Source: an optimization exercise on an open RTL-to-GDS flow (aim: small area, a short achievable clock period and few clock cycles per item). Production flows keep margins and buffers that such runs may drop.
Where RTL was checked, it was by simulation tests only, not by an equivalence proof against the original.
Some runs may be left out. An edit can pass the tests and still lose a function that they never use.
Only the layout flow was run in runs 9 and 10; the RTL was not checked for function there.

<file path="design.v">
module bubbleSort #(
    parameter SIZE_DATA = 16,
    parameter NUM_VALS  = 8
)(
    input  logic                         i_clk,
    input  logic                         i_rst_n,
    input  logic                         i_start,
    input  logic [NUM_VALS-1:0][SIZE_DATA-1:0]    i_data,
    output logic [NUM_VALS-1:0][SIZE_DATA-1:0]    o_data,
    output logic                         o_done
);
    function automatic logic gt(input logic [SIZE_DATA-1:0] a, input logic [SIZE_DATA-1:0] b);
        logic c;
        c = 1'b0;
        for (int i = 0; i < SIZE_DATA; i++)
            c = (a[i] & ~b[i]) | (a[i] & c) | (~b[i] & c);
        gt = c;
    endfunction
    logic [2:0] valid;
    always_ff @(posedge i_clk or negedge i_rst_n) begin
        if (!i_rst_n)
            valid <= '0;
        else
            valid <= {valid[1:0], i_start};
    end
    assign o_done = valid[2];
    logic s1_02;
    assign s1_02 = gt(i_data[0], i_data[2]);
    logic s1_13;
    assign s1_13 = gt(i_data[1], i_data[3]);
    logic s1_46;
    assign s1_46 = gt(i_data[4], i_data[6]);
    logic s1_57;
    assign s1_57 = gt(i_data[5], i_data[7]);
    logic [SIZE_DATA-1:0] r0_0;
    logic [SIZE_DATA-1:0] r0_1;
    logic [SIZE_DATA-1:0] r0_2;
    logic [SIZE_DATA-1:0] r0_3;
    logic [SIZE_DATA-1:0] r0_4;
    logic [SIZE_DATA-1:0] r0_5;
    logic [SIZE_DATA-1:0] r0_6;
    logic [SIZE_DATA-1:0] r0_7;
    logic [3:0] r0_sel;
    always_ff @(posedge i_clk) begin
        r0_0 <= i_data[0];
        r0_1 <= i_data[1];
        r0_2 <= i_data[2];
        r0_3 <= i_data[3];
        r0_4 <= i_data[4];
        r0_5 <= i_data[5];
        r0_6 <= i_data[6];
        r0_7 <= i_data[7];
        r0_sel <= {s1_57, s1_46, s1_13, s1_02};
    end
    logic [SIZE_DATA-1:0] k1_0;
    logic [SIZE_DATA-1:0] k1_2;
    assign k1_0 = r0_sel[0] ? r0_2 : r0_0;
    assign k1_2 = r0_sel[0] ? r0_0 : r0_2;
    logic [SIZE_DATA-1:0] k1_1;
    logic [SIZE_DATA-1:0] k1_3;
    assign k1_1 = r0_sel[1] ? r0_3 : r0_1;
    assign k1_3 = r0_sel[1] ? r0_1 : r0_3;
    logic [SIZE_DATA-1:0] k1_4;
    logic [SIZE_DATA-1:0] k1_6;
    assign k1_4 = r0_sel[2] ? r0_6 : r0_4;
    assign k1_6 = r0_sel[2] ? r0_4 : r0_6;
    logic [SIZE_DATA-1:0] k1_5;
    logic [SIZE_DATA-1:0] k1_7;
    assign k1_5 = r0_sel[3] ? r0_7 : r0_5;
    assign k1_7 = r0_sel[3] ? r0_5 : r0_7;
    logic s2_04;
    assign s2_04 = gt(k1_0, k1_4);
    logic s2_15;
    assign s2_15 = gt(k1_1, k1_5);
    logic s2_26;
    assign s2_26 = gt(k1_2, k1_6);
    logic s2_37;
    assign s2_37 = gt(k1_3, k1_7);
    logic [SIZE_DATA-1:0] k2_0;
    logic [SIZE_DATA-1:0] k2_4;
    assign k2_0 = s2_04 ? k1_4 : k1_0;
    assign k2_4 = s2_04 ? k1_0 : k1_4;
    logic [SIZE_DATA-1:0] k2_1;
    logic [SIZE_DATA-1:0] k2_5;
    assign k2_1 = s2_15 ? k1_5 : k1_1;
    assign k2_5 = s2_15 ? k1_1 : k1_5;
    logic [SIZE_DATA-1:0] k2_2;
    logic [SIZE_DATA-1:0] k2_6;
    assign k2_2 = s2_26 ? k1_6 : k1_2;
    assign k2_6 = s2_26 ? k1_2 : k1_6;
    logic [SIZE_DATA-1:0] k2_3;
    logic [SIZE_DATA-1:0] k2_7;
    assign k2_3 = s2_37 ? k1_7 : k1_3;
    assign k2_7 = s2_37 ? k1_3 : k1_7;
    logic s3_01;
    assign s3_01 = gt(k2_0, k2_1);
    logic s3_23;
    assign s3_23 = gt(k2_2, k2_3);
    logic s3_45;
    assign s3_45 = gt(k2_4, k2_5);
    logic s3_67;
    assign s3_67 = gt(k2_6, k2_7);
    logic [SIZE_DATA-1:0] k3_0;
    logic [SIZE_DATA-1:0] k3_1;
    assign k3_0 = s3_01 ? k2_1 : k2_0;
    assign k3_1 = s3_01 ? k2_0 : k2_1;
    logic [SIZE_DATA-1:0] k3_2;
    logic [SIZE_DATA-1:0] k3_3;
    assign k3_2 = s3_23 ? k2_3 : k2_2;
    assign k3_3 = s3_23 ? k2_2 : k2_3;
    logic [SIZE_DATA-1:0] k3_4;
    logic [SIZE_DATA-1:0] k3_5;
    assign k3_4 = s3_45 ? k2_5 : k2_4;
    assign k3_5 = s3_45 ? k2_4 : k2_5;
    logic [SIZE_DATA-1:0] k3_6;
    logic [SIZE_DATA-1:0] k3_7;
    assign k3_6 = s3_67 ? k2_7 : k2_6;
    assign k3_7 = s3_67 ? k2_6 : k2_7;
    logic [SIZE_DATA-1:0] r1_0;
    logic [SIZE_DATA-1:0] r1_1;
    logic [SIZE_DATA-1:0] r1_2;
    logic [SIZE_DATA-1:0] r1_3;
    logic [SIZE_DATA-1:0] r1_4;
    logic [SIZE_DATA-1:0] r1_5;
    logic [SIZE_DATA-1:0] r1_6;
    logic [SIZE_DATA-1:0] r1_7;
    always_ff @(posedge i_clk) begin
        r1_0 <= k3_0;
        r1_1 <= k3_1;
        r1_2 <= k3_2;
        r1_3 <= k3_3;
        r1_4 <= k3_4;
        r1_5 <= k3_5;
        r1_6 <= k3_6;
        r1_7 <= k3_7;
    end
    logic s4_24;
    assign s4_24 = gt(r1_2, r1_4);
    logic s4_35;
    assign s4_35 = gt(r1_3, r1_5);
    logic [SIZE_DATA-1:0] k4_2;
    logic [SIZE_DATA-1:0] k4_4;
    assign k4_2 = s4_24 ? r1_4 : r1_2;
    assign k4_4 = s4_24 ? r1_2 : r1_4;
    logic [SIZE_DATA-1:0] k4_3;
    logic [SIZE_DATA-1:0] k4_5;
    assign k4_3 = s4_35 ? r1_5 : r1_3;
    assign k4_5 = s4_35 ? r1_3 : r1_5;
    logic s5_14;
    assign s5_14 = gt(r1_1, k4_4);
    logic s5_36;
    assign s5_36 = gt(k4_3, r1_6);
    logic [SIZE_DATA-1:0] k5_1;
    logic [SIZE_DATA-1:0] k5_4;
    assign k5_1 = s5_14 ? k4_4 : r1_1;
    assign k5_4 = s5_14 ? r1_1 : k4_4;
    logic [SIZE_DATA-1:0] k5_3;
    logic [SIZE_DATA-1:0] k5_6;
    assign k5_3 = s5_36 ? r1_6 : k4_3;
    assign k5_6 = s5_36 ? k4_3 : r1_6;
    logic s6_12;
    assign s6_12 = gt(k5_1, k4_2);
    logic s6_34;
    assign s6_34 = gt(k5_3, k5_4);
    logic s6_56;
    assign s6_56 = gt(k4_5, k5_6);
    logic [SIZE_DATA-1:0] r2_0;
    logic [SIZE_DATA-1:0] r2_1;
    logic [SIZE_DATA-1:0] r2_2;
    logic [SIZE_DATA-1:0] r2_3;
    logic [SIZE_DATA-1:0] r2_4;
    logic [SIZE_DATA-1:0] r2_5;
    logic [SIZE_DATA-1:0] r2_6;
    logic [SIZE_DATA-1:0] r2_7;
    logic [2:0] r2_sel;
    always_ff @(posedge i_clk) begin
        r2_0 <= r1_0;
        r2_1 <= k5_1;
        r2_2 <= k4_2;
        r2_3 <= k5_3;
        r2_4 <= k5_4;
        r2_5 <= k4_5;
        r2_6 <= k5_6;
        r2_7 <= r1_7;
        r2_sel <= {s6_56, s6_34, s6_12};
    end
    logic [SIZE_DATA-1:0] k6_1;
    logic [SIZE_DATA-1:0] k6_2;
    assign k6_1 = r2_sel[0] ? r2_2 : r2_1;
    assign k6_2 = r2_sel[0] ? r2_1 : r2_2;
    logic [SIZE_DATA-1:0] k6_3;
    logic [SIZE_DATA-1:0] k6_4;
    assign k6_3 = r2_sel[1] ? r2_4 : r2_3;
    assign k6_4 = r2_sel[1] ? r2_3 : r2_4;
    logic [SIZE_DATA-1:0] k6_5;
    logic [SIZE_DATA-1:0] k6_6;
    assign k6_5 = r2_sel[2] ? r2_6 : r2_5;
    assign k6_6 = r2_sel[2] ? r2_5 : r2_6;
    assign o_data[0] = r2_0;
    assign o_data[1] = k6_1;
    assign o_data[2] = k6_2;
    assign o_data[3] = k6_3;
    assign o_data[4] = k6_4;
    assign o_data[5] = k6_5;
    assign o_data[6] = k6_6;
    assign o_data[7] = r2_7;
endmodule
</file>
<file path="flow/run.sh">
#!/bin/bash
# Standard ORFS layout, with repair_timing aiming at a larger setup margin.
set -euo pipefail
sed -e 's/SETUP_SLACK_MARGIN=[^ ]*/SETUP_SLACK_MARGIN=10/' standard.sh > standard_margin.sh
bash standard_margin.sh > standard_margin.log 2>&1
</file>
<file path="standard.sh">
#!/bin/bash
# synth_recipe.tcl (not shown) runs the flow's synth.tcl, then flattens the netlist and writes it again
# the make line also repeats each setting of config.mk as NAME=value (left out here)
make -C /OpenROAD-flow-scripts/flow DESIGN_CONFIG=/design/flow/config.mk WORK_HOME=/design/flow/orfs CLKGATE_MAP_FILE= SYNTH_SCRIPT=/design/flow/synth_recipe.tcl "${@:-finish}"
</file>
<file path="config.mk">
export PLATFORM = sky130hd
export DESIGN_NAME = bubbleSort
export DESIGN_NICKNAME = bubbleSort
export VERILOG_FILES = /design/flow/design.v
export SDC_FILE = /design/flow/constraint.sdc
export NUM_CORES = 8
export LEC_CHECK = 0
export ABC_AREA = 1
export CAP_MARGIN = 50
export CORE_MARGIN = 2
export CORE_UTILIZATION = 40
export SETUP_SLACK_MARGIN = 1.0
export SLEW_MARGIN = 50
</file>
<file path="constraint.sdc">
create_clock -name core_clock -period 15.0 [get_ports {i_clk}]
set_input_delay 3.0000 -clock core_clock [delete_from_list [all_inputs] [get_ports {i_clk}]]
set_output_delay 3.0000 -clock core_clock [all_outputs]
set_load 0.01 [all_outputs]
</file>
==> flow_metrics.env, run 1 <==
export IMPL_vias=21318
export IMPL_initial_core_util=0.406
export IMPL_grt_start_max_net_pins=62
export IMPL_fraction_of_layout_instances_using_a_drive_strength_above_1=0.0918
export IMPL_detailed_place_area_um2=23800
export IMPL_cts_sinks=394
export IMPL_max_clock_path_buffers=3
export IMPL_slew_viol_final=0
export IMPL_dieArea_um2=54300
export IMPL_grtUsageTotal=0.247
export IMPL_ys_seq_area_frac=0.377
export IMPL_globalplace_congestion=0.957
export IMPL_htree_num_levels=2
export IMPL_antenna_diode_count=0
export IMPL_achievable_frequency_ghz=0.201
export IMPL_drc_errors=0
export IMPL_rsz0062_at_grt="yes"
export IMPL_min_path_cells=0
export IMPL_synthesis_area_um2=21000
export IMPL_ys_flop_type="sky130_fd_sc_hd__dfxtp_1"
export IMPL_final_setup_skew_ns=0.0299
export IMPL_hold_viol=0
export IMPL_initial_antenna_violation_count=0
export IMPL_required_ns=12.00
export IMPL_setup_viol_count_final=0
export IMPL_min_to="r2_0[14]$_DFF_P_"
export IMPL_synth_edff_count=0
export IMPL_area_growth_syn_to_layout_pct=29.9
export IMPL_timing_hold_worst_class="flip-flop to flip-flop"
export IMPL_antenna_violating_nets_post_route=0
export IMPL_clock_tree_from_tritoncts="done"
export IMPL_timing_slew_headroom=0.468
export IMPL_numCtsBuffers=41
export IMPL_crit_reg2reg_launch="r0_sel[3]$_DFF_P_"
export IMPL_summed_negative_setup_slack_over_all_endpoints_ns=0
export IMPL_worst_r2r_path_depth=42
export IMPL_gr_total_overflow=0
export IMPL_r2r_setup_slack_ns=10.18
export IMPL_worst_setup_path_start_kind="flip-flop"
export IMPL_syn_instance_count=3432
export IMPL_detail_route_wirelength_mm=71.2
export IMPL_share_of_async_settable_or_async_resettable_flops_after_synthesis=0.00761
export IMPL_pre_cts_ws_ns=8.93
export IMPL_worstSetupPathType="flip-flop to primary output"
export IMPL_reg2reg_end="r1_1[4]$_DFF_P_"
export IMPL_hold_path_startpoint="r1_0[14]$_DFF_P_"
export IMPL_max_slew_worst_pin_slew_ns=0.794
export IMPL_mostFrequentLayoutCell="sky130_fd_sc_hd__nand2_1"
export IMPL_vias_per_cell=4.83
export IMPL_ys_warn_count=1
export IMPL_layout_cells_most_common_list="sky130_fd_sc_hd__nand2_1 (1152), sky130_fd_sc_hd__inv_1 (757), sky130_fd_sc_hd__dfxtp_1 (377), sky130_fd_sc_hd__clkdlybuf4s50_1 (243), sky130_fd_sc_hd__o21ai_0 (240)"
export IMPL_worstPathMaxFanout=14
export IMPL_design_final_nets=3836
export IMPL_post_route_min_period_ns=4.97
export IMPL_timing_max_cap_violations=0
export IMPL_clk_pin_slew_ns=0.06
export IMPL_synthDistinctLibCells=31
export IMPL_drt_initial_drc_count=2002
export IMPL_min_period_over_period=0.331
export IMPL_syn_area_per_cell_um2=6.11
export IMPL_mappedNetlistNets=3563
export IMPL_setup_ws_ns=10.03
export IMPL_detailed_place_hpwl_mm=53.7
export IMPL_clock_root_buffer="sky130_fd_sc_hd__clkbuf_16"
export IMPL_hold_ws_ns=0.320
export IMPL_detailedRoute_firstPassIterationCount=6
export IMPL_avgRoutedWirePerCell_um=16.1
export IMPL_crit_path_end_kind="primary output"
export IMPL_core_region_area_um2=51600
export IMPL_place_port_buffers=259
export IMPL_worst_ep_arrival_time_ns=1.97
export IMPL_clk_latency_worst_skew_pair_ns=0.59
export IMPL_hold_buffers=0
export IMPL_status="no timing/DRC/antenna violations"
export IMPL_postSynthRegisterBits=394
export IMPL_grt_pass1_wl_mm=103
export IMPL_number_of_global_route_vias_before_repair=18264
Testbench counts for the RTL of run 1, summed over its fixed seeds: cycles 2,072, sets 2,048.
## run 1: worst max path at each step
| stage | startpoint | depth (start not counted) | slack, ns | to |
|---|---|---|---|---|
| floorplan | i_data[33] | 17 | 10.45 | r0_sel[0]$_DFF_P_ |
| global placement | r0_sel[1]$_DFF_P_ | 57 | 8.04 | r1_2[0]$_DFF_P_ |
| detailed placement | r0_sel[3]$_DFF_P_ | 49 | 8.93 | r1_1[14]$_DFF_P_ |
| CTS | r2_sel[1]$_DFF_P_ | 4 | 9.98 | o_data[78] |
| global route | r0_sel[1]$_DFF_P_ | 60 | 9.90 | r1_3[0]$_DFF_P_ |
| finish | r2_sel[0]$_DFF_P_ | 3 | 10.03 | o_data[21] |
## run 1: registers in the layout, summed over array words and instances (netlist names), 16 cells and up
register and flops:
r1_3 16, r2_0 16, r0_3 16, r2_3 16, r1_6 16, r1_4 16, r1_0 16, r2_7 16
r2_1 16, r2_5 16, r0_7 16, r2_2 16, r1_2 16, r1_5 16, r0_6 16, r0_1 16
r0_0 16, r1_1 16, r2_6 16, r2_4 16, r0_2 16, r0_4 16, r0_5 16, r1_7 16
## run 1: critical path: stages, from the launching register on
cell                              delay [ns]
sky130_fd_sc_hd__dfxtp_4                0.37
sky130_fd_sc_hd__buf_12                 0.15
sky130_fd_sc_hd__o21ai_0                0.26
sky130_fd_sc_hd__clkdlybuf4s50_1        0.60
## run 1: cell type report
cell class	count	area, um^2
inverter	786	2960
clock buffer	59	1210
sequential	394	7940
tap	680	851
clock inverter	17	231
fill	5136	24400
multi-input combinational	2147	10600
timing repair buffer	335	3510
## run 1: cells in the mapped netlist, drive strengths merged (9+ instances only)
| cell type | number | area [um^2] |
|---|---|---|
| clkbuf | 35 | 131 |
| nor2 | 77 | 292 |
| buf | 96 | 609 |
| o21ai | 410 | 2070 |
| inv | 784 | 2940 |
| nand3 | 176 | 881 |
| dfxtp | 391 | 7830 |
| o22ai | 114 | 713 |
| nand2 | 1209 | 4570 |
| a21oi | 61 | 313 |
| o211ai | 49 | 368 |
| or2 | 9 | 56.3 |
## run 1: what timing repair did
action / 4_1_cts / 5_1_grt
pin swaps: 1 / 68
cloned: 1 / 29
resized for setup: 49 / 214
setup endpoints to repair: 217 / 167
buffers inserted: 16 / 52
## run 1: stage by stage
stage,util,cells
finish,0.528,4418
global route,0.528,4418
CTS,0.496,4337
detailed placement,0.461,4244
global placement,0.460,4244
floorplan,-,3432
## run 1: kinds of logic (layout without fill, tap and decap cells)
| family | count (synthesis) | after routing | synth area share |
|---|---|---|---|
| compound gates | 647 | 647 | 0.170 |
| buf+inv | 917 | 1197 | 0.176 |
| flops | 394 | 394 | 0.377 |
| simple gates | 1474 | 1500 | 0.277 |
## run 1: metal layers
layer,global-route usage,part of all wire,vias to the layer above,wire (um)
met4,0.116,0.047,0,3330
met5,0,0,-,0
met1,0.324,0.44,9430,31400
li1,-,-,11055,-
met2,0.396,0.45,706,31800
met3,0.0401,0.066,127,4690
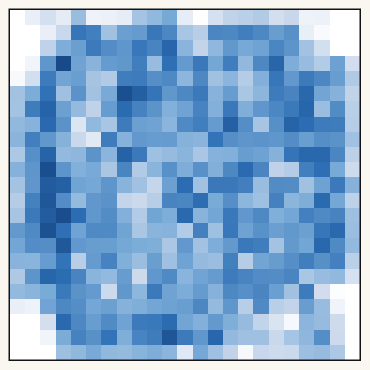
Fig. 1. Local utilization (run 1).
Drawn at 1.5 px/um. The die is cut into 23 by 23 equal tiles; white is low, dark blue is high, 0 to 100% covered.
nearly empty tiles = 4.9%
fullest tile = 90%
tiles over 75% full = 7.4%
mean over tiles = 49%

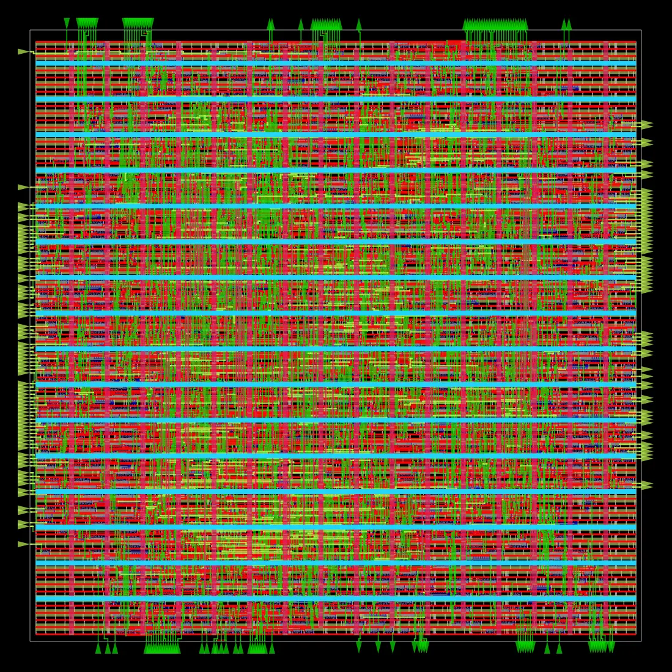
Fig. 2. Top view of the die (run 1).
Die Span X: 233 um
Cell Rows: 83
finished layout cell area: 27200 um^2
I/O pin total: 260

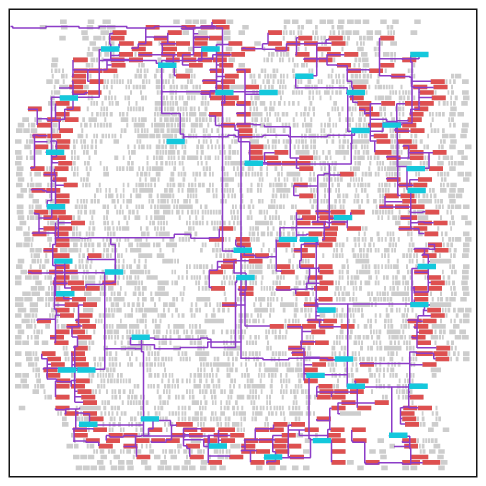
Fig. 3. Clock distribution (run 1).
Drawn at 2 px/um.
flip-flops -> red  # count 394
clock-net drivers -> cyan  # count 41
clock wires -> purple  # length 4820 um
flops lie = spread over the die

Fig. 4: run 1, met1 routing
Drawn at 1.5 px/um. Supply wires on this layer in gray.
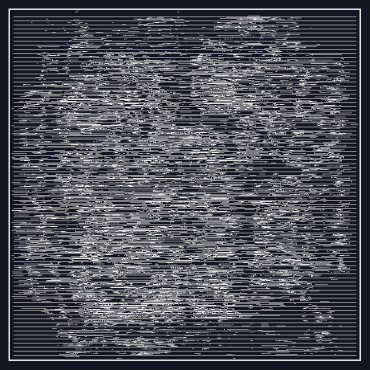

==> run 1 -> run 2 <==
==> flow/run.sh (replaced) <==
#!/bin/bash
# Standard ORFS layout, with repair_timing aiming at a larger setup margin.
set -euo pipefail
sed -e 's/SETUP_SLACK_MARGIN=[^ ]*/SETUP_SLACK_MARGIN=8/' standard.sh > standard_margin.sh
bash standard_margin.sh > standard_margin.log 2>&1
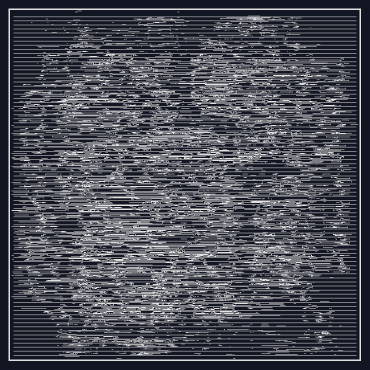
Fig. 5. Met1 routing (run 2).
Drawn at 1.5 px/um. Supply wires on this layer in gray.
longest straight run = 61.6 um
nets with wire on the layer = 3480
wire length on this layer = 29.6 mm
met1 Resource Use GR: 0.317
total vias in the final route: 20106
aggregate routed wire length: 65.1 mm

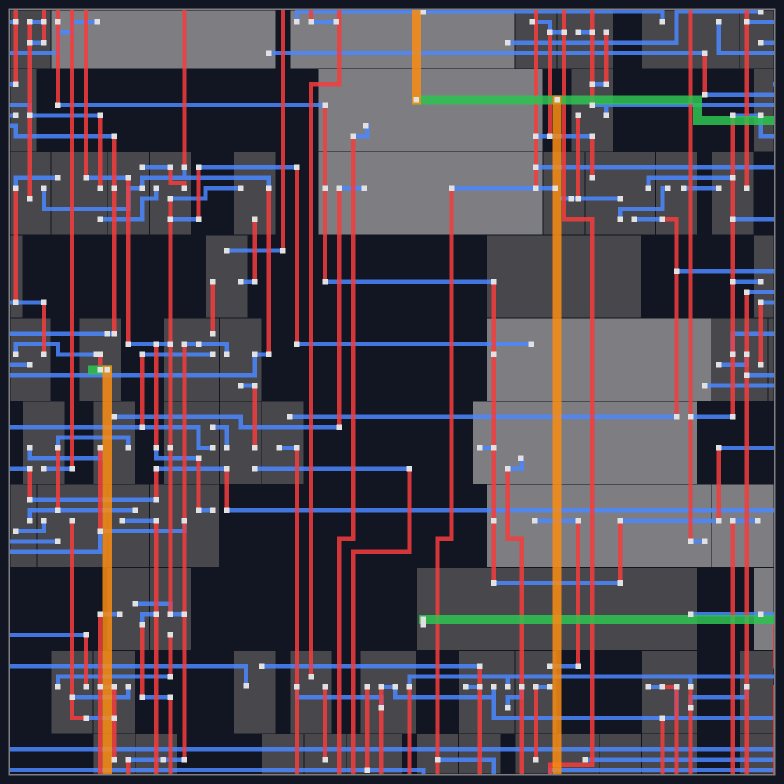
Fig. 6. Close-up of the layout (run 2).
Region (104, 151) to (129, 176) um. Cells in gray, sequential cells in the stronger gray; small squares are vias.
M4 -> orange
M1 -> blue
M3 -> green
M2 -> red
netlist names of flops here include = r1_1 (4), r1_4 (3)
cells with their middle in the window = 50
most frequent = nand2_1 (19), inv_1 (8), dfxtp_1 (7)
sequential cells in the window = 7

==> run 2 against run 1 <==
Die area stayed put. Critical endpoint is now r1_1[14]$_DFF_P_. Utilization is 3.9 points lower. Final area is 7.5% lower. Wire length is 8.6% lower. Global-route usage is 0.61 points lower. Hold slack worse by 0.0063 ns. Still clean on timing, DRC and antenna. Count of clock-buffer cells in the layout stayed put. Clock skew is 0.0064 ns higher.
==> flow_metrics.env, run 2 <==
export IMPL_status="no timing/DRC/antenna violations"
export IMPL_postCtsSetupBuffers=0
export IMPL_hold_path_startpoint="r1_0[14]$_DFF_P_"
export IMPL_timing_hold_worst_class="flip-flop to flip-flop"
export IMPL_netlist_top_cells_count="sky130_fd_sc_hd__nand2_1 (1196), sky130_fd_sc_hd__inv_1 (760), sky130_fd_sc_hd__dfxtp_1 (391)"
export IMPL_avgRoutedWirePerCell_um=15.1
export IMPL_synth_edff_count=0
export IMPL_achievable_frequency_ghz=0.162
export IMPL_gr_total_overflow=0
export IMPL_post_route_min_period_ns=6.18
export IMPL_number_of_global_route_vias_before_repair=17878
export IMPL_worst_ep_arrival_time_ns=6.61
export IMPL_rsz0062_at_grt="no"
export IMPL_clk_pin_slew_ns=0.06
export IMPL_hold_viol=0
export IMPL_antenna_diode_count=0
export IMPL_timing_critical_path_slowest_stage_cell="sky130_fd_sc_hd__dfxtp_4"
export IMPL_place_port_buffers=259
export IMPL_grt_pass1_wl_mm=100
export IMPL_die_x_um=233
export IMPL_numCtsBuffers=41
export IMPL_syn_area_per_cell_um2=6.11
export IMPL_min_path_cells=0
export IMPL_antenna_violating_nets_post_route=0
export IMPL_reg2reg_end="r1_1[14]$_DFF_P_"
export IMPL_synth_largest_type_area_fraction=0.373
export IMPL_row_count=83
export IMPL_min_period_over_period=0.412
export IMPL_grtUsageTotal=0.241
export IMPL_mappedNetlistNets=3563
export IMPL_layout_cells_most_common_list="sky130_fd_sc_hd__nand2_1 (1191), sky130_fd_sc_hd__inv_1 (760), sky130_fd_sc_hd__dfxtp_1 (384), sky130_fd_sc_hd__o21ai_0 (271), sky130_fd_sc_hd__clkdlybuf4s50_1 (259)"
export IMPL_fraction_of_layout_instances_using_a_drive_strength_above_1=0.0365
export IMPL_worstPathMaxFanout=64
export IMPL_ctsResizeCount=0
export IMPL_timing_max_cap_violations=0
export IMPL_synth_top_area_cell="sky130_fd_sc_hd__dfxtp_1"
export IMPL_crit_reg2reg_launch="r0_sel[3]$_DFF_P_"
export IMPL_max_slew_worst_pin_slew_ns=0.740
export IMPL_cts_sinks=394
export IMPL_hold_buffers=0
export IMPL_path_common_cell="sky130_fd_sc_hd__nand2_1"
export IMPL_worst_setup_path_start_kind="flip-flop"
export IMPL_worst_r2r_path_depth=49
export IMPL_detailedRoute_firstPassIterationCount=5
export IMPL_htree_num_levels=2
export IMPL_final_setup_skew_ns=0.0363
export IMPL_most_frequent_cell_after_synthesis="sky130_fd_sc_hd__nand2_1"
export IMPL_slew_viol_final=0
export IMPL_setup_viol_count_final=0
export IMPL_netlist_top_cells_area="sky130_fd_sc_hd__dfxtp_1 (37%), sky130_fd_sc_hd__nand2_1 (21%), sky130_fd_sc_hd__inv_1 (14%)"
export IMPL_vias_per_cell=4.65
export IMPL_worstSetupPathType="flip-flop to flip-flop"
export IMPL_clock_root_buffer="sky130_fd_sc_hd__clkbuf_16"
export IMPL_ys_seq_area_frac=0.377
export IMPL_grt_start_max_net_pins=65
export IMPL_share_of_async_settable_or_async_resettable_flops_after_synthesis=0.00761
export IMPL_core_region_area_um2=51600
export IMPL_synthesis_area_um2=21000
export IMPL_ys_flop_type="sky130_fd_sc_hd__dfxtp_1"
export IMPL_initial_core_util=0.406
export IMPL_placed_cells_incl_taps=4244
export IMPL_max_clock_path_buffers=3
export IMPL_r2r_setup_slack_ns=8.82
export IMPL_design_final_nets=3738
export IMPL_globalplace_congestion=0.957
export IMPL_synthDistinctLibCells=31
export IMPL_mostFrequentLayoutCell="sky130_fd_sc_hd__nand2_1"
export IMPL_detailed_place_hpwl_mm=53.7
export IMPL_summed_negative_setup_slack_over_all_endpoints_ns=0
export IMPL_drc_errors=0
export IMPL_min_to="r2_0[14]$_DFF_P_"
export IMPL_postSynthRegisterBits=394
export IMPL_io_pin_count=260
export IMPL_ys_warn_count=1
export IMPL_crit_path_end_kind="flip-flop"
export IMPL_clk_latency_worst_skew_pair_ns=0.59
export IMPL_timing_slew_headroom=0.502
export IMPL_initial_antenna_violation_count=0
export IMPL_drt_initial_drc_count=1722
export IMPL_timing_critical_path_slowest_cell_delay_ns=0.68
export IMPL_clock_tree_from_tritoncts="done"
export IMPL_required_ns=15.43
export IMPL_syn_instance_count=3432
export IMPL_area_growth_syn_to_layout_pct=20.2
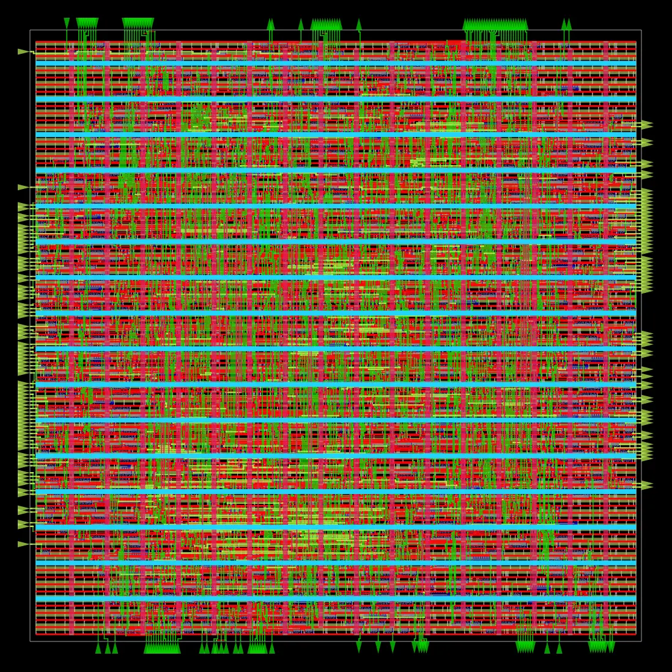
Fig. 7. Top view of the die (run 2).
overall die area: 54300 um^2
Finished Core Util: 0.488
post-route insts no fill: 4320
Die Height: 233 um

run 2: kinds of logic after synthesis:
group / synth area share
simple gates: 0.277
buf+inv: 0.176
flops: 0.377
compound gates: 0.170
run 2: per-stage QoR:
stage / hold WS (ns) / instance area (um^2) / setup slack, ns
final: 0.314 / 25200 / 8.82
after CTS: 0.319 / 25200 / 8.91
after global placement: 0.312 / 23700 / 8.04
after floorplan: 0.310 / 21000 / 10.45
after global routing: 0.330 / 25200 / 8.23
after detailed placement: 0.312 / 23800 / 8.93
run 2: worst max-delay path by stage:
| stage | startpoint | end | slack, ns | cells after the start |
|---|---|---|---|---|
| after floorplan | i_data[33] | r0_sel[0]$_DFF_P_ | 10.45 | 17 |
| after global placement | r0_sel[1]$_DFF_P_ | r1_2[0]$_DFF_P_ | 8.04 | 57 |
| after detailed placement | r0_sel[3]$_DFF_P_ | r1_1[14]$_DFF_P_ | 8.93 | 49 |
| after CTS | r0_sel[3]$_DFF_P_ | r1_1[14]$_DFF_P_ | 8.91 | 49 |
| after global routing | r0_sel[1]$_DFF_P_ | r1_1[14]$_DFF_P_ | 8.23 | 50 |
| final | r0_sel[3]$_DFF_P_ | r1_1[14]$_DFF_P_ | 8.82 | 49 |
run 2: layout make-up:
class	instances	area, um^2
Timing Repair Buffer	263	2620
Clock inverter	17	231
Clock buffer	59	1210
Tap cell	680	851
Inverter	786	2950
Sequential cell	394	7930
Fill cell	5310	26400
Multi-Input combinational cell	2121	9420
run 2: worst max-delay path: cells and delay by family (launching register included):
family	cells	cell delay (ns)
flip-flops	1	0.68
AND/OR/NAND/NOR	43	3.95
buffers and inverters	2	0.56
AO/OA/AOI/OAI	4	0.78
run 2: per-layer routing:
| metal | GRT usage | part of all wire | routed length (um) | vias to the layer above |
|---|---|---|---|---|
| met5 | 0 | 0 | 0 | - |
| met4 | 0.111 | 0.048 | 3120 | 0 |
| met3 | 0.0391 | 0.060 | 3920 | 107 |
| met2 | 0.385 | 0.44 | 28400 | 518 |
| met1 | 0.317 | 0.46 | 29600 | 8659 |
| li1 | - | - | - | 10822 |
Fig. 8: run 2, local utilization
Drawn at 1.5 px/um. The die is cut into 23 by 23 equal tiles; white is low, dark blue is high, 0 to 100% covered.
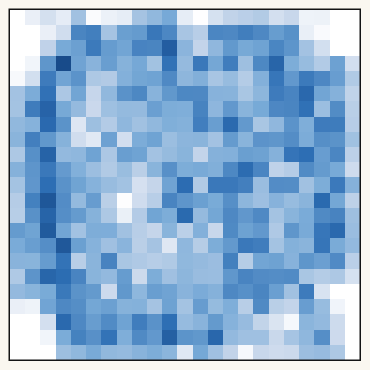

==> run 2 -> run 3 <==
==> flow/run.sh (replaced) <==
#!/bin/bash
# Standard ORFS layout, with repair_timing aiming at a larger setup margin.
set -euo pipefail
sed -e 's/SETUP_SLACK_MARGIN=[^ ]*/SETUP_SLACK_MARGIN=10.5/' standard.sh > standard_margin.sh
bash standard_margin.sh > standard_margin.log 2>&1
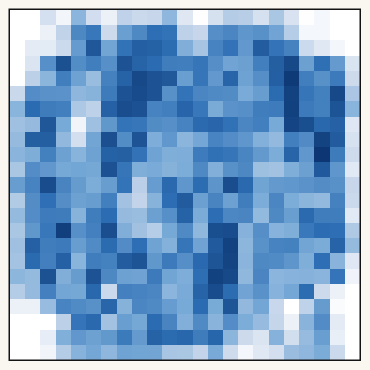
Fig. 9. Local utilization (run 3).
Drawn at 1.5 px/um. The die is cut into 23 by 23 equal tiles; white is low, dark blue is high, 0 to 100% covered.
fullest tile = 97%
emptiest ninth of the die = bottom right
nearly empty tiles = 5.1%

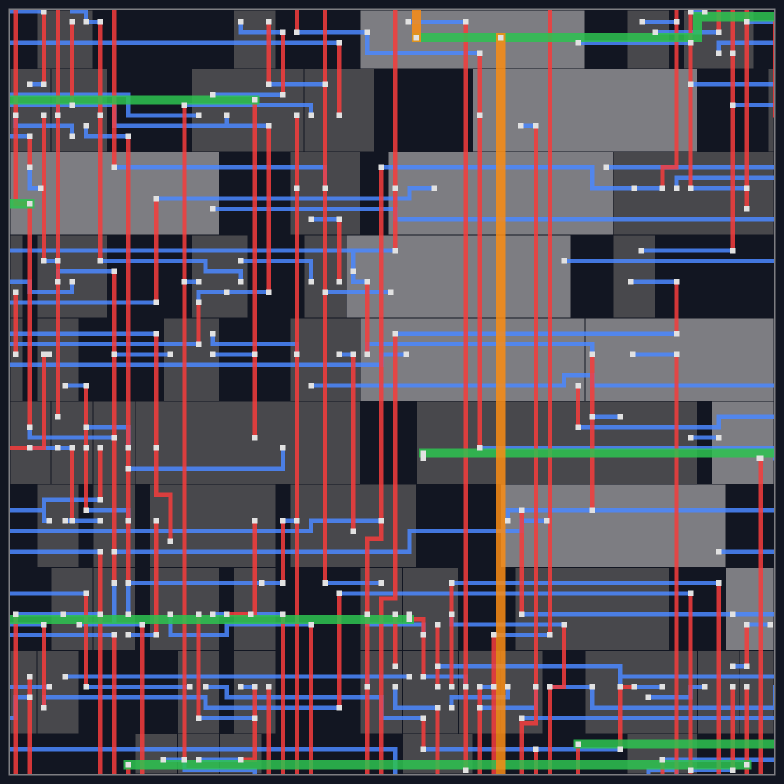
Fig. 10. Close-up of the layout (run 3).
Region (104, 151) to (129, 176) um. Cells in gray, sequential cells in the stronger gray; small squares are vias.
M1 -> blue
M4 -> orange
M3 -> green
M2 -> red
most frequent = nand2_1 (12), inv_1 (8), dfxtp_1 (8)
cells with their middle in the window = 50
sequential cells in the window = 8
netlist names of flops here include = r1_1 (5), r1_4 (3)

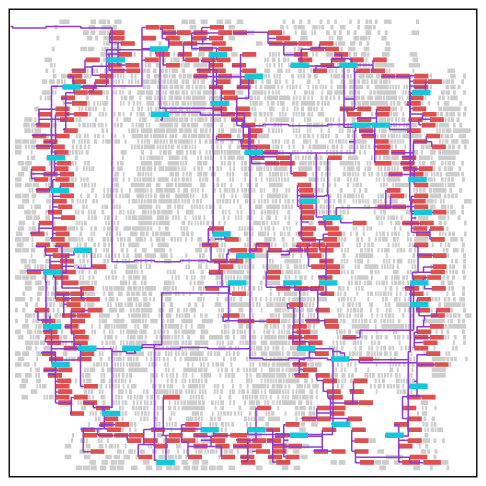
Fig. 11. Clock distribution (run 3).
Drawn at 2 px/um.
clock wires -> purple  # length 4780 um
clock-net drivers -> cyan  # count 42
flip-flops -> red  # count 394
flops lie = spread over the die
routed clock nets = 43

==> run 3 against run 2 <==
Hold slack gained 0.0051 ns. Final area grew 18%. First-iteration DRC count grew 5.9%. Synthesized cell count is the same. Count of clock-buffer cells in the layout grew 2. Largest cell class unchanged. Critical path type unchanged. Flip-flop and latch count is the same.
==> flow_metrics.env, run 3 <==
export IMPL_max_clock_path_buffers=3
export IMPL_ys_seq_area_frac=0.377
export IMPL_post_route_min_period_ns=4.72
export IMPL_setup_ws_ns=10.28
export IMPL_antenna_diode_count=0
export IMPL_netlist_top_cells_area="sky130_fd_sc_hd__dfxtp_1 (37%), sky130_fd_sc_hd__nand2_1 (21%), sky130_fd_sc_hd__inv_1 (14%)"
export IMPL_timing_slew_headroom=0.462
export IMPL_grtUsageTotal=0.259
export IMPL_mostFrequentLayoutCell="sky130_fd_sc_hd__nand2_1"
export IMPL_status="no timing/DRC/antenna violations"
export IMPL_worstPathMaxFanout=34
export IMPL_worst_r2r_path_depth=41
export IMPL_area_growth_syn_to_layout_pct=41.3
export IMPL_die_x_um=233
export IMPL_clk_latency_worst_skew_pair_ns=0.58
export IMPL_crit_path_end_kind="flip-flop"
export IMPL_clock_root_buffer="sky130_fd_sc_hd__clkbuf_16"
export IMPL_number_of_global_route_vias_before_repair=19002
export IMPL_timing_critical_path_slowest_stage_cell="sky130_fd_sc_hd__o21ai_1"
export IMPL_drc_errors=0
export IMPL_design_final_nets=3939
export IMPL_setup_viol_count_final=0
export IMPL_fraction_of_layout_instances_using_a_drive_strength_above_1=0.229
export IMPL_summed_negative_setup_slack_over_all_endpoints_ns=0
export IMPL_htree_num_levels=2
export IMPL_globalplace_congestion=0.975
export IMPL_ys_flop_type="sky130_fd_sc_hd__dfxtp_1"
export IMPL_mappedNetlistNets=3563
export IMPL_hold_buffers=0
export IMPL_min_path_cells=0
export IMPL_die_y_um=233
export IMPL_most_frequent_cell_after_synthesis="sky130_fd_sc_hd__nand2_1"
export IMPL_syn_area_per_cell_um2=6.11
export IMPL_clk_pin_slew_ns=0.06
export IMPL_cts_sinks=394
export IMPL_timing_critical_path_slowest_cell_delay_ns=0.57
export IMPL_reg2reg_end="r1_1[5]$_DFF_P_"
export IMPL_pre_cts_ws_ns=9.00
export IMPL_detail_route_wirelength_mm=76.3
export IMPL_avgRoutedWirePerCell_um=16.9
export IMPL_timing_max_cap_violations=0
export IMPL_initial_antenna_violation_count=0
export IMPL_io_pin_count=260
export IMPL_postLayoutCellArea_um2=29600
export IMPL_synth_edff_count=0
export IMPL_dieArea_um2=54300
export IMPL_min_period_over_period=0.315
export IMPL_path_common_cell="sky130_fd_sc_hd__nand2_1"
export IMPL_drt_initial_drc_count=1824
export IMPL_hold_path_startpoint="r1_7[13]$_DFF_P_"
export IMPL_numCtsBuffers=42
export IMPL_layout_cells_most_common_list="sky130_fd_sc_hd__nand2_1 (1023), sky130_fd_sc_hd__inv_1 (740), sky130_fd_sc_hd__dfxtp_1 (373), sky130_fd_sc_hd__o21ai_0 (188), sky130_fd_sc_hd__nand2_2 (134)"
export IMPL_core_region_area_um2=51600
export IMPL_syn_instance_count=3432
export IMPL_synthDistinctLibCells=31
export IMPL_synth_top_area_cell="sky130_fd_sc_hd__dfxtp_1"
export IMPL_place_port_buffers=259
export IMPL_initial_core_util=0.406
export IMPL_r2r_setup_slack_ns=10.28
export IMPL_share_of_async_settable_or_async_resettable_flops_after_synthesis=0.00761
export IMPL_postSynthRegisterBits=394
export IMPL_hold_viol=0
export IMPL_worst_ep_arrival_time_ns=5.18
export IMPL_clock_tree_from_tritoncts="done"
export IMPL_worst_setup_path_start_kind="flip-flop"
export IMPL_antenna_violating_nets_post_route=0
export IMPL_rsz0062_at_grt="yes"
export IMPL_detailed_place_area_um2=23800
export IMPL_row_count=83
export IMPL_slew_viol_final=0
export IMPL_crit_reg2reg_launch="r0_sel[3]$_DFF_P_"
export IMPL_worstSetupPathType="flip-flop to flip-flop"
export IMPL_grt_pass1_wl_mm=108
export IMPL_netlist_top_cells_count="sky130_fd_sc_hd__nand2_1 (1196), sky130_fd_sc_hd__inv_1 (760), sky130_fd_sc_hd__dfxtp_1 (391)"
export IMPL_final_setup_skew_ns=0.0170
export IMPL_detailedRoute_firstPassIterationCount=6
export IMPL_finalCoreUtilization=0.574
export IMPL_ys_warn_count=1
run 3: changes by cell type in the layout (fill, tap and decap cells not counted), sizes merged, moves of 3 or more:
cell           change
buf              +266
clkdlybuf4s50    -136
nand2             +37
clkbuf            +16
dlygate4sd2       +11
bufinv             -3
clkdlybuf4s15      +3
dlymetal6s2s       +3
run 3: layout make-up:
cell class	count	area (um^2)
inverters	786	2970
well taps	680	851
clock buffers	61	1290
fillers	4927	22000
repair buffers	426	4170
flip-flops and latches	394	7950
clock inverters	14	148
multi-input cells	2158	12300
run 3: what timing repair did:
| item | in CTS | in global routing |
|---|---|---|
| gates resized for setup | 724 | 546 |
| buffers inserted | 68 | 75 |
| gates cloned | 28 | 27 |
| pin swaps | 98 | 183 |
| endpoints found under the setup margin | 224 | 178 |
run 3: how the worst max path moves through the flow:
| stage | startpoint | to | depth (start not counted) |
|---|---|---|---|
| 6_report | r0_sel[3]$_DFF_P_ | r1_1[5]$_DFF_P_ | 41 |
| 4_1_cts | r2_sel[0]$_DFF_P_ | o_data[35] | 4 |
| 2_1_floorplan | i_data[33] | r0_sel[0]$_DFF_P_ | 17 |
| 3_3_place_gp | r0_sel[1]$_DFF_P_ | r1_2[5]$_DFF_P_ | 57 |
| 5_1_grt | r0_sel[3]$_DFF_P_ | r1_1[5]$_DFF_P_ | 53 |
| 3_5_place_dp | r0_sel[3]$_DFF_P_ | r1_1[14]$_DFF_P_ | 48 |
run 3: kinds of logic after synthesis:
| group | share of synthesized area |
|---|---|
| buffers and inverters | 0.176 |
| flip-flops | 0.377 |
| AND/OR/NAND/NOR | 0.277 |
| AO/OA/AOI/OAI | 0.170 |
run 3: worst max-delay path, delay by kind of cell, from the launching register on:
family / cells / cell delay, ns
buf+inv: 6 / 0.88
flops: 1 / 0.39
compound gates: 3 / 0.91
simple gates: 32 / 2.39
run 3: metrics by stage:
step / std cells / hold slack (ns)
2_1_floorplan: 3432 / 0.310
3_3_place_gp: 4246 / 0.311
3_5_place_dp: 4246 / 0.312
4_1_cts: 4417 / 0.318
5_1_grt: 4519 / 0.320
6_report: 4519 / 0.319
run 3: per-layer routing:
metal  wire, um  global-route usage  up-vias
li1           -                   -    11307
met1      32700               0.340     9965
met2      35100               0.425      751
met3       4640              0.0390      183
met4       3870               0.104        0
met5          0                   0        -
Fig. 12: run 3, cell outlines without signal wires
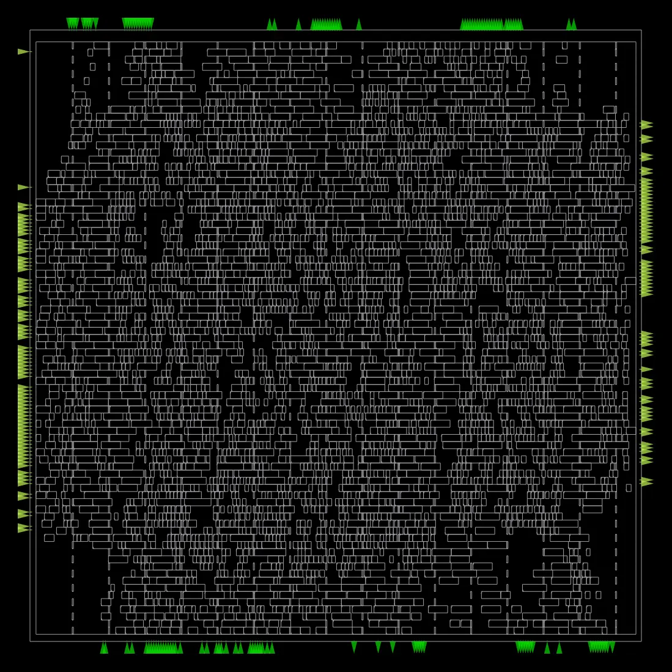

==> run 3 -> run 4 <==
==> flow/run.sh (replaced) <==
#!/bin/bash
# Standard ORFS layout, with repair_timing aiming at a larger setup margin.
set -euo pipefail
sed -e 's/SETUP_SLACK_MARGIN=[^ ]*/SETUP_SLACK_MARGIN=11/' standard.sh > standard_margin.sh
bash standard_margin.sh > standard_margin.log 2>&1
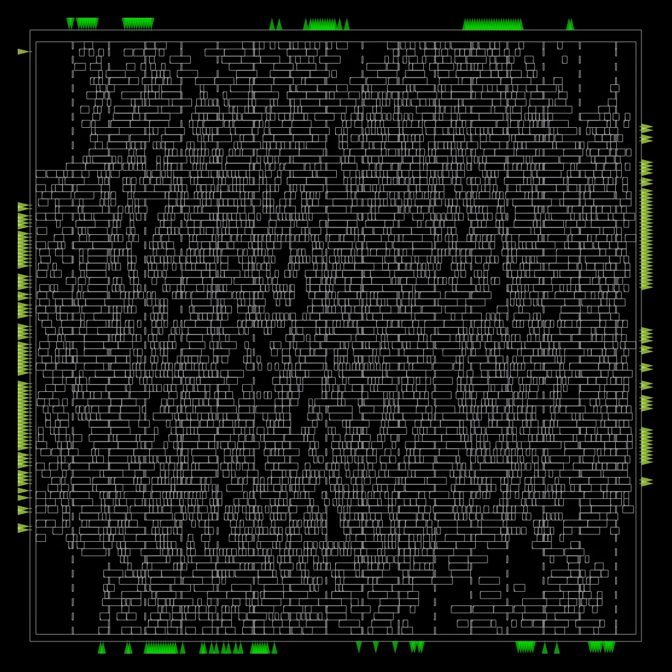
Fig. 13. Cell outlines without signal wires (run 4).
post-route insts no fill: 4594
Seq cells: 394
Finished Core Util: 0.608
sequential share of cell area: 0.254
total number of tap cells: 680

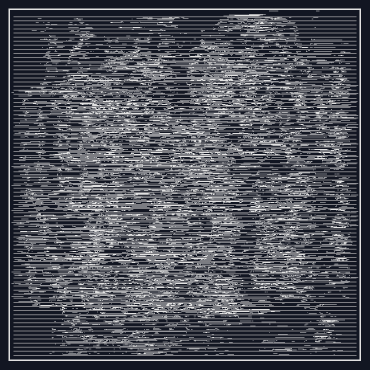
Fig. 14. Met1 routing (run 4).
Drawn at 1.5 px/um. Supply wires on this layer in gray.
main direction = horizontal
longest straight run = 53.8 um
share of all routed wire = 43%
nets with wire on the layer = 3757
total vias in the final route: 22592
met1 Resource Use GR: 0.346
aggregate routed wire length: 78.0 mm

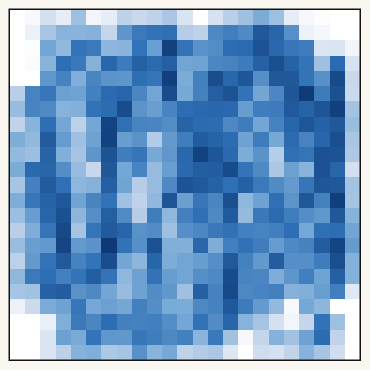
Fig. 15. Local utilization (run 4).
Drawn at 1.5 px/um. The die is cut into 23 by 23 equal tiles; white is low, dark blue is high, 0 to 100% covered.
tiles over 75% full = 23%
nearly empty tiles = 4.7%
mean over tiles = 56%
starting utilization of the core area: 0.406
Core Box Area: 51600 um^2

==> run 4 against run 3 <==
Via count rose by 1.7%. Count of clock-buffer cells in the layout fell by 5. Hold slack improved by 0.0036 ns. Still clean on timing, DRC and antenna. First-iteration DRC count fell by 3.9%. Largest cell class unchanged.
==> flow_metrics.env, run 4 <==
export IMPL_area_growth_syn_to_layout_pct=49.6
export IMPL_worst_ep_arrival_time_ns=1.64
export IMPL_final_setup_skew_ns=0.0169
export IMPL_multi_input_logic_area_um2=13200
export IMPL_synthesis_area_um2=21000
export IMPL_hold_viol=0
export IMPL_timing_slew_headroom=0.446
export IMPL_required_ns=12.00
export IMPL_vias_per_cell=4.92
export IMPL_ys_flop_type="sky130_fd_sc_hd__dfxtp_1"
export IMPL_worstSetupPathType="flip-flop to primary output"
export IMPL_syn_area_per_cell_um2=6.11
export IMPL_setup_viol_count_final=0
export IMPL_mappedNetlistNets=3563
export IMPL_antenna_diode_count=0
export IMPL_status="no timing/DRC/antenna violations"
export IMPL_dieArea_um2=54300
export IMPL_syn_instance_count=3432
export IMPL_postLayoutCellArea_um2=31400
export IMPL_fillers=4733
export IMPL_timing_critical_path_slowest_stage_cell="sky130_fd_sc_hd__dfxtp_4"
export IMPL_synth_top_area_cell="sky130_fd_sc_hd__dfxtp_1"
export IMPL_seq_area_um2=7980
export IMPL_critical_path_cell_chain="buf_12 -> buf_4 -> nand2_2 -> o21ai_2 -> buf_2"
export IMPL_cts_sinks=394
export IMPL_detailed_place_area_um2=23800
export IMPL_die_x_um=233
export IMPL_ys_warn_count=1
export IMPL_initial_antenna_violation_count=0
export IMPL_clock_root_buffer="sky130_fd_sc_hd__clkbuf_16"
export IMPL_share_of_async_settable_or_async_resettable_flops_after_synthesis=0.00761
export IMPL_detailedRoute_firstPassIterationCount=5
export IMPL_design_final_nets=4012
export IMPL_timing_hold_worst_class="flip-flop to flip-flop"
export IMPL_post_route_min_period_ns=4.64
export IMPL_clk_pin_slew_ns=0.06
export IMPL_layout_cells_most_common_list="sky130_fd_sc_hd__nand2_1 (955), sky130_fd_sc_hd__inv_1 (733), sky130_fd_sc_hd__dfxtp_1 (356), sky130_fd_sc_hd__nand2_2 (174), sky130_fd_sc_hd__o21ai_0 (150)"
export IMPL_fraction_of_layout_instances_using_a_drive_strength_above_1=0.300
export IMPL_synth_largest_type_area_fraction=0.373
export IMPL_timing_critical_path_slowest_cell_delay_ns=0.51
export IMPL_postSynthRegisterBits=394
export IMPL_slew_viol_final=0
export IMPL_most_frequent_cell_after_synthesis="sky130_fd_sc_hd__nand2_1"
export IMPL_crit_path_end_kind="primary output"
export IMPL_detailed_place_hpwl_mm=53.3
export IMPL_number_of_global_route_vias_before_repair=20764
export IMPL_die_y_um=233
export IMPL_max_slew_worst_pin_slew_ns=0.829
export IMPL_r2r_setup_slack_ns=10.43
export IMPL_synthDistinctLibCells=31
export IMPL_htree_num_levels=2
export IMPL_row_count=83
export IMPL_min_period_over_period=0.309
export IMPL_io_pin_count=260
export IMPL_place_port_buffers=259
export IMPL_hold_buffers=0
export IMPL_clk_latency_worst_skew_pair_ns=0.58
export IMPL_worstPathMaxFanout=8
export IMPL_gr_total_overflow=0
export IMPL_rsz0062_at_grt="yes"
export IMPL_antenna_violating_nets_post_route=0
export IMPL_achievable_frequency_ghz=0.216
export IMPL_globalplace_congestion=0.947
export IMPL_netlist_top_cells_count="sky130_fd_sc_hd__nand2_1 (1196), sky130_fd_sc_hd__inv_1 (760), sky130_fd_sc_hd__dfxtp_1 (391)"
export IMPL_worst_setup_path_start_kind="flip-flop"
export IMPL_grtUsageTotal=0.275
export IMPL_grt_pass1_wl_mm=116
export IMPL_synth_edff_count=0
export IMPL_drc_errors=0
export IMPL_timing_max_cap_violations=0
export IMPL_numCtsBuffers=42
export IMPL_max_clock_path_buffers=3
export IMPL_drt_initial_drc_count=1753
export IMPL_grt_start_max_net_pins=35
export IMPL_avgRoutedWirePerCell_um=17.0
export IMPL_clock_tree_from_tritoncts="done"
export IMPL_netlist_top_cells_area="sky130_fd_sc_hd__dfxtp_1 (37%), sky130_fd_sc_hd__nand2_1 (21%), sky130_fd_sc_hd__inv_1 (14%)"
export IMPL_summed_negative_setup_slack_over_all_endpoints_ns=0
export IMPL_mostFrequentLayoutCell="sky130_fd_sc_hd__nand2_1"
export IMPL_ys_seq_area_frac=0.377
## run 4: cell counts after synthesis
No cell type changed its count.
## run 4: through the flow
| stage | std cells | worst slack, ns | hold slack, ns |
|---|---|---|---|
| 2_1_floorplan | 3432 | 10.45 | 0.310 |
| 3_3_place_gp | 4244 | 8.01 | 0.311 |
| 3_5_place_dp | 4244 | 9.15 | 0.312 |
| 4_1_cts | 4532 | 10.41 | 0.320 |
| 5_1_grt | 4594 | 10.01 | 0.323 |
| 6_report | 4594 | 10.36 | 0.323 |
## run 4: per-layer routing
layer / global-route usage / part of all wire
met1: 0.346 / 0.43
met2: 0.457 / 0.47
met3: 0.0398 / 0.055
met4: 0.140 / 0.053
met5: 0 / 0
## run 4: worst max-delay path, delay by kind of cell (launching register included)
kind / cells / cell delay (ns)
compound gates: 1 / 0.06
buf+inv: 3 / 0.44
flops: 1 / 0.51
simple gates: 1 / 0.04
## run 4: cells by family after synthesis
kind of cell	Yosys count	share of synthesized area
AO/OA/AOI/OAI	647	0.170
buffers and inverters	917	0.176
AND/OR/NAND/NOR	1474	0.277
flip-flops	394	0.377
## run 4: final cells by class
type / instances / share of cell area
Multi-Input combinational cell: 2162 / 0.421
Sequential cell: 394 / 0.254
Clock buffer: 56 / 0.0395
Tap cell: 680 / 0.0271
Timing Repair Buffer: 495 / 0.155
Clock inverter: 21 / 0.00829
Inverter: 786 / 0.0947
## run 4: final timing paths
check                                        from                  to  depth (start not counted)
worst max-delay path            r2_sel[0]$_DFF_P_          o_data[19]                          5
worst min-delay path             r1_7[13]$_DFF_P_    r2_7[13]$_DFF_P_                          0
worst max register to register  r0_sel[0]$_DFF_P_     r1_2[2]$_DFF_P_                         48
worst min register to register   r1_7[13]$_DFF_P_    r2_7[13]$_DFF_P_                          0
max in group asynchronous                 i_rst_n  valid[1]$_DFF_PN0_                          1
min in group asynchronous                 i_rst_n  valid[0]$_DFF_PN0_                          1
## run 4: timing repair
action / in CTS / in global routing
gates resized for setup: 1287 / 437
endpoints found under the setup margin: 316 / 276
hold endpoints to repair: 0 / 0
pin swaps: 191 / 208
buffers inserted: 163 / 44
gates cloned: 48 / 16
Fig. 16: run 4, clock distribution
Drawn at 2 px/um.
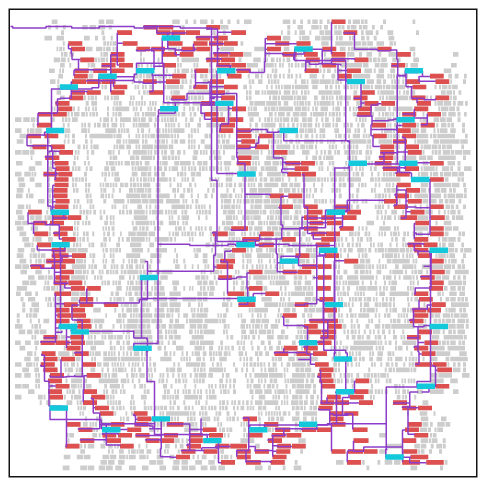

==> run 4 -> run 5 <==
==> run.sh (new file) <==
#!/bin/bash
# synth_recipe.tcl (not shown) runs the flow's synth.tcl, then flattens the netlist and writes it again
# the make line also repeats each setting of config.mk as NAME=value (left out here)
make -C /OpenROAD-flow-scripts/flow DESIGN_CONFIG=/design/flow/config.mk WORK_HOME=/design/flow/orfs CLKGATE_MAP_FILE= SYNTH_SCRIPT=/design/flow/synth_recipe.tcl finish
--- a/config.mk
+++ b/config.mk
@@ -6,8 +6,8 @@
 export NUM_CORES = 8
 export LEC_CHECK = 0
 export ABC_AREA = 1
-export CAP_MARGIN = 50
+export CAP_MARGIN = 20
 export CORE_MARGIN = 2
 export CORE_UTILIZATION = 40
 export SETUP_SLACK_MARGIN = 1.0
-export SLEW_MARGIN = 50
+export SLEW_MARGIN = 20
removed: flow/run.sh
removed: standard.sh
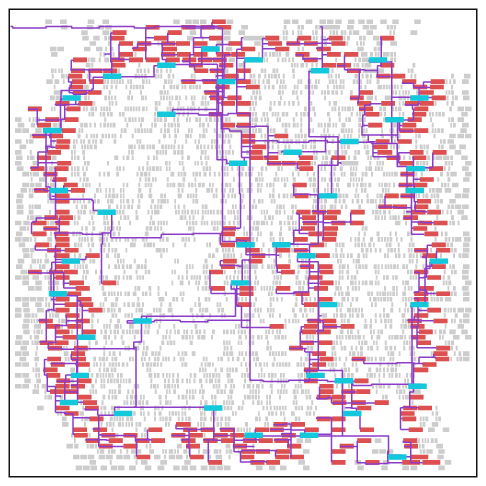
Fig. 17. Clock distribution (run 5).
Drawn at 2 px/um.
clock-net drivers -> cyan  # count 42
flip-flops -> red  # count 394
clock wires -> purple  # length 4890 um
flops lie = spread over the die

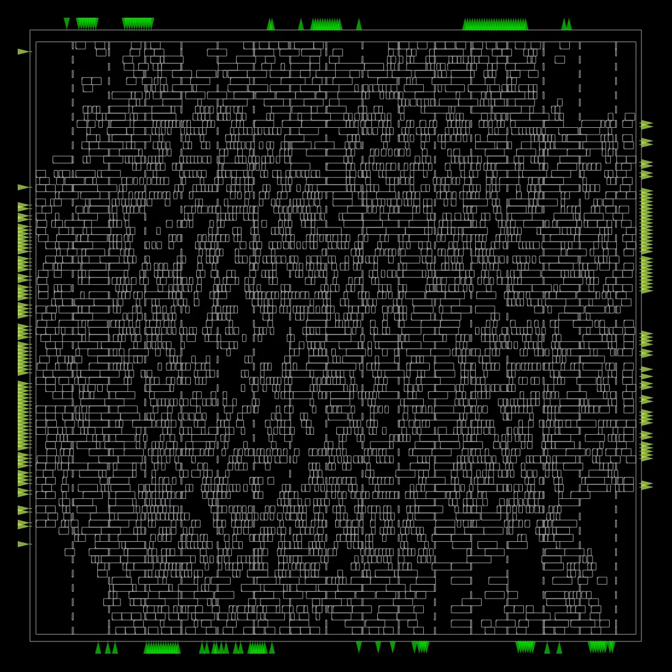
Fig. 18. Cell outlines without signal wires (run 5).
fillers: 5359
post-route insts no fill: 4321
sequential share of cell area: 0.315
Finished Core Util: 0.486

==> run 5 against run 4 <==
Hold slack improved by 0.00099 ns. Synthesized area unchanged. Still clean on timing, DRC and antenna. Worst setup slack worse by 2.5 ns. Highest routed layer unchanged. Sequential share of layout area grew 6.1 points. Register-to-register slack got worse by 2.6 ns. Count of clock-buffer cells in the layout shrank 1. First-iteration DRC count is 3.8% higher.
==> flow_metrics.env, run 5 <==
export IMPL_htree_num_levels=2
export IMPL_clk_pin_slew_ns=0.06
export IMPL_timing_hold_worst_class="flip-flop to flip-flop"
export IMPL_min_path_cells=0
export IMPL_crit_reg2reg_launch="r0_sel[1]$_DFF_P_"
export IMPL_detailedRoute_firstPassIterationCount=6
export IMPL_place_port_buffers=259
export IMPL_timing_max_cap_violations=0
export IMPL_mappedNetlistNets=3563
export IMPL_timing_critical_path_slowest_cell_delay_ns=1.00
export IMPL_share_of_async_settable_or_async_resettable_flops_after_synthesis=0.00761
export IMPL_status="no timing/DRC/antenna violations"
export IMPL_max_clock_path_buffers=3
export IMPL_drt_initial_drc_count=1819
export IMPL_worst_r2r_path_depth=57
export IMPL_clock_tree_from_tritoncts="done"
export IMPL_r2r_setup_slack_ns=7.82
export IMPL_ctsResizeCount=0
export IMPL_dieArea_um2=54300
export IMPL_postSynthRegisterBits=394
export IMPL_pre_cts_ws_ns=7.99
export IMPL_die_y_um=233
export IMPL_min_to="r2_0[1]$_DFF_P_"
export IMPL_worst_setup_path_start_kind="flip-flop"
export IMPL_globalplace_congestion=0.957
export IMPL_hold_buffers=0
export IMPL_syn_instance_count=3432
export IMPL_vias=20081
export IMPL_synth_largest_type_area_fraction=0.373
export IMPL_initial_core_util=0.406
export IMPL_synth_edff_count=0
export IMPL_max_slew_worst_pin_slew_ns=1.13
export IMPL_design_final_nets=3739
export IMPL_postCtsSetupBuffers=0
export IMPL_area_growth_syn_to_layout_pct=19.7
export IMPL_grt_start_max_net_pins=65
export IMPL_netlist_top_cells_count="sky130_fd_sc_hd__nand2_1 (1196), sky130_fd_sc_hd__inv_1 (760), sky130_fd_sc_hd__dfxtp_1 (391)"
export IMPL_setup_viol_count_final=0
export IMPL_clk_latency_worst_skew_pair_ns=0.58
export IMPL_crit_path_end_kind="flip-flop"
export IMPL_detailed_place_hpwl_mm=53.6
export IMPL_synth_top_area_cell="sky130_fd_sc_hd__dfxtp_1"
export IMPL_gr_total_overflow=0
export IMPL_antenna_violating_nets_post_route=0
export IMPL_cts_sinks=394
export IMPL_synthesis_area_um2=21000
export IMPL_ys_seq_area_frac=0.377
export IMPL_row_count=83
export IMPL_avgRoutedWirePerCell_um=15.1
export IMPL_worst_ep_arrival_time_ns=7.64
export IMPL_layout_cells_most_common_list="sky130_fd_sc_hd__nand2_1 (1196), sky130_fd_sc_hd__inv_1 (760), sky130_fd_sc_hd__dfxtp_1 (384), sky130_fd_sc_hd__o21ai_0 (295), sky130_fd_sc_hd__clkdlybuf4s50_1 (259)"
export IMPL_setup_ws_ns=7.82
export IMPL_grtUsageTotal=0.240
export IMPL_drc_errors=0
export IMPL_netlist_top_cells_area="sky130_fd_sc_hd__dfxtp_1 (37%), sky130_fd_sc_hd__nand2_1 (21%), sky130_fd_sc_hd__inv_1 (14%)"
export IMPL_number_of_global_route_vias_before_repair=17915
export IMPL_rsz0062_at_grt="no"
export IMPL_hold_viol=0
export IMPL_worstSetupPathType="flip-flop to flip-flop"
export IMPL_initial_antenna_violation_count=0
export IMPL_clock_root_buffer="sky130_fd_sc_hd__clkbuf_16"
export IMPL_io_pin_count=260
export IMPL_worstPathMaxFanout=64
export IMPL_timing_critical_path_slowest_stage_cell="sky130_fd_sc_hd__dfxtp_2"
export IMPL_reg2reg_end="r1_2[4]$_DFF_P_"
export IMPL_achievable_frequency_ghz=0.139
export IMPL_syn_area_per_cell_um2=6.11
export IMPL_ys_flop_type="sky130_fd_sc_hd__dfxtp_1"
export IMPL_summed_negative_setup_slack_over_all_endpoints_ns=0
export IMPL_grt_pass1_wl_mm=99.9
export IMPL_required_ns=15.45
export IMPL_ys_warn_count=1
export IMPL_timing_slew_headroom=0.242
export IMPL_mostFrequentLayoutCell="sky130_fd_sc_hd__nand2_1"
export IMPL_synthDistinctLibCells=31
export IMPL_core_region_area_um2=51600
export IMPL_post_route_min_period_ns=7.18
export IMPL_min_period_over_period=0.479
export IMPL_numCtsBuffers=42
export IMPL_hold_path_startpoint="r1_0[1]$_DFF_P_"
export IMPL_fraction_of_layout_instances_using_a_drive_strength_above_1=0.0349
export IMPL_die_x_um=233
export IMPL_antenna_diode_count=0
export IMPL_vias_per_cell=4.65
export IMPL_final_setup_skew_ns=0.0219
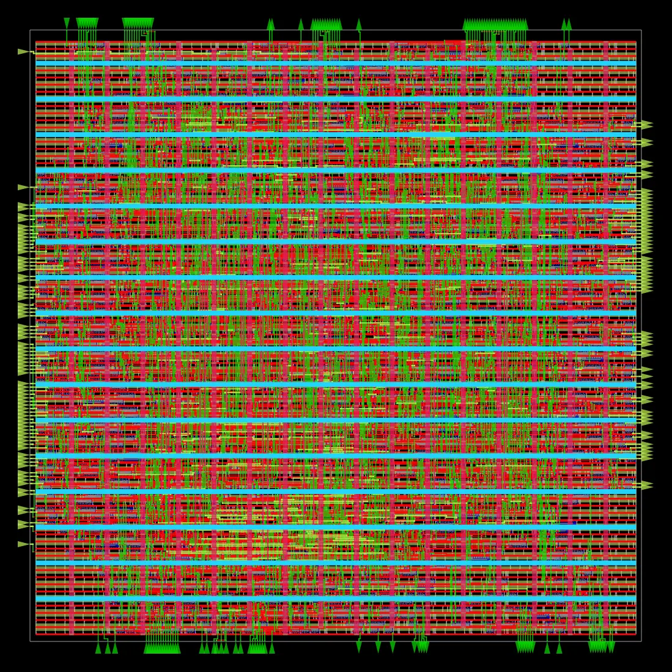
Fig. 19. Top view of the die (run 5).
aggregate routed wire length: 65.1 mm
finished layout cell area: 25100 um^2

run 5: metal layers:
layer,GRT usage,wire [um],up-vias
met5,0,0,-
met4,0.107,2910,0
met3,0.0380,3510,96
met2,0.385,28600,504
met1,0.318,30000,8667
li1,-,-,10814
run 5: kinds of logic after synthesis:
family | share of synthesized area
and+or+nand+nor | 0.277
buffers and inverters | 0.176
AOI/OAI and AO/OA | 0.170
DFF | 0.377
run 5: worst max-delay path by stage:
stage | to | cells past startpoint | slack, ns | startpoint
floorplan | r0_sel[0]$_DFF_P_ | 17 | 10.45 | i_data[33]
global placement | r1_2[0]$_DFF_P_ | 57 | 8.04 | r0_sel[1]$_DFF_P_
detailed placement | r1_2[4]$_DFF_P_ | 57 | 7.99 | r0_sel[1]$_DFF_P_
CTS | r1_2[4]$_DFF_P_ | 57 | 7.95 | r0_sel[1]$_DFF_P_
global route | r1_3[3]$_DFF_P_ | 57 | 6.77 | r0_sel[1]$_DFF_P_
finish | r1_2[4]$_DFF_P_ | 57 | 7.82 | r0_sel[1]$_DFF_P_
run 5: through the flow:
step           cells  cell area, um^2  hold WS, ns
3_5_place_dp    4244            23700        0.312
2_1_floorplan   3432            21000        0.310
6_report        4321            25100        0.324
5_1_grt         4321            25100        0.330
4_1_cts         4321            25100        0.323
3_3_place_gp    4244            23700        0.312
run 5: area by class of cell:
type / count / area (um^2) / share of cell area
Inverter: 786 / 2950 / 0.118
Timing Repair Buffer: 263 / 2620 / 0.104
Tap cell: 680 / 851 / 0.0339
Sequential cell: 394 / 7910 / 0.315
Clock inverter: 22 / 256 / 0.0102
Multi-Input combinational cell: 2121 / 9380 / 0.374
Clock buffer: 55 / 1130 / 0.0451
run 5: critical path: cells and delay by family (launching register included):
kind                   cells  cell delay (ns)
AND/OR/NAND/NOR           53             5.09
flip-flops                 1             1.00
AO/OA/AOI/OAI              2             0.76
buffers and inverters      2             0.15
Fig. 20: run 5, local utilization
Drawn at 1.5 px/um. The die is cut into 23 by 23 equal tiles; white is low, dark blue is high, 0 to 100% covered.
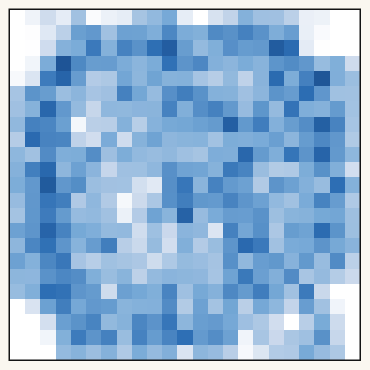

==> run 5 -> run 6 <==
--- a/config.mk
+++ b/config.mk
@@ -6,8 +6,8 @@
 export NUM_CORES = 8
 export LEC_CHECK = 0
 export ABC_AREA = 1
-export CAP_MARGIN = 20
+export CAP_MARGIN = 80
 export CORE_MARGIN = 2
 export CORE_UTILIZATION = 40
 export SETUP_SLACK_MARGIN = 1.0
-export SLEW_MARGIN = 20
+export SLEW_MARGIN = 80
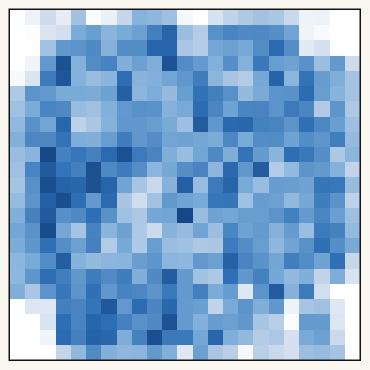
Fig. 21. Local utilization (run 6).
Drawn at 1.5 px/um. The die is cut into 23 by 23 equal tiles; white is low, dark blue is high, 0 to 100% covered.
mean over tiles = 50%
nearly empty tiles = 5.3%
densest ninth of the die = left middle
tiles over 75% full = 9.8%
fullest tile = 91%
Finished Core Util: 0.543

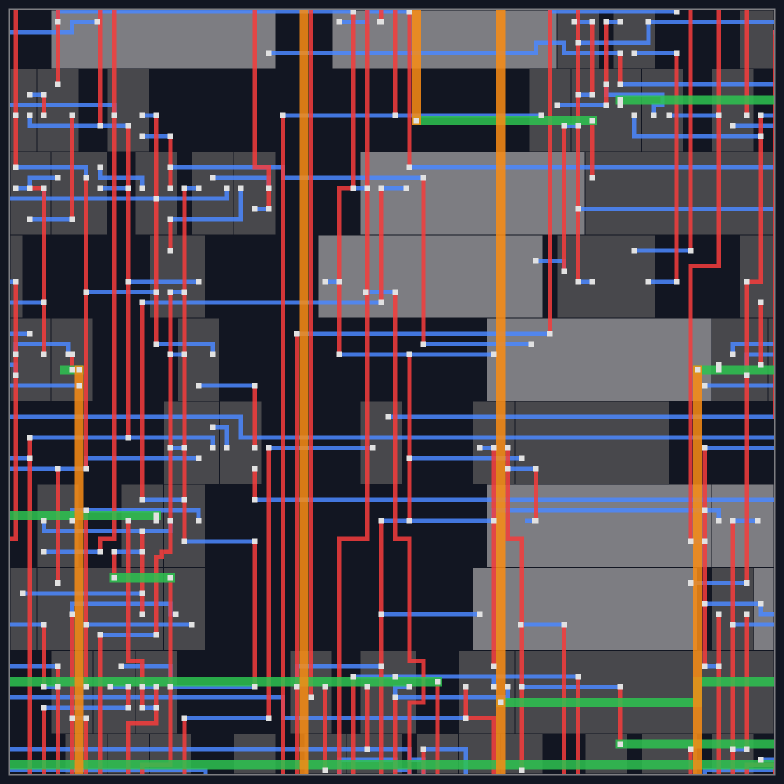
Fig. 22. Close-up of the layout (run 6).
Region (104, 151) to (129, 176) um. Cells in gray, sequential cells in the stronger gray; small squares are vias.
M2 -> red
M1 -> blue
M4 -> orange
M3 -> green
most frequent = nand2_1 (19), inv_1 (8), dfxtp_1 (7)
sequential cells in the window = 7
cells with their middle in the window = 47
netlist names of flops here include = r1_1 (4), r1_4 (3)

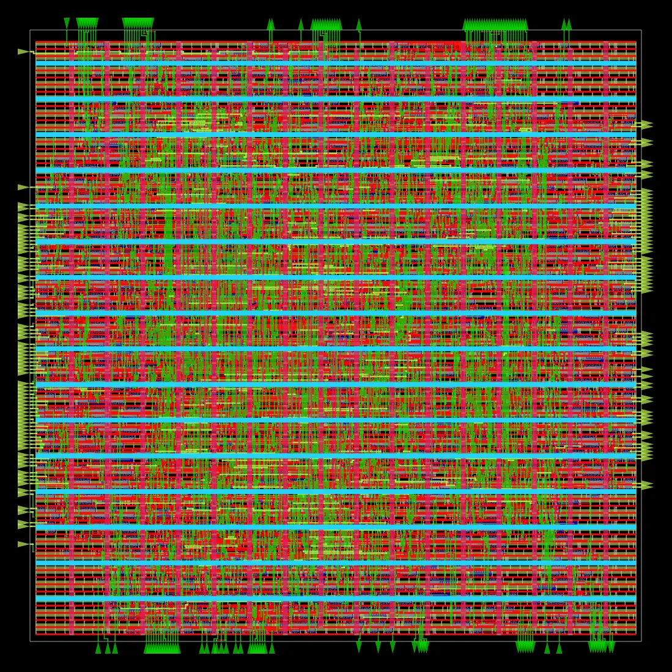
Fig. 23. Top view of the die (run 6).
post-route insts no fill: 4370
aggregate routed wire length: 66.4 mm
finished layout cell area: 28000 um^2

==> run 6 against run 5 <==
Flip-flop and latch count did not move. Synthesized cell count is the same. Count of clock-buffer cells in the layout up 1. Wire length rose by 2.0%. Fmax increased by 25%. Final area is 12% higher. Global-route usage grew 0.52 points. Hold slack got worse by 0.0055 ns. Clock skew fell by 0.0051 ns. Synthesized area is the same. Via count increased by 2.6%. Critical path type unchanged.
==> flow_metrics.env, run 6 <==
export IMPL_placed_cells_incl_taps=4292
export IMPL_timing_critical_path_slowest_stage_cell="sky130_fd_sc_hd__dfxtp_4"
export IMPL_setup_viol_count_final=0
export IMPL_achievable_frequency_ghz=0.175
export IMPL_synthDistinctLibCells=31
export IMPL_layout_cells_most_common_list="sky130_fd_sc_hd__nand2_1 (1159), sky130_fd_sc_hd__inv_1 (760), sky130_fd_sc_hd__dfxtp_1 (384), sky130_fd_sc_hd__clkdlybuf4s50_1 (259), sky130_fd_sc_hd__nand3_1 (176)"
export IMPL_netlist_top_cells_area="sky130_fd_sc_hd__dfxtp_1 (37%), sky130_fd_sc_hd__nand2_1 (21%), sky130_fd_sc_hd__inv_1 (14%)"
export IMPL_area_growth_syn_to_layout_pct=33.6
export IMPL_slew_viol_final=0
export IMPL_clock_root_buffer="sky130_fd_sc_hd__clkbuf_16"
export IMPL_most_frequent_cell_after_synthesis="sky130_fd_sc_hd__nand2_1"
export IMPL_dieArea_um2=54300
export IMPL_max_clock_path_buffers=3
export IMPL_clock_tree_from_tritoncts="done"
export IMPL_detailedRoute_firstPassIterationCount=5
export IMPL_share_of_async_settable_or_async_resettable_flops_after_synthesis=0.00761
export IMPL_mappedNetlistNets=3563
export IMPL_hold_buffers=0
export IMPL_post_route_min_period_ns=5.72
export IMPL_timing_max_cap_violations=0
export IMPL_clk_pin_slew_ns=0.06
export IMPL_status="no timing/DRC/antenna violations"
export IMPL_summed_negative_setup_slack_over_all_endpoints_ns=0
export IMPL_clk_latency_worst_skew_pair_ns=0.58
export IMPL_detailed_place_area_um2=26400
export IMPL_synth_top_area_cell="sky130_fd_sc_hd__dfxtp_1"
export IMPL_path_common_cell="sky130_fd_sc_hd__nand2_1"
export IMPL_timing_critical_path_slowest_cell_delay_ns=0.44
export IMPL_rsz0062_at_grt="no"
export IMPL_gr_total_overflow=0
export IMPL_initial_core_util=0.406
export IMPL_ys_seq_area_frac=0.377
export IMPL_io_pin_count=260
export IMPL_worstPathMaxFanout=17
export IMPL_drt_initial_drc_count=1546
export IMPL_avgRoutedWirePerCell_um=15.2
export IMPL_vias=20603
export IMPL_min_period_over_period=0.382
export IMPL_fraction_of_layout_instances_using_a_drive_strength_above_1=0.127
export IMPL_place_port_buffers=259
export IMPL_globalplace_congestion=0.957
export IMPL_drc_errors=0
export IMPL_grt_start_max_net_pins=58
export IMPL_syn_area_per_cell_um2=6.11
export IMPL_max_slew_worst_pin_slew_ns=0.306
export IMPL_antenna_diode_count=0
export IMPL_grt_pass1_wl_mm=103
export IMPL_vias_per_cell=4.71
export IMPL_design_final_nets=3788
export IMPL_row_count=83
export IMPL_worst_ep_arrival_time_ns=6.18
export IMPL_postCtsSetupBuffers=0
export IMPL_ys_flop_type="sky130_fd_sc_hd__dfxtp_1"
export IMPL_hold_viol=0
export IMPL_final_setup_skew_ns=0.0168
export IMPL_initial_antenna_violation_count=0
export IMPL_mostFrequentLayoutCell="sky130_fd_sc_hd__nand2_1"
export IMPL_synth_largest_type_area_fraction=0.373
export IMPL_timing_slew_headroom=0.795
export IMPL_cts_sinks=394
export IMPL_synth_edff_count=0
export IMPL_syn_instance_count=3432
export IMPL_netlist_top_cells_count="sky130_fd_sc_hd__nand2_1 (1196), sky130_fd_sc_hd__inv_1 (760), sky130_fd_sc_hd__dfxtp_1 (391)"
export IMPL_die_y_um=233
export IMPL_htree_num_levels=2
export IMPL_core_region_area_um2=51600
export IMPL_worst_setup_path_start_kind="flip-flop"
export IMPL_die_x_um=233
export IMPL_number_of_global_route_vias_before_repair=18690
export IMPL_detailed_place_hpwl_mm=55.8
export IMPL_numCtsBuffers=41
export IMPL_worstSetupPathType="flip-flop to flip-flop"
export IMPL_postSynthRegisterBits=394
export IMPL_crit_path_end_kind="flip-flop"
export IMPL_ys_warn_count=1
export IMPL_grtUsageTotal=0.246
export IMPL_timing_hold_worst_class="flip-flop to flip-flop"
export IMPL_antenna_violating_nets_post_route=0
export IMPL_ctsResizeCount=0
export IMPL_synthesis_area_um2=21000
export IMPL_required_ns=15.45
[run 6: through the flow]
step,worst slack (ns),hold slack [ns],utilization
floorplan,10.45,0.310,-
finish,9.28,0.318,0.543
global route,8.56,0.327,0.543
detailed placement,9.40,0.313,0.511
global placement,8.04,0.312,0.460
CTS,9.35,0.326,0.541
[run 6: critical path, delay by kind of cell (launching register included)]
kind / cells / cell delay [ns]
buffers and inverters: 11 / 1.74
and+or+nand+nor: 47 / 2.93
AOI/OAI and AO/OA: 3 / 0.45
DFF: 1 / 0.44
[run 6: final cells by class]
type,count,area (um^2)
tap,680,851
inverter,786,2950
clock inverter,20,304
sequential,394,7930
timing repair buffer,313,3380
clock buffer,56,1240
fill,5016,23600
multi-input combinational,2121,11400
[run 6: cell families (layout without fill, tap and decap cells)]
| group | count (synthesis) | count (layout) | share of synthesized area |
|---|---|---|---|
| AO/OA/AOI/OAI | 647 | 647 | 0.170 |
| buffers and inverters | 917 | 1175 | 0.176 |
| flip-flops | 394 | 394 | 0.377 |
| AND/OR/NAND/NOR | 1474 | 1474 | 0.277 |
[run 6: final timing paths]
path / start / endpoint / slack, ns / depth (start not counted)
hold / removal: r1_0[14]$_DFF_P_ / r2_0[14]$_DFF_P_ / 0.32 / 0
setup reg to reg: r0_sel[2]$_DFF_P_ / r1_3[2]$_DFF_P_ / 9.28 / 61
hold reg to reg: r1_0[14]$_DFF_P_ / r2_0[14]$_DFF_P_ / 0.32 / 0
setup / recovery: r0_sel[2]$_DFF_P_ / r1_3[2]$_DFF_P_ / 9.28 / 61
max in group asynchronous: i_rst_n / valid[0]$_DFF_PN0_ / 12.25 / 1
min in group asynchronous: i_rst_n / valid[2]$_DFF_PN0_ / 2.61 / 1
[run 6: routing by layer]
metal	share of wire	global-route usage
met4	0.035	0.0852
met2	0.46	0.412
met3	0.052	0.0339
met5	0	0
met1	0.46	0.322
Fig. 24: run 6, clock distribution
Drawn at 2 px/um.
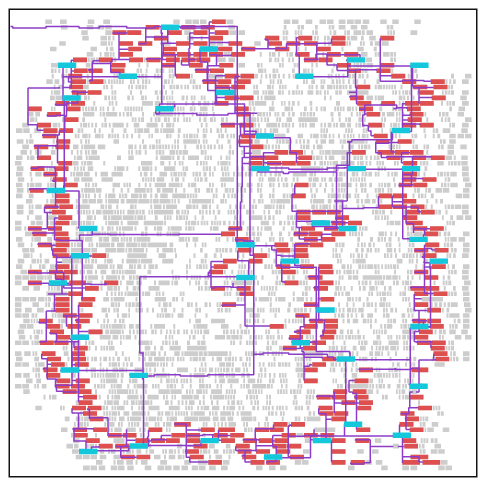

==> run 6 -> run 7 <==
--- a/config.mk
+++ b/config.mk
@@ -6,8 +6,8 @@
 export NUM_CORES = 8
 export LEC_CHECK = 0
 export ABC_AREA = 1
-export CAP_MARGIN = 80
+export CAP_MARGIN = 50
 export CORE_MARGIN = 2
 export CORE_UTILIZATION = 40
 export SETUP_SLACK_MARGIN = 1.0
-export SLEW_MARGIN = 80
+export SLEW_MARGIN = 50
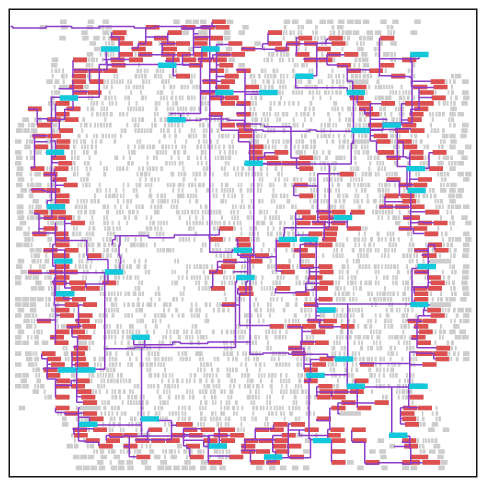
Fig. 25. Clock distribution (run 7).
Drawn at 2 px/um.
clock wires -> purple  # length 4780 um
flip-flops -> red  # count 394
clock-net drivers -> cyan  # count 41
flops lie = spread over the die
Clk Latency, worst-skew pair: 0.59 ns
Max Clock Skew: 0.0363 ns

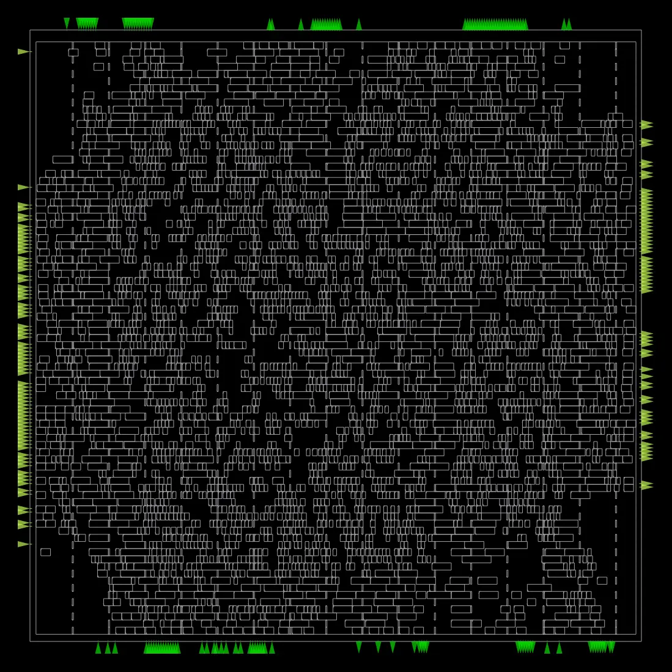
Fig. 26. Cell outlines without signal wires (run 7).
Finished Core Util: 0.488
fillers: 5310
sequential share of cell area: 0.314
post-route insts no fill: 4320

==> run 7 against run 6 <==
Sequential share of layout area up 3.2 points. Worst setup slack worse by 0.46 ns. Clock skew up 0.020 ns. Non-clock buffer count down 50.
==> flow_metrics.env, run 7 <==
export IMPL_hold_buffers=0
export IMPL_synth_edff_count=0
export IMPL_detailed_place_area_um2=23800
export IMPL_gr_usage_met2=0.385
export IMPL_detail_route_wirelength_mm=65.1
export IMPL_path_common_cell="sky130_fd_sc_hd__nand2_1"
export IMPL_globalplace_congestion=0.957
export IMPL_htree_num_levels=2
export IMPL_detailed_place_hpwl_mm=53.7
export IMPL_clock_tree_from_tritoncts="done"
export IMPL_area_growth_syn_to_layout_pct=20.2
export IMPL_share_of_async_settable_or_async_resettable_flops_after_synthesis=0.00761
export IMPL_antenna_violating_nets_post_route=0
export IMPL_setup_viol_count_final=0
export IMPL_post_route_min_period_ns=6.18
export IMPL_most_frequent_cell_after_synthesis="sky130_fd_sc_hd__nand2_1"
export IMPL_postLayoutCellArea_um2=25200
export IMPL_cts_sinks=394
export IMPL_grt_start_max_net_pins=65
export IMPL_netlist_top_cells_count="sky130_fd_sc_hd__nand2_1 (1196), sky130_fd_sc_hd__inv_1 (760), sky130_fd_sc_hd__dfxtp_1 (391)"
export IMPL_mappedNetlistNets=3563
export IMPL_postSynthRegisterBits=394
export IMPL_ys_flop_type="sky130_fd_sc_hd__dfxtp_1"
export IMPL_vias_per_cell=4.65
export IMPL_synth_top_area_cell="sky130_fd_sc_hd__dfxtp_1"
export IMPL_timing_critical_path_slowest_cell_delay_ns=0.68
export IMPL_timing_critical_path_slowest_stage_cell="sky130_fd_sc_hd__dfxtp_4"
export IMPL_worst_ep_arrival_time_ns=6.61
export IMPL_layout_cells_most_common_list="sky130_fd_sc_hd__nand2_1 (1191), sky130_fd_sc_hd__inv_1 (760), sky130_fd_sc_hd__dfxtp_1 (384), sky130_fd_sc_hd__o21ai_0 (271), sky130_fd_sc_hd__clkdlybuf4s50_1 (259)"
export IMPL_design_final_nets=3738
export IMPL_clk_pin_slew_ns=0.06
export IMPL_initial_antenna_violation_count=0
export IMPL_achievable_frequency_ghz=0.162
export IMPL_synthDistinctLibCells=31
export IMPL_detailedRoute_firstPassIterationCount=5
export IMPL_summed_negative_setup_slack_over_all_endpoints_ns=0
export IMPL_max_slew_worst_pin_slew_ns=0.740
export IMPL_ys_seq_area_frac=0.377
export IMPL_max_clock_path_buffers=3
export IMPL_antenna_diode_count=0
export IMPL_global_route_usage_met3=0.0391
export IMPL_vias=20106
export IMPL_ctsResizeCount=0
export IMPL_syn_instance_count=3432
export IMPL_timing_max_cap_violations=0
export IMPL_synthesis_area_um2=21000
export IMPL_place_port_buffers=259
export IMPL_slew_viol_final=0
export IMPL_dieArea_um2=54300
export IMPL_clock_root_buffer="sky130_fd_sc_hd__clkbuf_16"
export IMPL_io_pin_count=260
export IMPL_worst_r2r_path_depth=49
export IMPL_use_met1=0.317
export IMPL_syn_area_per_cell_um2=6.11
export IMPL_die_x_um=233
export IMPL_synth_largest_type_area_fraction=0.373
export IMPL_grtUsageTotal=0.241
export IMPL_crit_path_end_kind="flip-flop"
export IMPL_worstSetupPathType="flip-flop to flip-flop"
export IMPL_gr_total_overflow=0
export IMPL_number_of_global_route_vias_before_repair=17878
export IMPL_postCtsSetupBuffers=0
export IMPL_die_y_um=233
export IMPL_worstPathMaxFanout=64
export IMPL_worst_setup_path_start_kind="flip-flop"
export IMPL_min_period_over_period=0.412
export IMPL_netlist_top_cells_area="sky130_fd_sc_hd__dfxtp_1 (37%), sky130_fd_sc_hd__nand2_1 (21%), sky130_fd_sc_hd__inv_1 (14%)"
export IMPL_numCtsBuffers=41
export IMPL_status="no timing/DRC/antenna violations"
export IMPL_rsz0062_at_grt="no"
export IMPL_fraction_of_layout_instances_using_a_drive_strength_above_1=0.0365
export IMPL_timing_slew_headroom=0.502
export IMPL_mostFrequentLayoutCell="sky130_fd_sc_hd__nand2_1"
export IMPL_ys_warn_count=1
export IMPL_timing_hold_worst_class="flip-flop to flip-flop"
export IMPL_hold_viol=0
export IMPL_drc_errors=0
export IMPL_grt_pass1_wl_mm=100
export IMPL_avgRoutedWirePerCell_um=15.1
export IMPL_core_region_area_um2=51600
export IMPL_min_path_cells=0
export IMPL_drt_initial_drc_count=1722
export IMPL_row_count=83
export IMPL_grt_busiest_layer="met2"
export IMPL_initial_core_util=0.406
export IMPL_required_ns=15.43
[run 7: worst paths after layout]
check | slack (ns) | end | from
worst max register to register | 8.82 | r1_1[14]$_DFF_P_ | r0_sel[3]$_DFF_P_
worst min register to register | 0.31 | r2_0[14]$_DFF_P_ | r1_0[14]$_DFF_P_
worst min-delay path | 0.31 | r2_0[14]$_DFF_P_ | r1_0[14]$_DFF_P_
worst max-delay path | 8.82 | r1_1[14]$_DFF_P_ | r0_sel[3]$_DFF_P_
max in group asynchronous | 12.25 | valid[1]$_DFF_PN0_ | i_rst_n
min in group asynchronous | 2.61 | valid[0]$_DFF_PN0_ | i_rst_n
[run 7: layer usage]
layer / share of wire / up-vias
li1: - / 10822
met1: 0.46 / 8659
met2: 0.44 / 518
met3: 0.060 / 107
met4: 0.048 / 0
met5: 0 / -
[run 7: final cells by class]
type	count	area, um^2
clock buffers	59	1210
clock inverters	17	231
fillers	5310	26400
inverters	786	2950
multi-input cells	2121	9420
flip-flops and latches	394	7930
well taps	680	851
repair buffers	263	2620
[run 7: logic make-up (layout without fill, tap and decap cells)]
logic type             count (synthesis)  count (layout)  synth area share
AND/OR/NAND/NOR                     1474            1474             0.277
AO/OA/AOI/OAI                        647             647             0.170
flip-flops                           394             394             0.377
buffers and inverters                917            1125             0.176
[run 7: through the flow]
step / hold slack (ns) / std cells / setup slack, ns
floorplan: 0.310 / 3432 / 10.45
global placement: 0.312 / 4244 / 8.04
detailed placement: 0.312 / 4244 / 8.93
CTS: 0.319 / 4320 / 8.91
global route: 0.330 / 4320 / 8.23
finish: 0.314 / 4320 / 8.82
[run 7: worst max-delay path: cells and delay by family (launching register included)]
| kind | cells | cell delay (ns) |
|---|---|---|
| AND/OR/NAND/NOR | 43 | 3.95 |
| flip-flops | 1 | 0.68 |
| AO/OA/AOI/OAI | 4 | 0.78 |
| buffers and inverters | 2 | 0.56 |
==> run 7 -> run 8 <==
==> flow/run.sh (new file) <==
#!/bin/bash
# Layout flow: the standard ORFS flow (standard.sh) with two changes:
#  - synthesis maps the logic with flow/abc.script (area-oriented mapping)
#    instead of ORFS's abc_area.script; everything else in synth_recipe.tcl,
#    including the register mapping, is unchanged;
#  - repair_timing aims at a larger setup margin (flow/margin.txt), so the
#    placer and CTS steps size and buffer the critical paths.
# Each tool's log stays in orfs/logs/; the make output goes to standard_custom.log.
set -euo pipefail
HERE=$(pwd)
MARGIN=$(cat flow/margin.txt)
cp "$FLOW_HOME/scripts/synth.tcl" synth_abc.tcl
sed -i "s|^source \$::env(SCRIPTS_DIR)/synth_preamble.tcl|&\nset abc_args [lreplace \$abc_args 1 1 $HERE/flow/abc.script]|" synth_abc.tcl
sed "s|\$::env(SCRIPTS_DIR)/synth.tcl|$HERE/synth_abc.tcl|" synth_recipe.tcl > synth_recipe_abc.tcl
sed -e "s/SETUP_SLACK_MARGIN=[^ ]*/SETUP_SLACK_MARGIN=$MARGIN/" \
    -e "s|SYNTH_SCRIPT=[^ ]*|SYNTH_SCRIPT=$HERE/synth_recipe_abc.tcl|" standard.sh > standard_custom.sh
bash standard_custom.sh > standard_custom.log 2>&1
==> flow/abc.script (new file) <==
&get -n
&st
&dch
&nf -R 1000
&put
topo
stime -c
==> flow/margin.txt (new file) <==
10
==> standard.sh (new file) <==
#!/bin/bash
# synth_recipe.tcl (not shown) runs the flow's synth.tcl, then flattens the netlist and writes it again
# the make line also repeats each setting of config.mk as NAME=value (left out here)
make -C /OpenROAD-flow-scripts/flow DESIGN_CONFIG=/design/flow/config.mk WORK_HOME=/design/flow/orfs CLKGATE_MAP_FILE= SYNTH_SCRIPT=/design/flow/synth_recipe.tcl "${@:-finish}"
--- a/config.mk
+++ b/config.mk
@@ -9,5 +9,4 @@
 export CAP_MARGIN = 50
 export CORE_MARGIN = 2
 export CORE_UTILIZATION = 40
-export SETUP_SLACK_MARGIN = 1.0
 export SLEW_MARGIN = 50
removed: run.sh
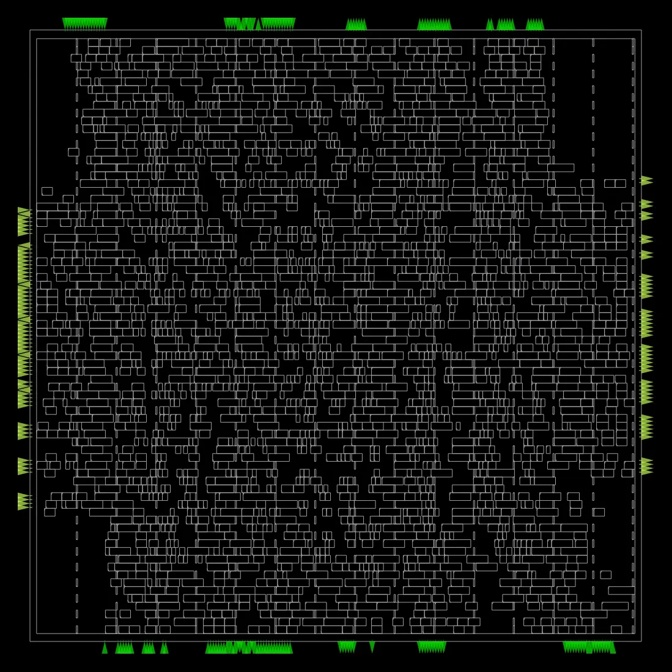
Fig. 27. Cell outlines without signal wires (run 8).
Finished Core Util: 0.521
Cell Rows: 76
fillers: 4086

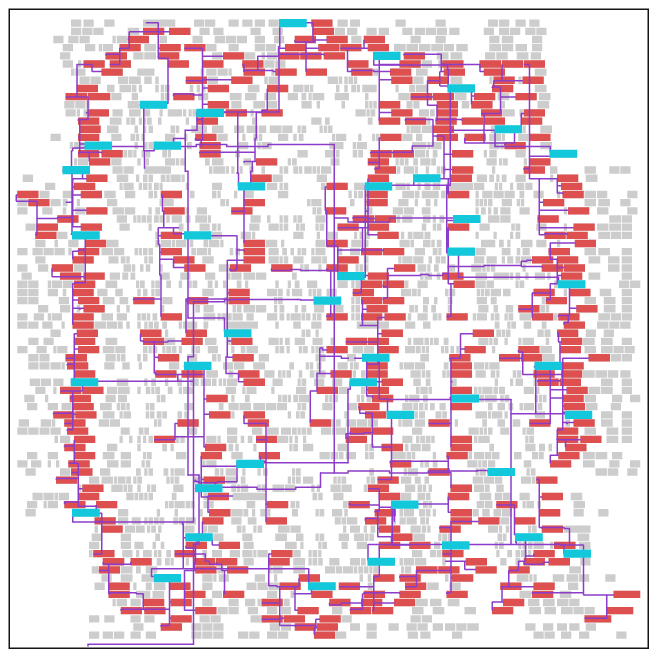
Fig. 28. Clock distribution (run 8).
Drawn at 3 px/um.
clock wires -> purple  # length 4630 um
flip-flops -> red  # count 394
clock-net drivers -> cyan  # count 41
routed clock nets = 42
flops lie = spread over the die
Max Clock Skew: 0.0186 ns
Clk Latency, worst-skew pair: 0.56 ns

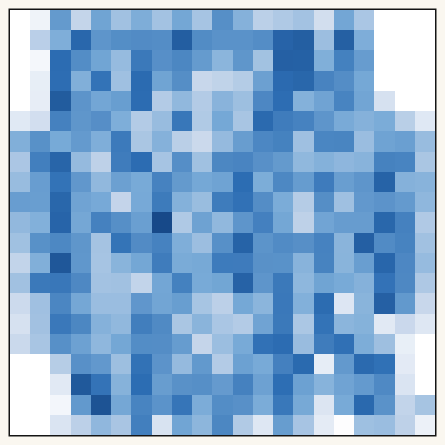
Fig. 29. Local utilization (run 8).
Drawn at 2 px/um. The die is cut into 21 by 21 equal tiles; white is low, dark blue is high, 0 to 100% covered.
nearly empty tiles = 7.0%
mean over tiles = 48%
densest ninth of the die = middle
fullest tile = 90%
tiles over 75% full = 8.6%

==> run 8 against run 7 <==
Still clean. First-iteration DRC count fell by 47%. Register-to-register slack got worse by 8.2 ns. Utilization rose by 3.3 points. Hold slack improved by 0.0078 ns.
==> flow_metrics.env, run 8 <==
export IMPL_synth_largest_type_area_fraction=0.450
export IMPL_initial_antenna_violation_count=2
export IMPL_setup_viol_count_final=0
export IMPL_gr_total_overflow=0
export IMPL_mappedNetlistNets=1970
export IMPL_max_clock_path_buffers=3
export IMPL_share_of_async_settable_or_async_resettable_flops_after_synthesis=0.00761
export IMPL_crit_path_end_kind="flip-flop"
export IMPL_layout_cells_most_common_list="sky130_fd_sc_hd__dfxtp_1 (390), sky130_fd_sc_hd__clkdlybuf4s50_1 (259), sky130_fd_sc_hd__nor2_1 (200), sky130_fd_sc_hd__maj3_1 (198), sky130_fd_sc_hd__a21oi_1 (191)"
export IMPL_antenna_diode_count=0
export IMPL_clock_root_buffer="sky130_fd_sc_hd__clkbuf_16"
export IMPL_detailed_place_hpwl_mm=37.9
export IMPL_slew_viol_final=0
export IMPL_die_x_um=212
export IMPL_ys_warn_count=1
export IMPL_fraction_of_layout_instances_using_a_drive_strength_above_1=0.0549
export IMPL_timing_critical_path_slowest_cell_delay_ns=0.40
export IMPL_worst_ep_arrival_time_ns=14.83
export IMPL_timing_slew_headroom=0.527
export IMPL_ys_flop_type="sky130_fd_sc_hd__dfxtp_1"
export IMPL_critical_path_startpoint="r1_4[0]$_DFF_P_"
export IMPL_syn_instance_count=1839
export IMPL_timing_max_cap_violations=0
export IMPL_summed_negative_setup_slack_over_all_endpoints_ns=0
export IMPL_detailedRoute_firstPassIterationCount=5
export IMPL_syn_area_per_cell_um2=9.45
export IMPL_timing_critical_path_slowest_stage_cell="sky130_fd_sc_hd__maj3_4"
export IMPL_ys_seq_area_frac=0.455
export IMPL_number_of_global_route_vias_before_repair=12988
export IMPL_antenna_violating_nets_post_route=0
export IMPL_synthesis_area_um2=17400
export IMPL_synthDistinctLibCells=28
export IMPL_vias_per_cell=4.91
export IMPL_worst_setup_path_start_kind="flip-flop"
export IMPL_grtUsageTotal=0.206
export IMPL_grt_start_max_net_pins=61
export IMPL_achievable_frequency_ghz=0.0695
export IMPL_detail_route_wirelength_mm=46.8
export IMPL_post_route_min_period_ns=14.39
export IMPL_timing_hold_worst_class="flip-flop to flip-flop"
export IMPL_crit_reg2reg_launch="r1_4[0]$_DFF_P_"
export IMPL_worstSetupPathType="flip-flop to flip-flop"
export IMPL_core_region_area_um2=43000
export IMPL_vias=13676
export IMPL_dieArea_um2=45100
export IMPL_netlist_top_cells_count="sky130_fd_sc_hd__dfxtp_1 (391), sky130_fd_sc_hd__maj3_1 (214), sky130_fd_sc_hd__nor2_1 (201)"
export IMPL_clock_tree_from_tritoncts="done"
export IMPL_die_y_um=212
export IMPL_place_port_buffers=259
export IMPL_synth_edff_count=0
export IMPL_worst_r2r_path_depth=46
export IMPL_path_common_cell="sky130_fd_sc_hd__maj3_1"
export IMPL_hold_viol=0
export IMPL_grt_pass1_wl_mm=71.2
export IMPL_drt_initial_drc_count=915
export IMPL_clk_pin_slew_ns=0.06
export IMPL_htree_num_levels=2
export IMPL_most_frequent_cell_after_synthesis="sky130_fd_sc_hd__dfxtp_1"
export IMPL_area_growth_syn_to_layout_pct=28.8
export IMPL_max_slew_worst_pin_slew_ns=0.701
export IMPL_synth_top_area_cell="sky130_fd_sc_hd__dfxtp_1"
export IMPL_globalplace_congestion=0.860
export IMPL_postSynthRegisterBits=394
export IMPL_required_ns=15.44
export IMPL_drc_errors=0
export IMPL_status="no timing/DRC/antenna violations"
export IMPL_hold_buffers=0
export IMPL_numCtsBuffers=41
export IMPL_io_pin_count=260
export IMPL_min_period_over_period=0.959
export IMPL_avgRoutedWirePerCell_um=16.8
export IMPL_rsz0062_at_grt="no"
export IMPL_worstPathMaxFanout=8
export IMPL_cts_sinks=394
export IMPL_r2r_setup_slack_ns=0.61
export IMPL_hold_path_startpoint="r1_7[14]$_DFF_P_"
export IMPL_design_final_nets=2301
export IMPL_min_path_cells=0
export IMPL_netlist_top_cells_area="sky130_fd_sc_hd__dfxtp_1 (45%), sky130_fd_sc_hd__maj3_1 (12%), sky130_fd_sc_hd__mux2_1 (11%)"
export IMPL_mostFrequentLayoutCell="sky130_fd_sc_hd__dfxtp_1"
export IMPL_initial_core_util=0.404
==> run 8: changes by cell type in the layout (fill, tap and decap cells not counted), sizes merged, moves of 127 or more <==
| cell | before | now |
|---|---|---|
| mux2 | 0 | 163 |
| o21ai | 410 | 136 |
| clkinv | 11 | 184 |
| a21oi | 61 | 193 |
| nand3 | 176 | 0 |
| nand2 | 1209 | 155 |
| mux2i | 0 | 127 |
| inv | 786 | 2 |
| maj3 | 0 | 214 |
==> run 8: what timing repair did <==
action / 4_1_cts / 5_1_grt
pin swaps: 0 / 8
setup endpoints to repair: 1 / 1
setup buffers: 0 / 3
resized for setup: 1 / 15
==> run 8: worst paths after layout <==
kind / to
max in group asynchronous: valid[2]$_DFF_PN0_
worst max-delay path: r2_sel[1]$_DFF_P_
worst min-delay path: r2_7[14]$_DFF_P_
min in group asynchronous: valid[0]$_DFF_PN0_
worst min register to register: r2_7[14]$_DFF_P_
worst max register to register: r2_sel[1]$_DFF_P_
==> run 8: metrics by stage <==
step / area (um^2) / setup slack, ns / std cells / hold WS (ns)
2_1_floorplan: 17400 / 0.240 / 1839 / 0.310
6_report: 22400 / 0.612 / 2788 / 0.322
4_1_cts: 22300 / 0.0159 / 2785 / 0.324
3_3_place_gp: 20900 / 0.0478 / 2709 / 0.312
5_1_grt: 22400 / 0.0601 / 2788 / 0.326
3_5_place_dp: 21000 / -0.0461 / 2709 / 0.313
==> run 8: logic make-up after synthesis <==
| logic type | after synthesis | share of synthesized area |
|---|---|---|
| flip-flops | 394 | 0.455 |
| AO/OA/AOI/OAI | 387 | 0.120 |
| AND/OR/NAND/NOR | 382 | 0.0862 |
| multiplexers | 290 | 0.179 |
| adder cells (fa/ha/maj) | 214 | 0.123 |
| buffers and inverters | 172 | 0.0371 |
==> run 8: layout make-up <==
cell class / instances / area (um^2) / share of cell area
clock inverters: 21 / 220 / 0.00983
well taps: 585 / 732 / 0.0327
clock buffers: 55 / 1170 / 0.0523
flip-flops and latches: 394 / 7900 / 0.353
multi-input cells: 1273 / 8910 / 0.398
repair buffers: 288 / 2810 / 0.126
inverters: 172 / 646 / 0.0288
==> run 8: metal layers <==
metal / global-route usage / up-vias / wire [um]
li1: - / 7075 / -
met1: 0.288 / 6221 / 22800
met2: 0.331 / 323 / 20900
met3: 0.0331 / 57 / 2120
met4: 0.0550 / 0 / 922
met5: 0 / - / 0
==> run 8: worst max-delay path: cells and delay by family (launching register included) <==
kind                       cells  cell delay [ns]
and+or+nand+nor                2             0.22
AOI/OAI and AO/OA              9             1.42
adders and majority gates     34            12.13
buffers and inverters          1             0.15
DFF                            1             0.30
Fig. 30: run 8, close-up of the layout
Region (94, 136) to (119, 161) um. Cells in gray, sequential cells in the stronger gray; small squares are vias.
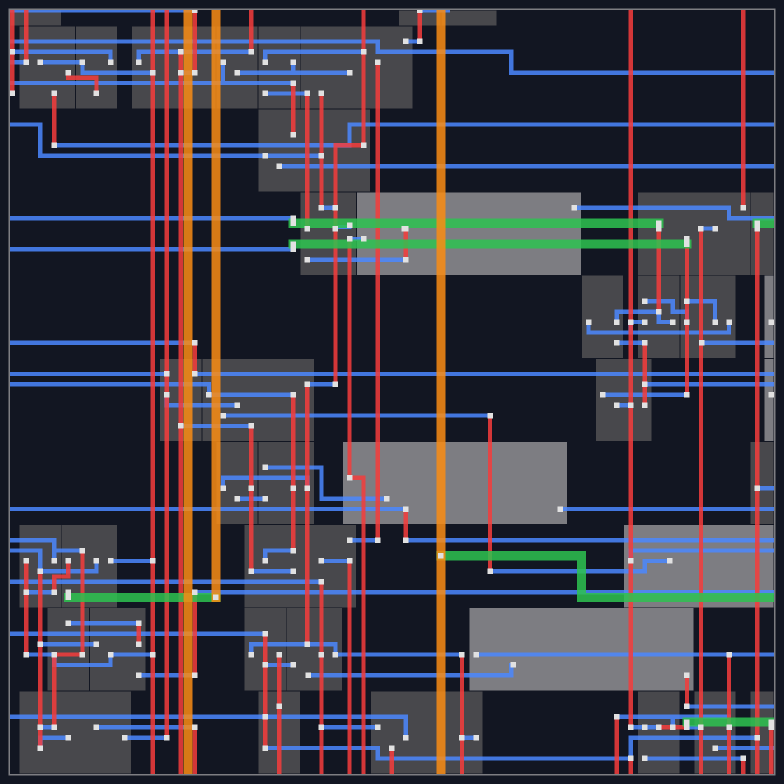

==> run 8 -> run 9 <==
--- a/design.v
+++ b/design.v
@@ -10,11 +10,26 @@
     output logic                         o_done
 );
     function automatic logic gt(input logic [SIZE_DATA-1:0] a, input logic [SIZE_DATA-1:0] b);
-        logic c;
-        c = 1'b0;
-        for (int i = 0; i < SIZE_DATA; i++)
-            c = (a[i] & ~b[i]) | (a[i] & c) | (~b[i] & c);
-        gt = c;
+        logic [SIZE_DATA-1:0] g, e;
+        g = a & ~b;
+        e = ~(a ^ b);
+        for (int i = 0; i < 8; i++) begin
+            g[i] = g[2*i+1] | (e[2*i+1] & g[2*i]);
+            e[i] = e[2*i+1] & e[2*i];
+        end
+        for (int i = 0; i < 4; i++) begin
+            g[i] = g[2*i+1] | (e[2*i+1] & g[2*i]);
+            e[i] = e[2*i+1] & e[2*i];
+        end
+        for (int i = 0; i < 2; i++) begin
+            g[i] = g[2*i+1] | (e[2*i+1] & g[2*i]);
+            e[i] = e[2*i+1] & e[2*i];
+        end
+        for (int i = 0; i < 1; i++) begin
+            g[i] = g[2*i+1] | (e[2*i+1] & g[2*i]);
+            e[i] = e[2*i+1] & e[2*i];
+        end
+        gt = g[0];
     endfunction
     logic [2:0] valid;
     always_ff @(posedge i_clk or negedge i_rst_n) begin
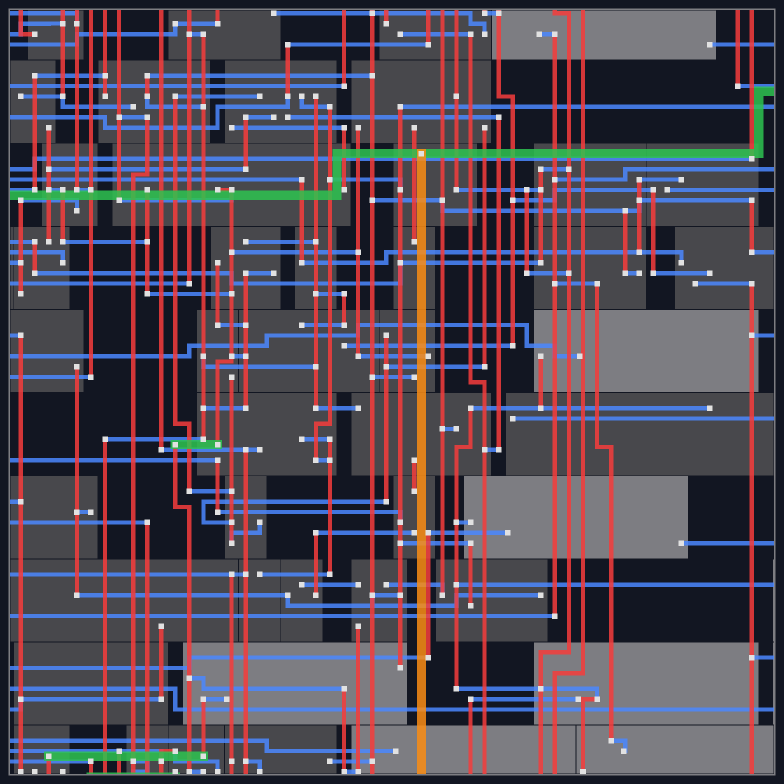
Fig. 31. Close-up of the layout (run 9).
Region (102, 148) to (127, 173) um. Cells in gray, sequential cells in the stronger gray; small squares are vias.
M1 -> blue
M4 -> orange
M3 -> green
M2 -> red
cells with their middle in the window = 44
most frequent = mux2i_1 (11), dfxtp_1 (7)
netlist names of flops here include = r1_5 (4)
sequential cells in the window = 7

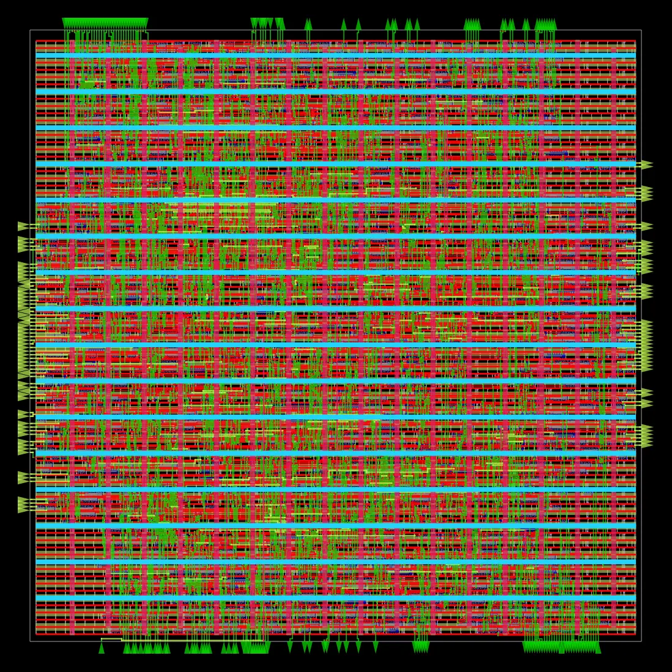
Fig. 32. Top view of the die (run 9).
post-route insts no fill: 3232
aggregate routed wire length: 57.9 mm
Die Height: 230 um
Finished Core Util: 0.508

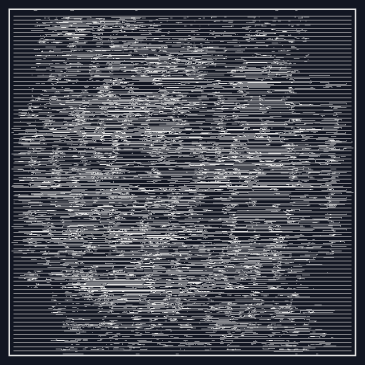
Fig. 33. Met1 routing (run 9).
Drawn at 1.5 px/um. Supply wires on this layer in gray.
main direction = horizontal
longest straight run = 69.9 um
share of all routed wire = 48%
wire length on this layer = 27.8 mm
total vias in the final route: 16497
met1 Resource Use GR: 0.300

==> run 9 against run 8 <==
First-iteration DRC count grew 1.7%. Cell count grew 16%. Die area grew 17%. Final area grew 14%. Clock skew grew 0.0084 ns. Non-clock buffer count shrank 3. Wire length grew 24%. Sequential share of layout area shrank 4.3 points. Highest routed layer unchanged.
==> flow_metrics.env, run 9 <==
export IMPL_status="no timing/DRC/antenna violations"
export IMPL_dieArea_um2=52800
export IMPL_number_of_global_route_vias_before_repair=15845
export IMPL_ys_flop_type="sky130_fd_sc_hd__dfxtp_1"
export IMPL_max_clock_path_buffers=3
export IMPL_grtUsageTotal=0.217
export IMPL_avgRoutedWirePerCell_um=17.9
export IMPL_grt_pass1_wl_mm=89.2
export IMPL_hold_buffers=0
export IMPL_clk_latency_worst_skew_pair_ns=0.58
export IMPL_timing_max_cap_violations=0
export IMPL_core_region_area_um2=50300
export IMPL_crit_reg2reg_launch="r1_5[9]$_DFF_P_"
export IMPL_layout_cells_most_common_list="sky130_fd_sc_hd__dfxtp_1 (389), sky130_fd_sc_hd__ha_1 (284), sky130_fd_sc_hd__clkdlybuf4s50_1 (259), sky130_fd_sc_hd__a21oi_1 (244), sky130_fd_sc_hd__nand2_1 (225)"
export IMPL_netlist_top_cells_count="sky130_fd_sc_hd__dfxtp_1 (391), sky130_fd_sc_hd__ha_1 (284), sky130_fd_sc_hd__a21oi_1 (244)"
export IMPL_critical_path_startpoint="r1_5[9]$_DFF_P_"
export IMPL_ys_warn_count=1
export IMPL_hold_path_startpoint="r1_0[0]$_DFF_P_"
export IMPL_timing_critical_path_slowest_cell_delay_ns=0.58
export IMPL_area_growth_syn_to_layout_pct=25.1
export IMPL_min_period_over_period=0.438
export IMPL_grt_start_max_net_pins=65
export IMPL_worst_setup_path_start_kind="flip-flop"
export IMPL_fraction_of_layout_instances_using_a_drive_strength_above_1=0.0422
export IMPL_timing_hold_worst_class="flip-flop to flip-flop"
export IMPL_postLayoutCellArea_um2=25500
export IMPL_timing_critical_path_slowest_stage_cell="sky130_fd_sc_hd__a2111oi_0"
export IMPL_synth_edff_count=0
export IMPL_detailed_place_hpwl_mm=48.3
export IMPL_hold_viol=0
export IMPL_ctsResizeCount=0
export IMPL_numCtsBuffers=41
export IMPL_ys_seq_area_frac=0.387
export IMPL_worst_r2r_path_depth=27
export IMPL_setup_ws_ns=8.43
export IMPL_final_setup_skew_ns=0.0270
export IMPL_share_of_async_settable_or_async_resettable_flops_after_synthesis=0.00761
export IMPL_io_pin_count=260
export IMPL_initial_antenna_violation_count=0
export IMPL_timing_slew_headroom=0.497
export IMPL_place_port_buffers=259
export IMPL_clk_pin_slew_ns=0.06
export IMPL_clock_tree_from_tritoncts="done"
export IMPL_drt_initial_drc_count=931
export IMPL_synth_top_area_cell="sky130_fd_sc_hd__dfxtp_1"
export IMPL_detailedRoute_firstPassIterationCount=5
export IMPL_postSynthRegisterBits=394
export IMPL_worstPathMaxFanout=40
export IMPL_mostFrequentLayoutCell="sky130_fd_sc_hd__dfxtp_1"
export IMPL_crit_path_end_kind="flip-flop"
export IMPL_gr_total_overflow=0
export IMPL_achievable_frequency_ghz=0.152
export IMPL_worstSetupPathType="flip-flop to flip-flop"
export IMPL_synth_largest_type_area_fraction=0.384
export IMPL_slew_viol_final=0
export IMPL_globalplace_congestion=0.918
export IMPL_summed_negative_setup_slack_over_all_endpoints_ns=0
export IMPL_htree_num_levels=2
export IMPL_design_final_nets=2945
export IMPL_drc_errors=0
export IMPL_syn_area_per_cell_um2=9.27
export IMPL_pre_cts_ws_ns=8.28
export IMPL_mappedNetlistNets=2617
export IMPL_post_route_min_period_ns=6.57
export IMPL_reg2reg_end="r2_sel[2]$_DFF_P_"
export IMPL_detailed_place_area_um2=24200
export IMPL_initial_core_util=0.406
export IMPL_setup_viol_count_final=0
export IMPL_die_x_um=230
export IMPL_clock_root_buffer="sky130_fd_sc_hd__clkbuf_16"
export IMPL_placed_cells_incl_taps=3159
export IMPL_min_path_cells=0
export IMPL_fillers=4739
export IMPL_netlist_top_cells_area="sky130_fd_sc_hd__dfxtp_1 (38%), sky130_fd_sc_hd__ha_1 (17%), sky130_fd_sc_hd__mux2_1 (8.9%)"
export IMPL_row_count=82
export IMPL_cts_sinks=394
export IMPL_synthDistinctLibCells=29
export IMPL_min_to="r2_0[0]$_DFF_P_"
export IMPL_hold_ws_ns=0.324
export IMPL_worst_ep_arrival_time_ns=7.02
export IMPL_r2r_setup_slack_ns=8.43
export IMPL_most_frequent_cell_after_synthesis="sky130_fd_sc_hd__dfxtp_1"
export IMPL_required_ns=15.45
export IMPL_synthesis_area_um2=20400
export IMPL_max_slew_worst_pin_slew_ns=0.747
export IMPL_vias_per_cell=5.10
export IMPL_postCtsSetupBuffers=0
export IMPL_antenna_diode_count=0
export IMPL_antenna_violating_nets_post_route=0
export IMPL_rsz0062_at_grt="no"
export IMPL_syn_instance_count=2202
run 9: cell count changes after synthesis, moves of 18 or more:
cell                        change
sky130_fd_sc_hd__nand3_1       +26
sky130_fd_sc_hd__ha_1         +284
sky130_fd_sc_hd__nand2_1       +70
sky130_fd_sc_hd__clkinv_1      +43
sky130_fd_sc_hd__nand4_1       +32
sky130_fd_sc_hd__o21ai_0       +33
sky130_fd_sc_hd__nor2_1        -24
sky130_fd_sc_hd__a2111oi_0     +18
sky130_fd_sc_hd__a21oi_1       +51
sky130_fd_sc_hd__maj3_1       -214
sky130_fd_sc_hd__a21o_1        +30
run 9: cells by family after synthesis:
| family | Yosys count | share of synthesized area |
|---|---|---|
| flip-flops | 394 | 0.387 |
| AO/OA/AOI/OAI | 528 | 0.144 |
| multiplexers | 306 | 0.160 |
| adder cells (fa/ha/maj) | 284 | 0.174 |
| AND/OR/NAND/NOR | 475 | 0.0947 |
| buffers and inverters | 215 | 0.0395 |
run 9: worst max-delay path, delay by kind of cell, from the launching register on:
kind                       cells  cell delay (ns)
AOI/OAI and AO/OA             14             3.42
adders and majority gates      3             0.89
buffers and inverters          6             1.29
DFF                            1             0.32
and+or+nand+nor                4             0.49
run 9: final cells by class:
cell class              count  area (um^2)  share of cell area
clock buffers              59         1200              0.0471
well taps                 672          841              0.0329
repair buffers            285         2790               0.109
clock inverters            14          155             0.00608
inverters                 215          807              0.0316
multi-input cells        1593        11800               0.463
flip-flops and latches    394         7910               0.310
run 9: layer usage:
layer,track usage,up-vias,part of all wire
li1,-,8460,-
met1,0.300,7629,0.48
met2,0.360,346,0.46
met3,0.0299,62,0.046
met4,0.0438,0,0.016
met5,0,-,0
run 9: worst max path at each step:
stage                     slack, ns           endpoint  depth (start not counted)
after CTS                      8.25  r2_sel[2]$_DFF_P_                         29
after detailed placement       8.28  r2_sel[2]$_DFF_P_                         29
after global placement         8.42  r2_sel[2]$_DFF_P_                         25
after floorplan                0.30    r1_2[0]$_DFF_P_                         20
final                          8.43  r2_sel[2]$_DFF_P_                         27
after global routing           7.85  r2_sel[2]$_DFF_P_                         29
Fig. 34: run 9, clock distribution
Drawn at 2 px/um.
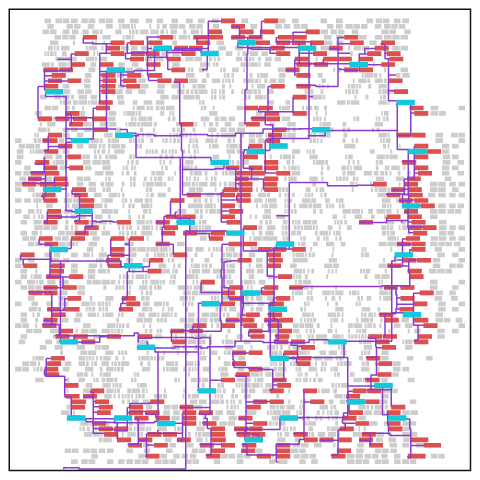

==> run 9 -> run 10 <==
==> flow/abc.script (replaced) <==
strash
dch
map -B 0.9
topo
stime -c
buffer -c
upsize -c
dnsize -c
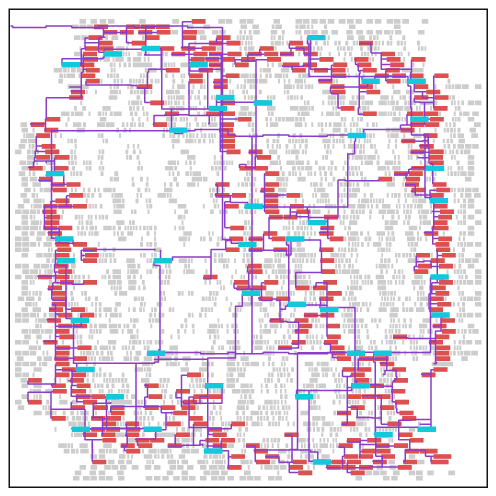
Fig. 35. Clock distribution (run 10).
Drawn at 2 px/um.
flip-flops -> red  # count 394
clock wires -> purple  # length 5100 um
clock-net drivers -> cyan  # count 43
routed clock nets = 44
flops lie = spread over the die
Clk Latency, worst-skew pair: 0.59 ns
Max Clock Skew: 0.0316 ns

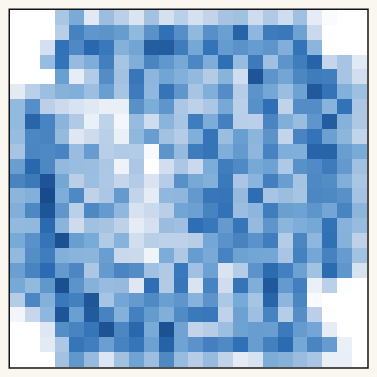
Fig. 36. Local utilization (run 10).
Drawn at 1.5 px/um. The die is cut into 24 by 24 equal tiles; white is low, dark blue is high, 0 to 100% covered.
tiles over 75% full = 5.6%
emptiest ninth of the die = top left
nearly empty tiles = 7.1%
fullest tile = 89%
Core Box Area: 54000 um^2
Finished Core Util: 0.490
starting utilization of the core area: 0.406

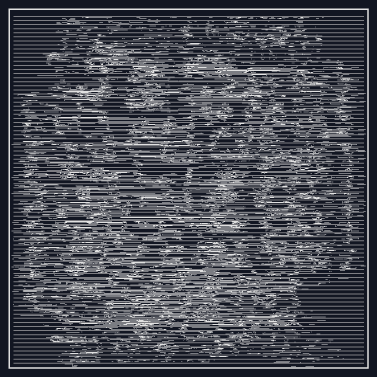
Fig. 37. Met1 routing (run 10).
Drawn at 1.5 px/um. Supply wires on this layer in gray.
main direction = horizontal
share of all routed wire = 44%
longest straight run = 90.2 um
wire length on this layer = 29.7 mm
nets with wire on the layer = 3418

==> run 10 against run 9 <==
Fmax grew 12%. Synthesized cell count grew 40%. Utilization shrank 1.8 points. Sequential share of layout area shrank 1.0 points. Synthesized area grew 7.5%. Critical path type unchanged. Still clean. First-iteration DRC count grew 57%. Flip-flop and latch count is the same.
==> flow_metrics.env, run 10 <==
export IMPL_clk_pin_slew_ns=0.06
export IMPL_syn_area_per_cell_um2=7.14
export IMPL_max_clock_path_buffers=3
export IMPL_avgRoutedWirePerCell_um=16.9
export IMPL_most_frequent_cell_after_synthesis="sky130_fd_sc_hd__nand2_1"
export IMPL_synth_largest_type_area_fraction=0.357
export IMPL_max_slew_worst_pin_slew_ns=0.906
export IMPL_postCtsSetupBuffers=0
export IMPL_number_of_global_route_vias_before_repair=18383
export IMPL_drt_initial_drc_count=1465
export IMPL_synth_top_area_cell="sky130_fd_sc_hd__dfxtp_1"
export IMPL_fraction_of_layout_instances_using_a_drive_strength_above_1=0.0438
export IMPL_required_ns=15.45
export IMPL_worstSetupPathType="flip-flop to flip-flop"
export IMPL_grt_pass1_wl_mm=102
export IMPL_die_y_um=238
export IMPL_netlist_top_cells_area="sky130_fd_sc_hd__dfxtp_1 (36%), sky130_fd_sc_hd__ha_1 (16%), sky130_fd_sc_hd__nand2_1 (14%)"
export IMPL_numCtsBuffers=43
export IMPL_path_common_cell="sky130_fd_sc_hd__nand2_1"
export IMPL_dieArea_um2=56700
export IMPL_vias=19940
export IMPL_area_growth_syn_to_layout_pct=20.6
export IMPL_layout_cells_most_common_list="sky130_fd_sc_hd__nand2_1 (812), sky130_fd_sc_hd__inv_1 (413), sky130_fd_sc_hd__dfxtp_1 (386), sky130_fd_sc_hd__o21ai_0 (295), sky130_fd_sc_hd__ha_1 (284)"
export IMPL_antenna_diode_count=0
export IMPL_rsz0062_at_grt="no"
export IMPL_design_final_nets=3668
export IMPL_hold_viol=0
export IMPL_synthesis_area_um2=21900
export IMPL_syn_instance_count=3074
export IMPL_gr_total_overflow=0
export IMPL_post_route_min_period_ns=5.87
export IMPL_ys_warn_count=1
export IMPL_summed_negative_setup_slack_over_all_endpoints_ns=0
export IMPL_cts_sinks=394
export IMPL_layout_cells_non_filler=3982
export IMPL_fillers=5322
export IMPL_clock_tree_from_tritoncts="done"
export IMPL_worstPathMaxFanout=35
export IMPL_crit_path_end_kind="flip-flop"
export IMPL_synthDistinctLibCells=37
export IMPL_hold_buffers=0
export IMPL_status="no timing/DRC/antenna violations"
export IMPL_timing_max_cap_violations=0
export IMPL_ys_seq_area_frac=0.360
export IMPL_detailedRoute_firstPassIterationCount=6
export IMPL_placed_cells_incl_taps=3904
export IMPL_timing_critical_path_slowest_stage_cell="sky130_fd_sc_hd__dfxtp_2"
export IMPL_timing_slew_headroom=0.390
export IMPL_clock_root_buffer="sky130_fd_sc_hd__clkbuf_16"
export IMPL_synth_edff_count=0
export IMPL_drc_errors=0
export IMPL_grt_start_max_net_pins=65
export IMPL_ys_flop_type="sky130_fd_sc_hd__dfxtp_1"
export IMPL_die_x_um=238
export IMPL_vias_per_cell=5.01
export IMPL_worst_setup_path_start_kind="flip-flop"
export IMPL_critical_path_top_delay_family="simple AND/OR/NAND/NOR gates"
export IMPL_htree_num_levels=2
export IMPL_detail_route_wirelength_mm=67.5
export IMPL_worst_ep_arrival_time_ns=6.32
export IMPL_timing_hold_worst_class="flip-flop to flip-flop"
export IMPL_timing_critical_path_slowest_cell_delay_ns=0.65
export IMPL_critical_path_cell_chain="inv_2 -> o21ai_0 -> ha_1 -> nand4_1 -> a31oi_1 -> a2111oi_1 -> nand2_2 -> inv_2 -> o21ai_0 -> ha_1 -> nand2_1 -> nor2_1 -> a211oi_1 -> nand2_1 -> nand2_2 -> nand2_2 -> nand2_1 -> nand2_1"
export IMPL_achievable_frequency_ghz=0.170
export IMPL_initial_antenna_violation_count=0
export IMPL_min_period_over_period=0.391
export IMPL_share_of_async_settable_or_async_resettable_flops_after_synthesis=0.00761
export IMPL_mappedNetlistNets=3489
export IMPL_grtUsageTotal=0.234
export IMPL_io_pin_count=260
export IMPL_antenna_violating_nets_post_route=0
export IMPL_globalplace_congestion=0.961
export IMPL_detailed_place_hpwl_mm=55.6
export IMPL_mostFrequentLayoutCell="sky130_fd_sc_hd__nand2_1"
export IMPL_row_count=85
export IMPL_buf_inv_on_cp=2
export IMPL_slew_viol_final=0
export IMPL_ctsResizeCount=0
export IMPL_place_port_buffers=259
export IMPL_setup_viol_count_final=0
export IMPL_postSynthRegisterBits=394
export IMPL_netlist_top_cells_count="sky130_fd_sc_hd__nand2_1 (813), sky130_fd_sc_hd__inv_1 (414), sky130_fd_sc_hd__dfxtp_1 (391)"
run 10: metrics by stage:
stage,hold WS (ns),utilization,instance area (um^2),setup WS [ns]
after floorplan,0.310,-,21900,10.36
after global placement,0.312,0.461,24900,8.28
after detailed placement,0.312,0.461,24900,8.96
after CTS,0.325,0.489,26400,8.96
after global routing,0.332,0.490,26500,8.51
final,0.324,0.490,26500,9.13
run 10: cells by family (layout without fill, tap and decap cells):
family          after synthesis  count (layout)  share of synthesized area
simple gates               1187            1187                      0.219
fa+ha+maj                   284             284                      0.162
compound gates              654             654                      0.159
buf+inv                     555             767                     0.0997
flops                       394             394                      0.360
run 10: cell type report:
type	count	area, um^2	area share
Multi-Input combinational cell	2125	11900	0.451
Clock buffer	53	1200	0.0452
Sequential cell	394	7920	0.299
Clock inverter	25	302	0.0114
Tap cell	696	871	0.0329
Timing Repair Buffer	267	2650	0.100
Inverter	422	1590	0.0599
run 10: path summary, 6_finish.rpt:
check | start | endpoint | slack, ns | depth (start not counted)
worst max-delay path | r0_sel[0]$_DFF_P_ | r1_3[15]$_DFF_P_ | 9.13 | 18
worst min-delay path | r1_0[6]$_DFF_P_ | r2_0[6]$_DFF_P_ | 0.32 | 0
worst max register to register | r0_sel[0]$_DFF_P_ | r1_3[15]$_DFF_P_ | 9.13 | 18
worst min register to register | r1_0[6]$_DFF_P_ | r2_0[6]$_DFF_P_ | 0.32 | 0
max in group asynchronous | i_rst_n | valid[0]$_DFF_PN0_ | 12.26 | 1
min in group asynchronous | i_rst_n | valid[2]$_DFF_PN0_ | 2.60 | 1
run 10: per-layer routing:
metal | routed length [um] | global-route usage | vias to the layer above
met5 | 0 | 0 | -
met4 | 2760 | 0.0928 | 0
met3 | 4170 | 0.0407 | 119
met2 | 30900 | 0.397 | 575
met1 | 29700 | 0.295 | 8915
li1 | - | - | 10331

-- re-timing with driven ports --
How much do the figures lean on ideal ports? The routed layouts below were timed once more, with nothing changed but the port constraints. Step 1, drivers: a clkbuf_16 drives i_clk and a buf_2 each remaining input, both assumed. Step 2 moves the port delays by t, midway between the first and last clock arrival at a register: inputs arrive t later, outputs are due t later. That takes back most of the time a late clock gives input paths. a / b / c = ideal / step 1 / step 2; a / b = the first two.
run | shift t [ns] | setup WS [ns] | worst setup path at the end | worst register clock-pin slew, ns | worst data-port slew with drivers (ns)
run 1 | 0.634 | 10.035 / 9.977 / 9.657 | input to register | 0.07 / 0.07 | 0.06
run 2 | 0.628 | 8.815 / 8.815 / 8.815 | register to register | 0.07 / 0.07 | 0.06
run 3 | 0.634 | 10.278 / 10.278 / 9.932 | input to register | 0.07 / 0.07 | 0.05
run 4 | 0.631 | 10.364 / 10.303 / 9.978 | input to register | 0.07 / 0.07 | 0.05
run 5 | 0.627 | 7.818 / 7.818 / 7.818 | register to register | 0.07 / 0.07 | 0.05
run 6 | 0.625 | 9.276 / 9.276 / 9.276 | register to register | 0.07 / 0.07 | 0.05
run 7 | 0.628 | 8.815 / 8.815 / 8.815 | register to register | 0.07 / 0.07 | 0.06
run 8 | 0.611 | 0.612 / 0.612 / 0.612 | register to register | 0.07 / 0.07 | 0.05
run 9 | 0.627 | 8.427 / 8.427 / 8.427 | register to register | 0.07 / 0.07 | 0.06
run 10 | 0.629 | 9.133 / 9.133 / 9.133 | register to register | 0.07 / 0.07 | 0.05
After both steps every run listed still meets setup and hold. The setup slack of run 4, which loses most, moves by -0.061 ns with the drivers and by -0.386 ns with both steps.
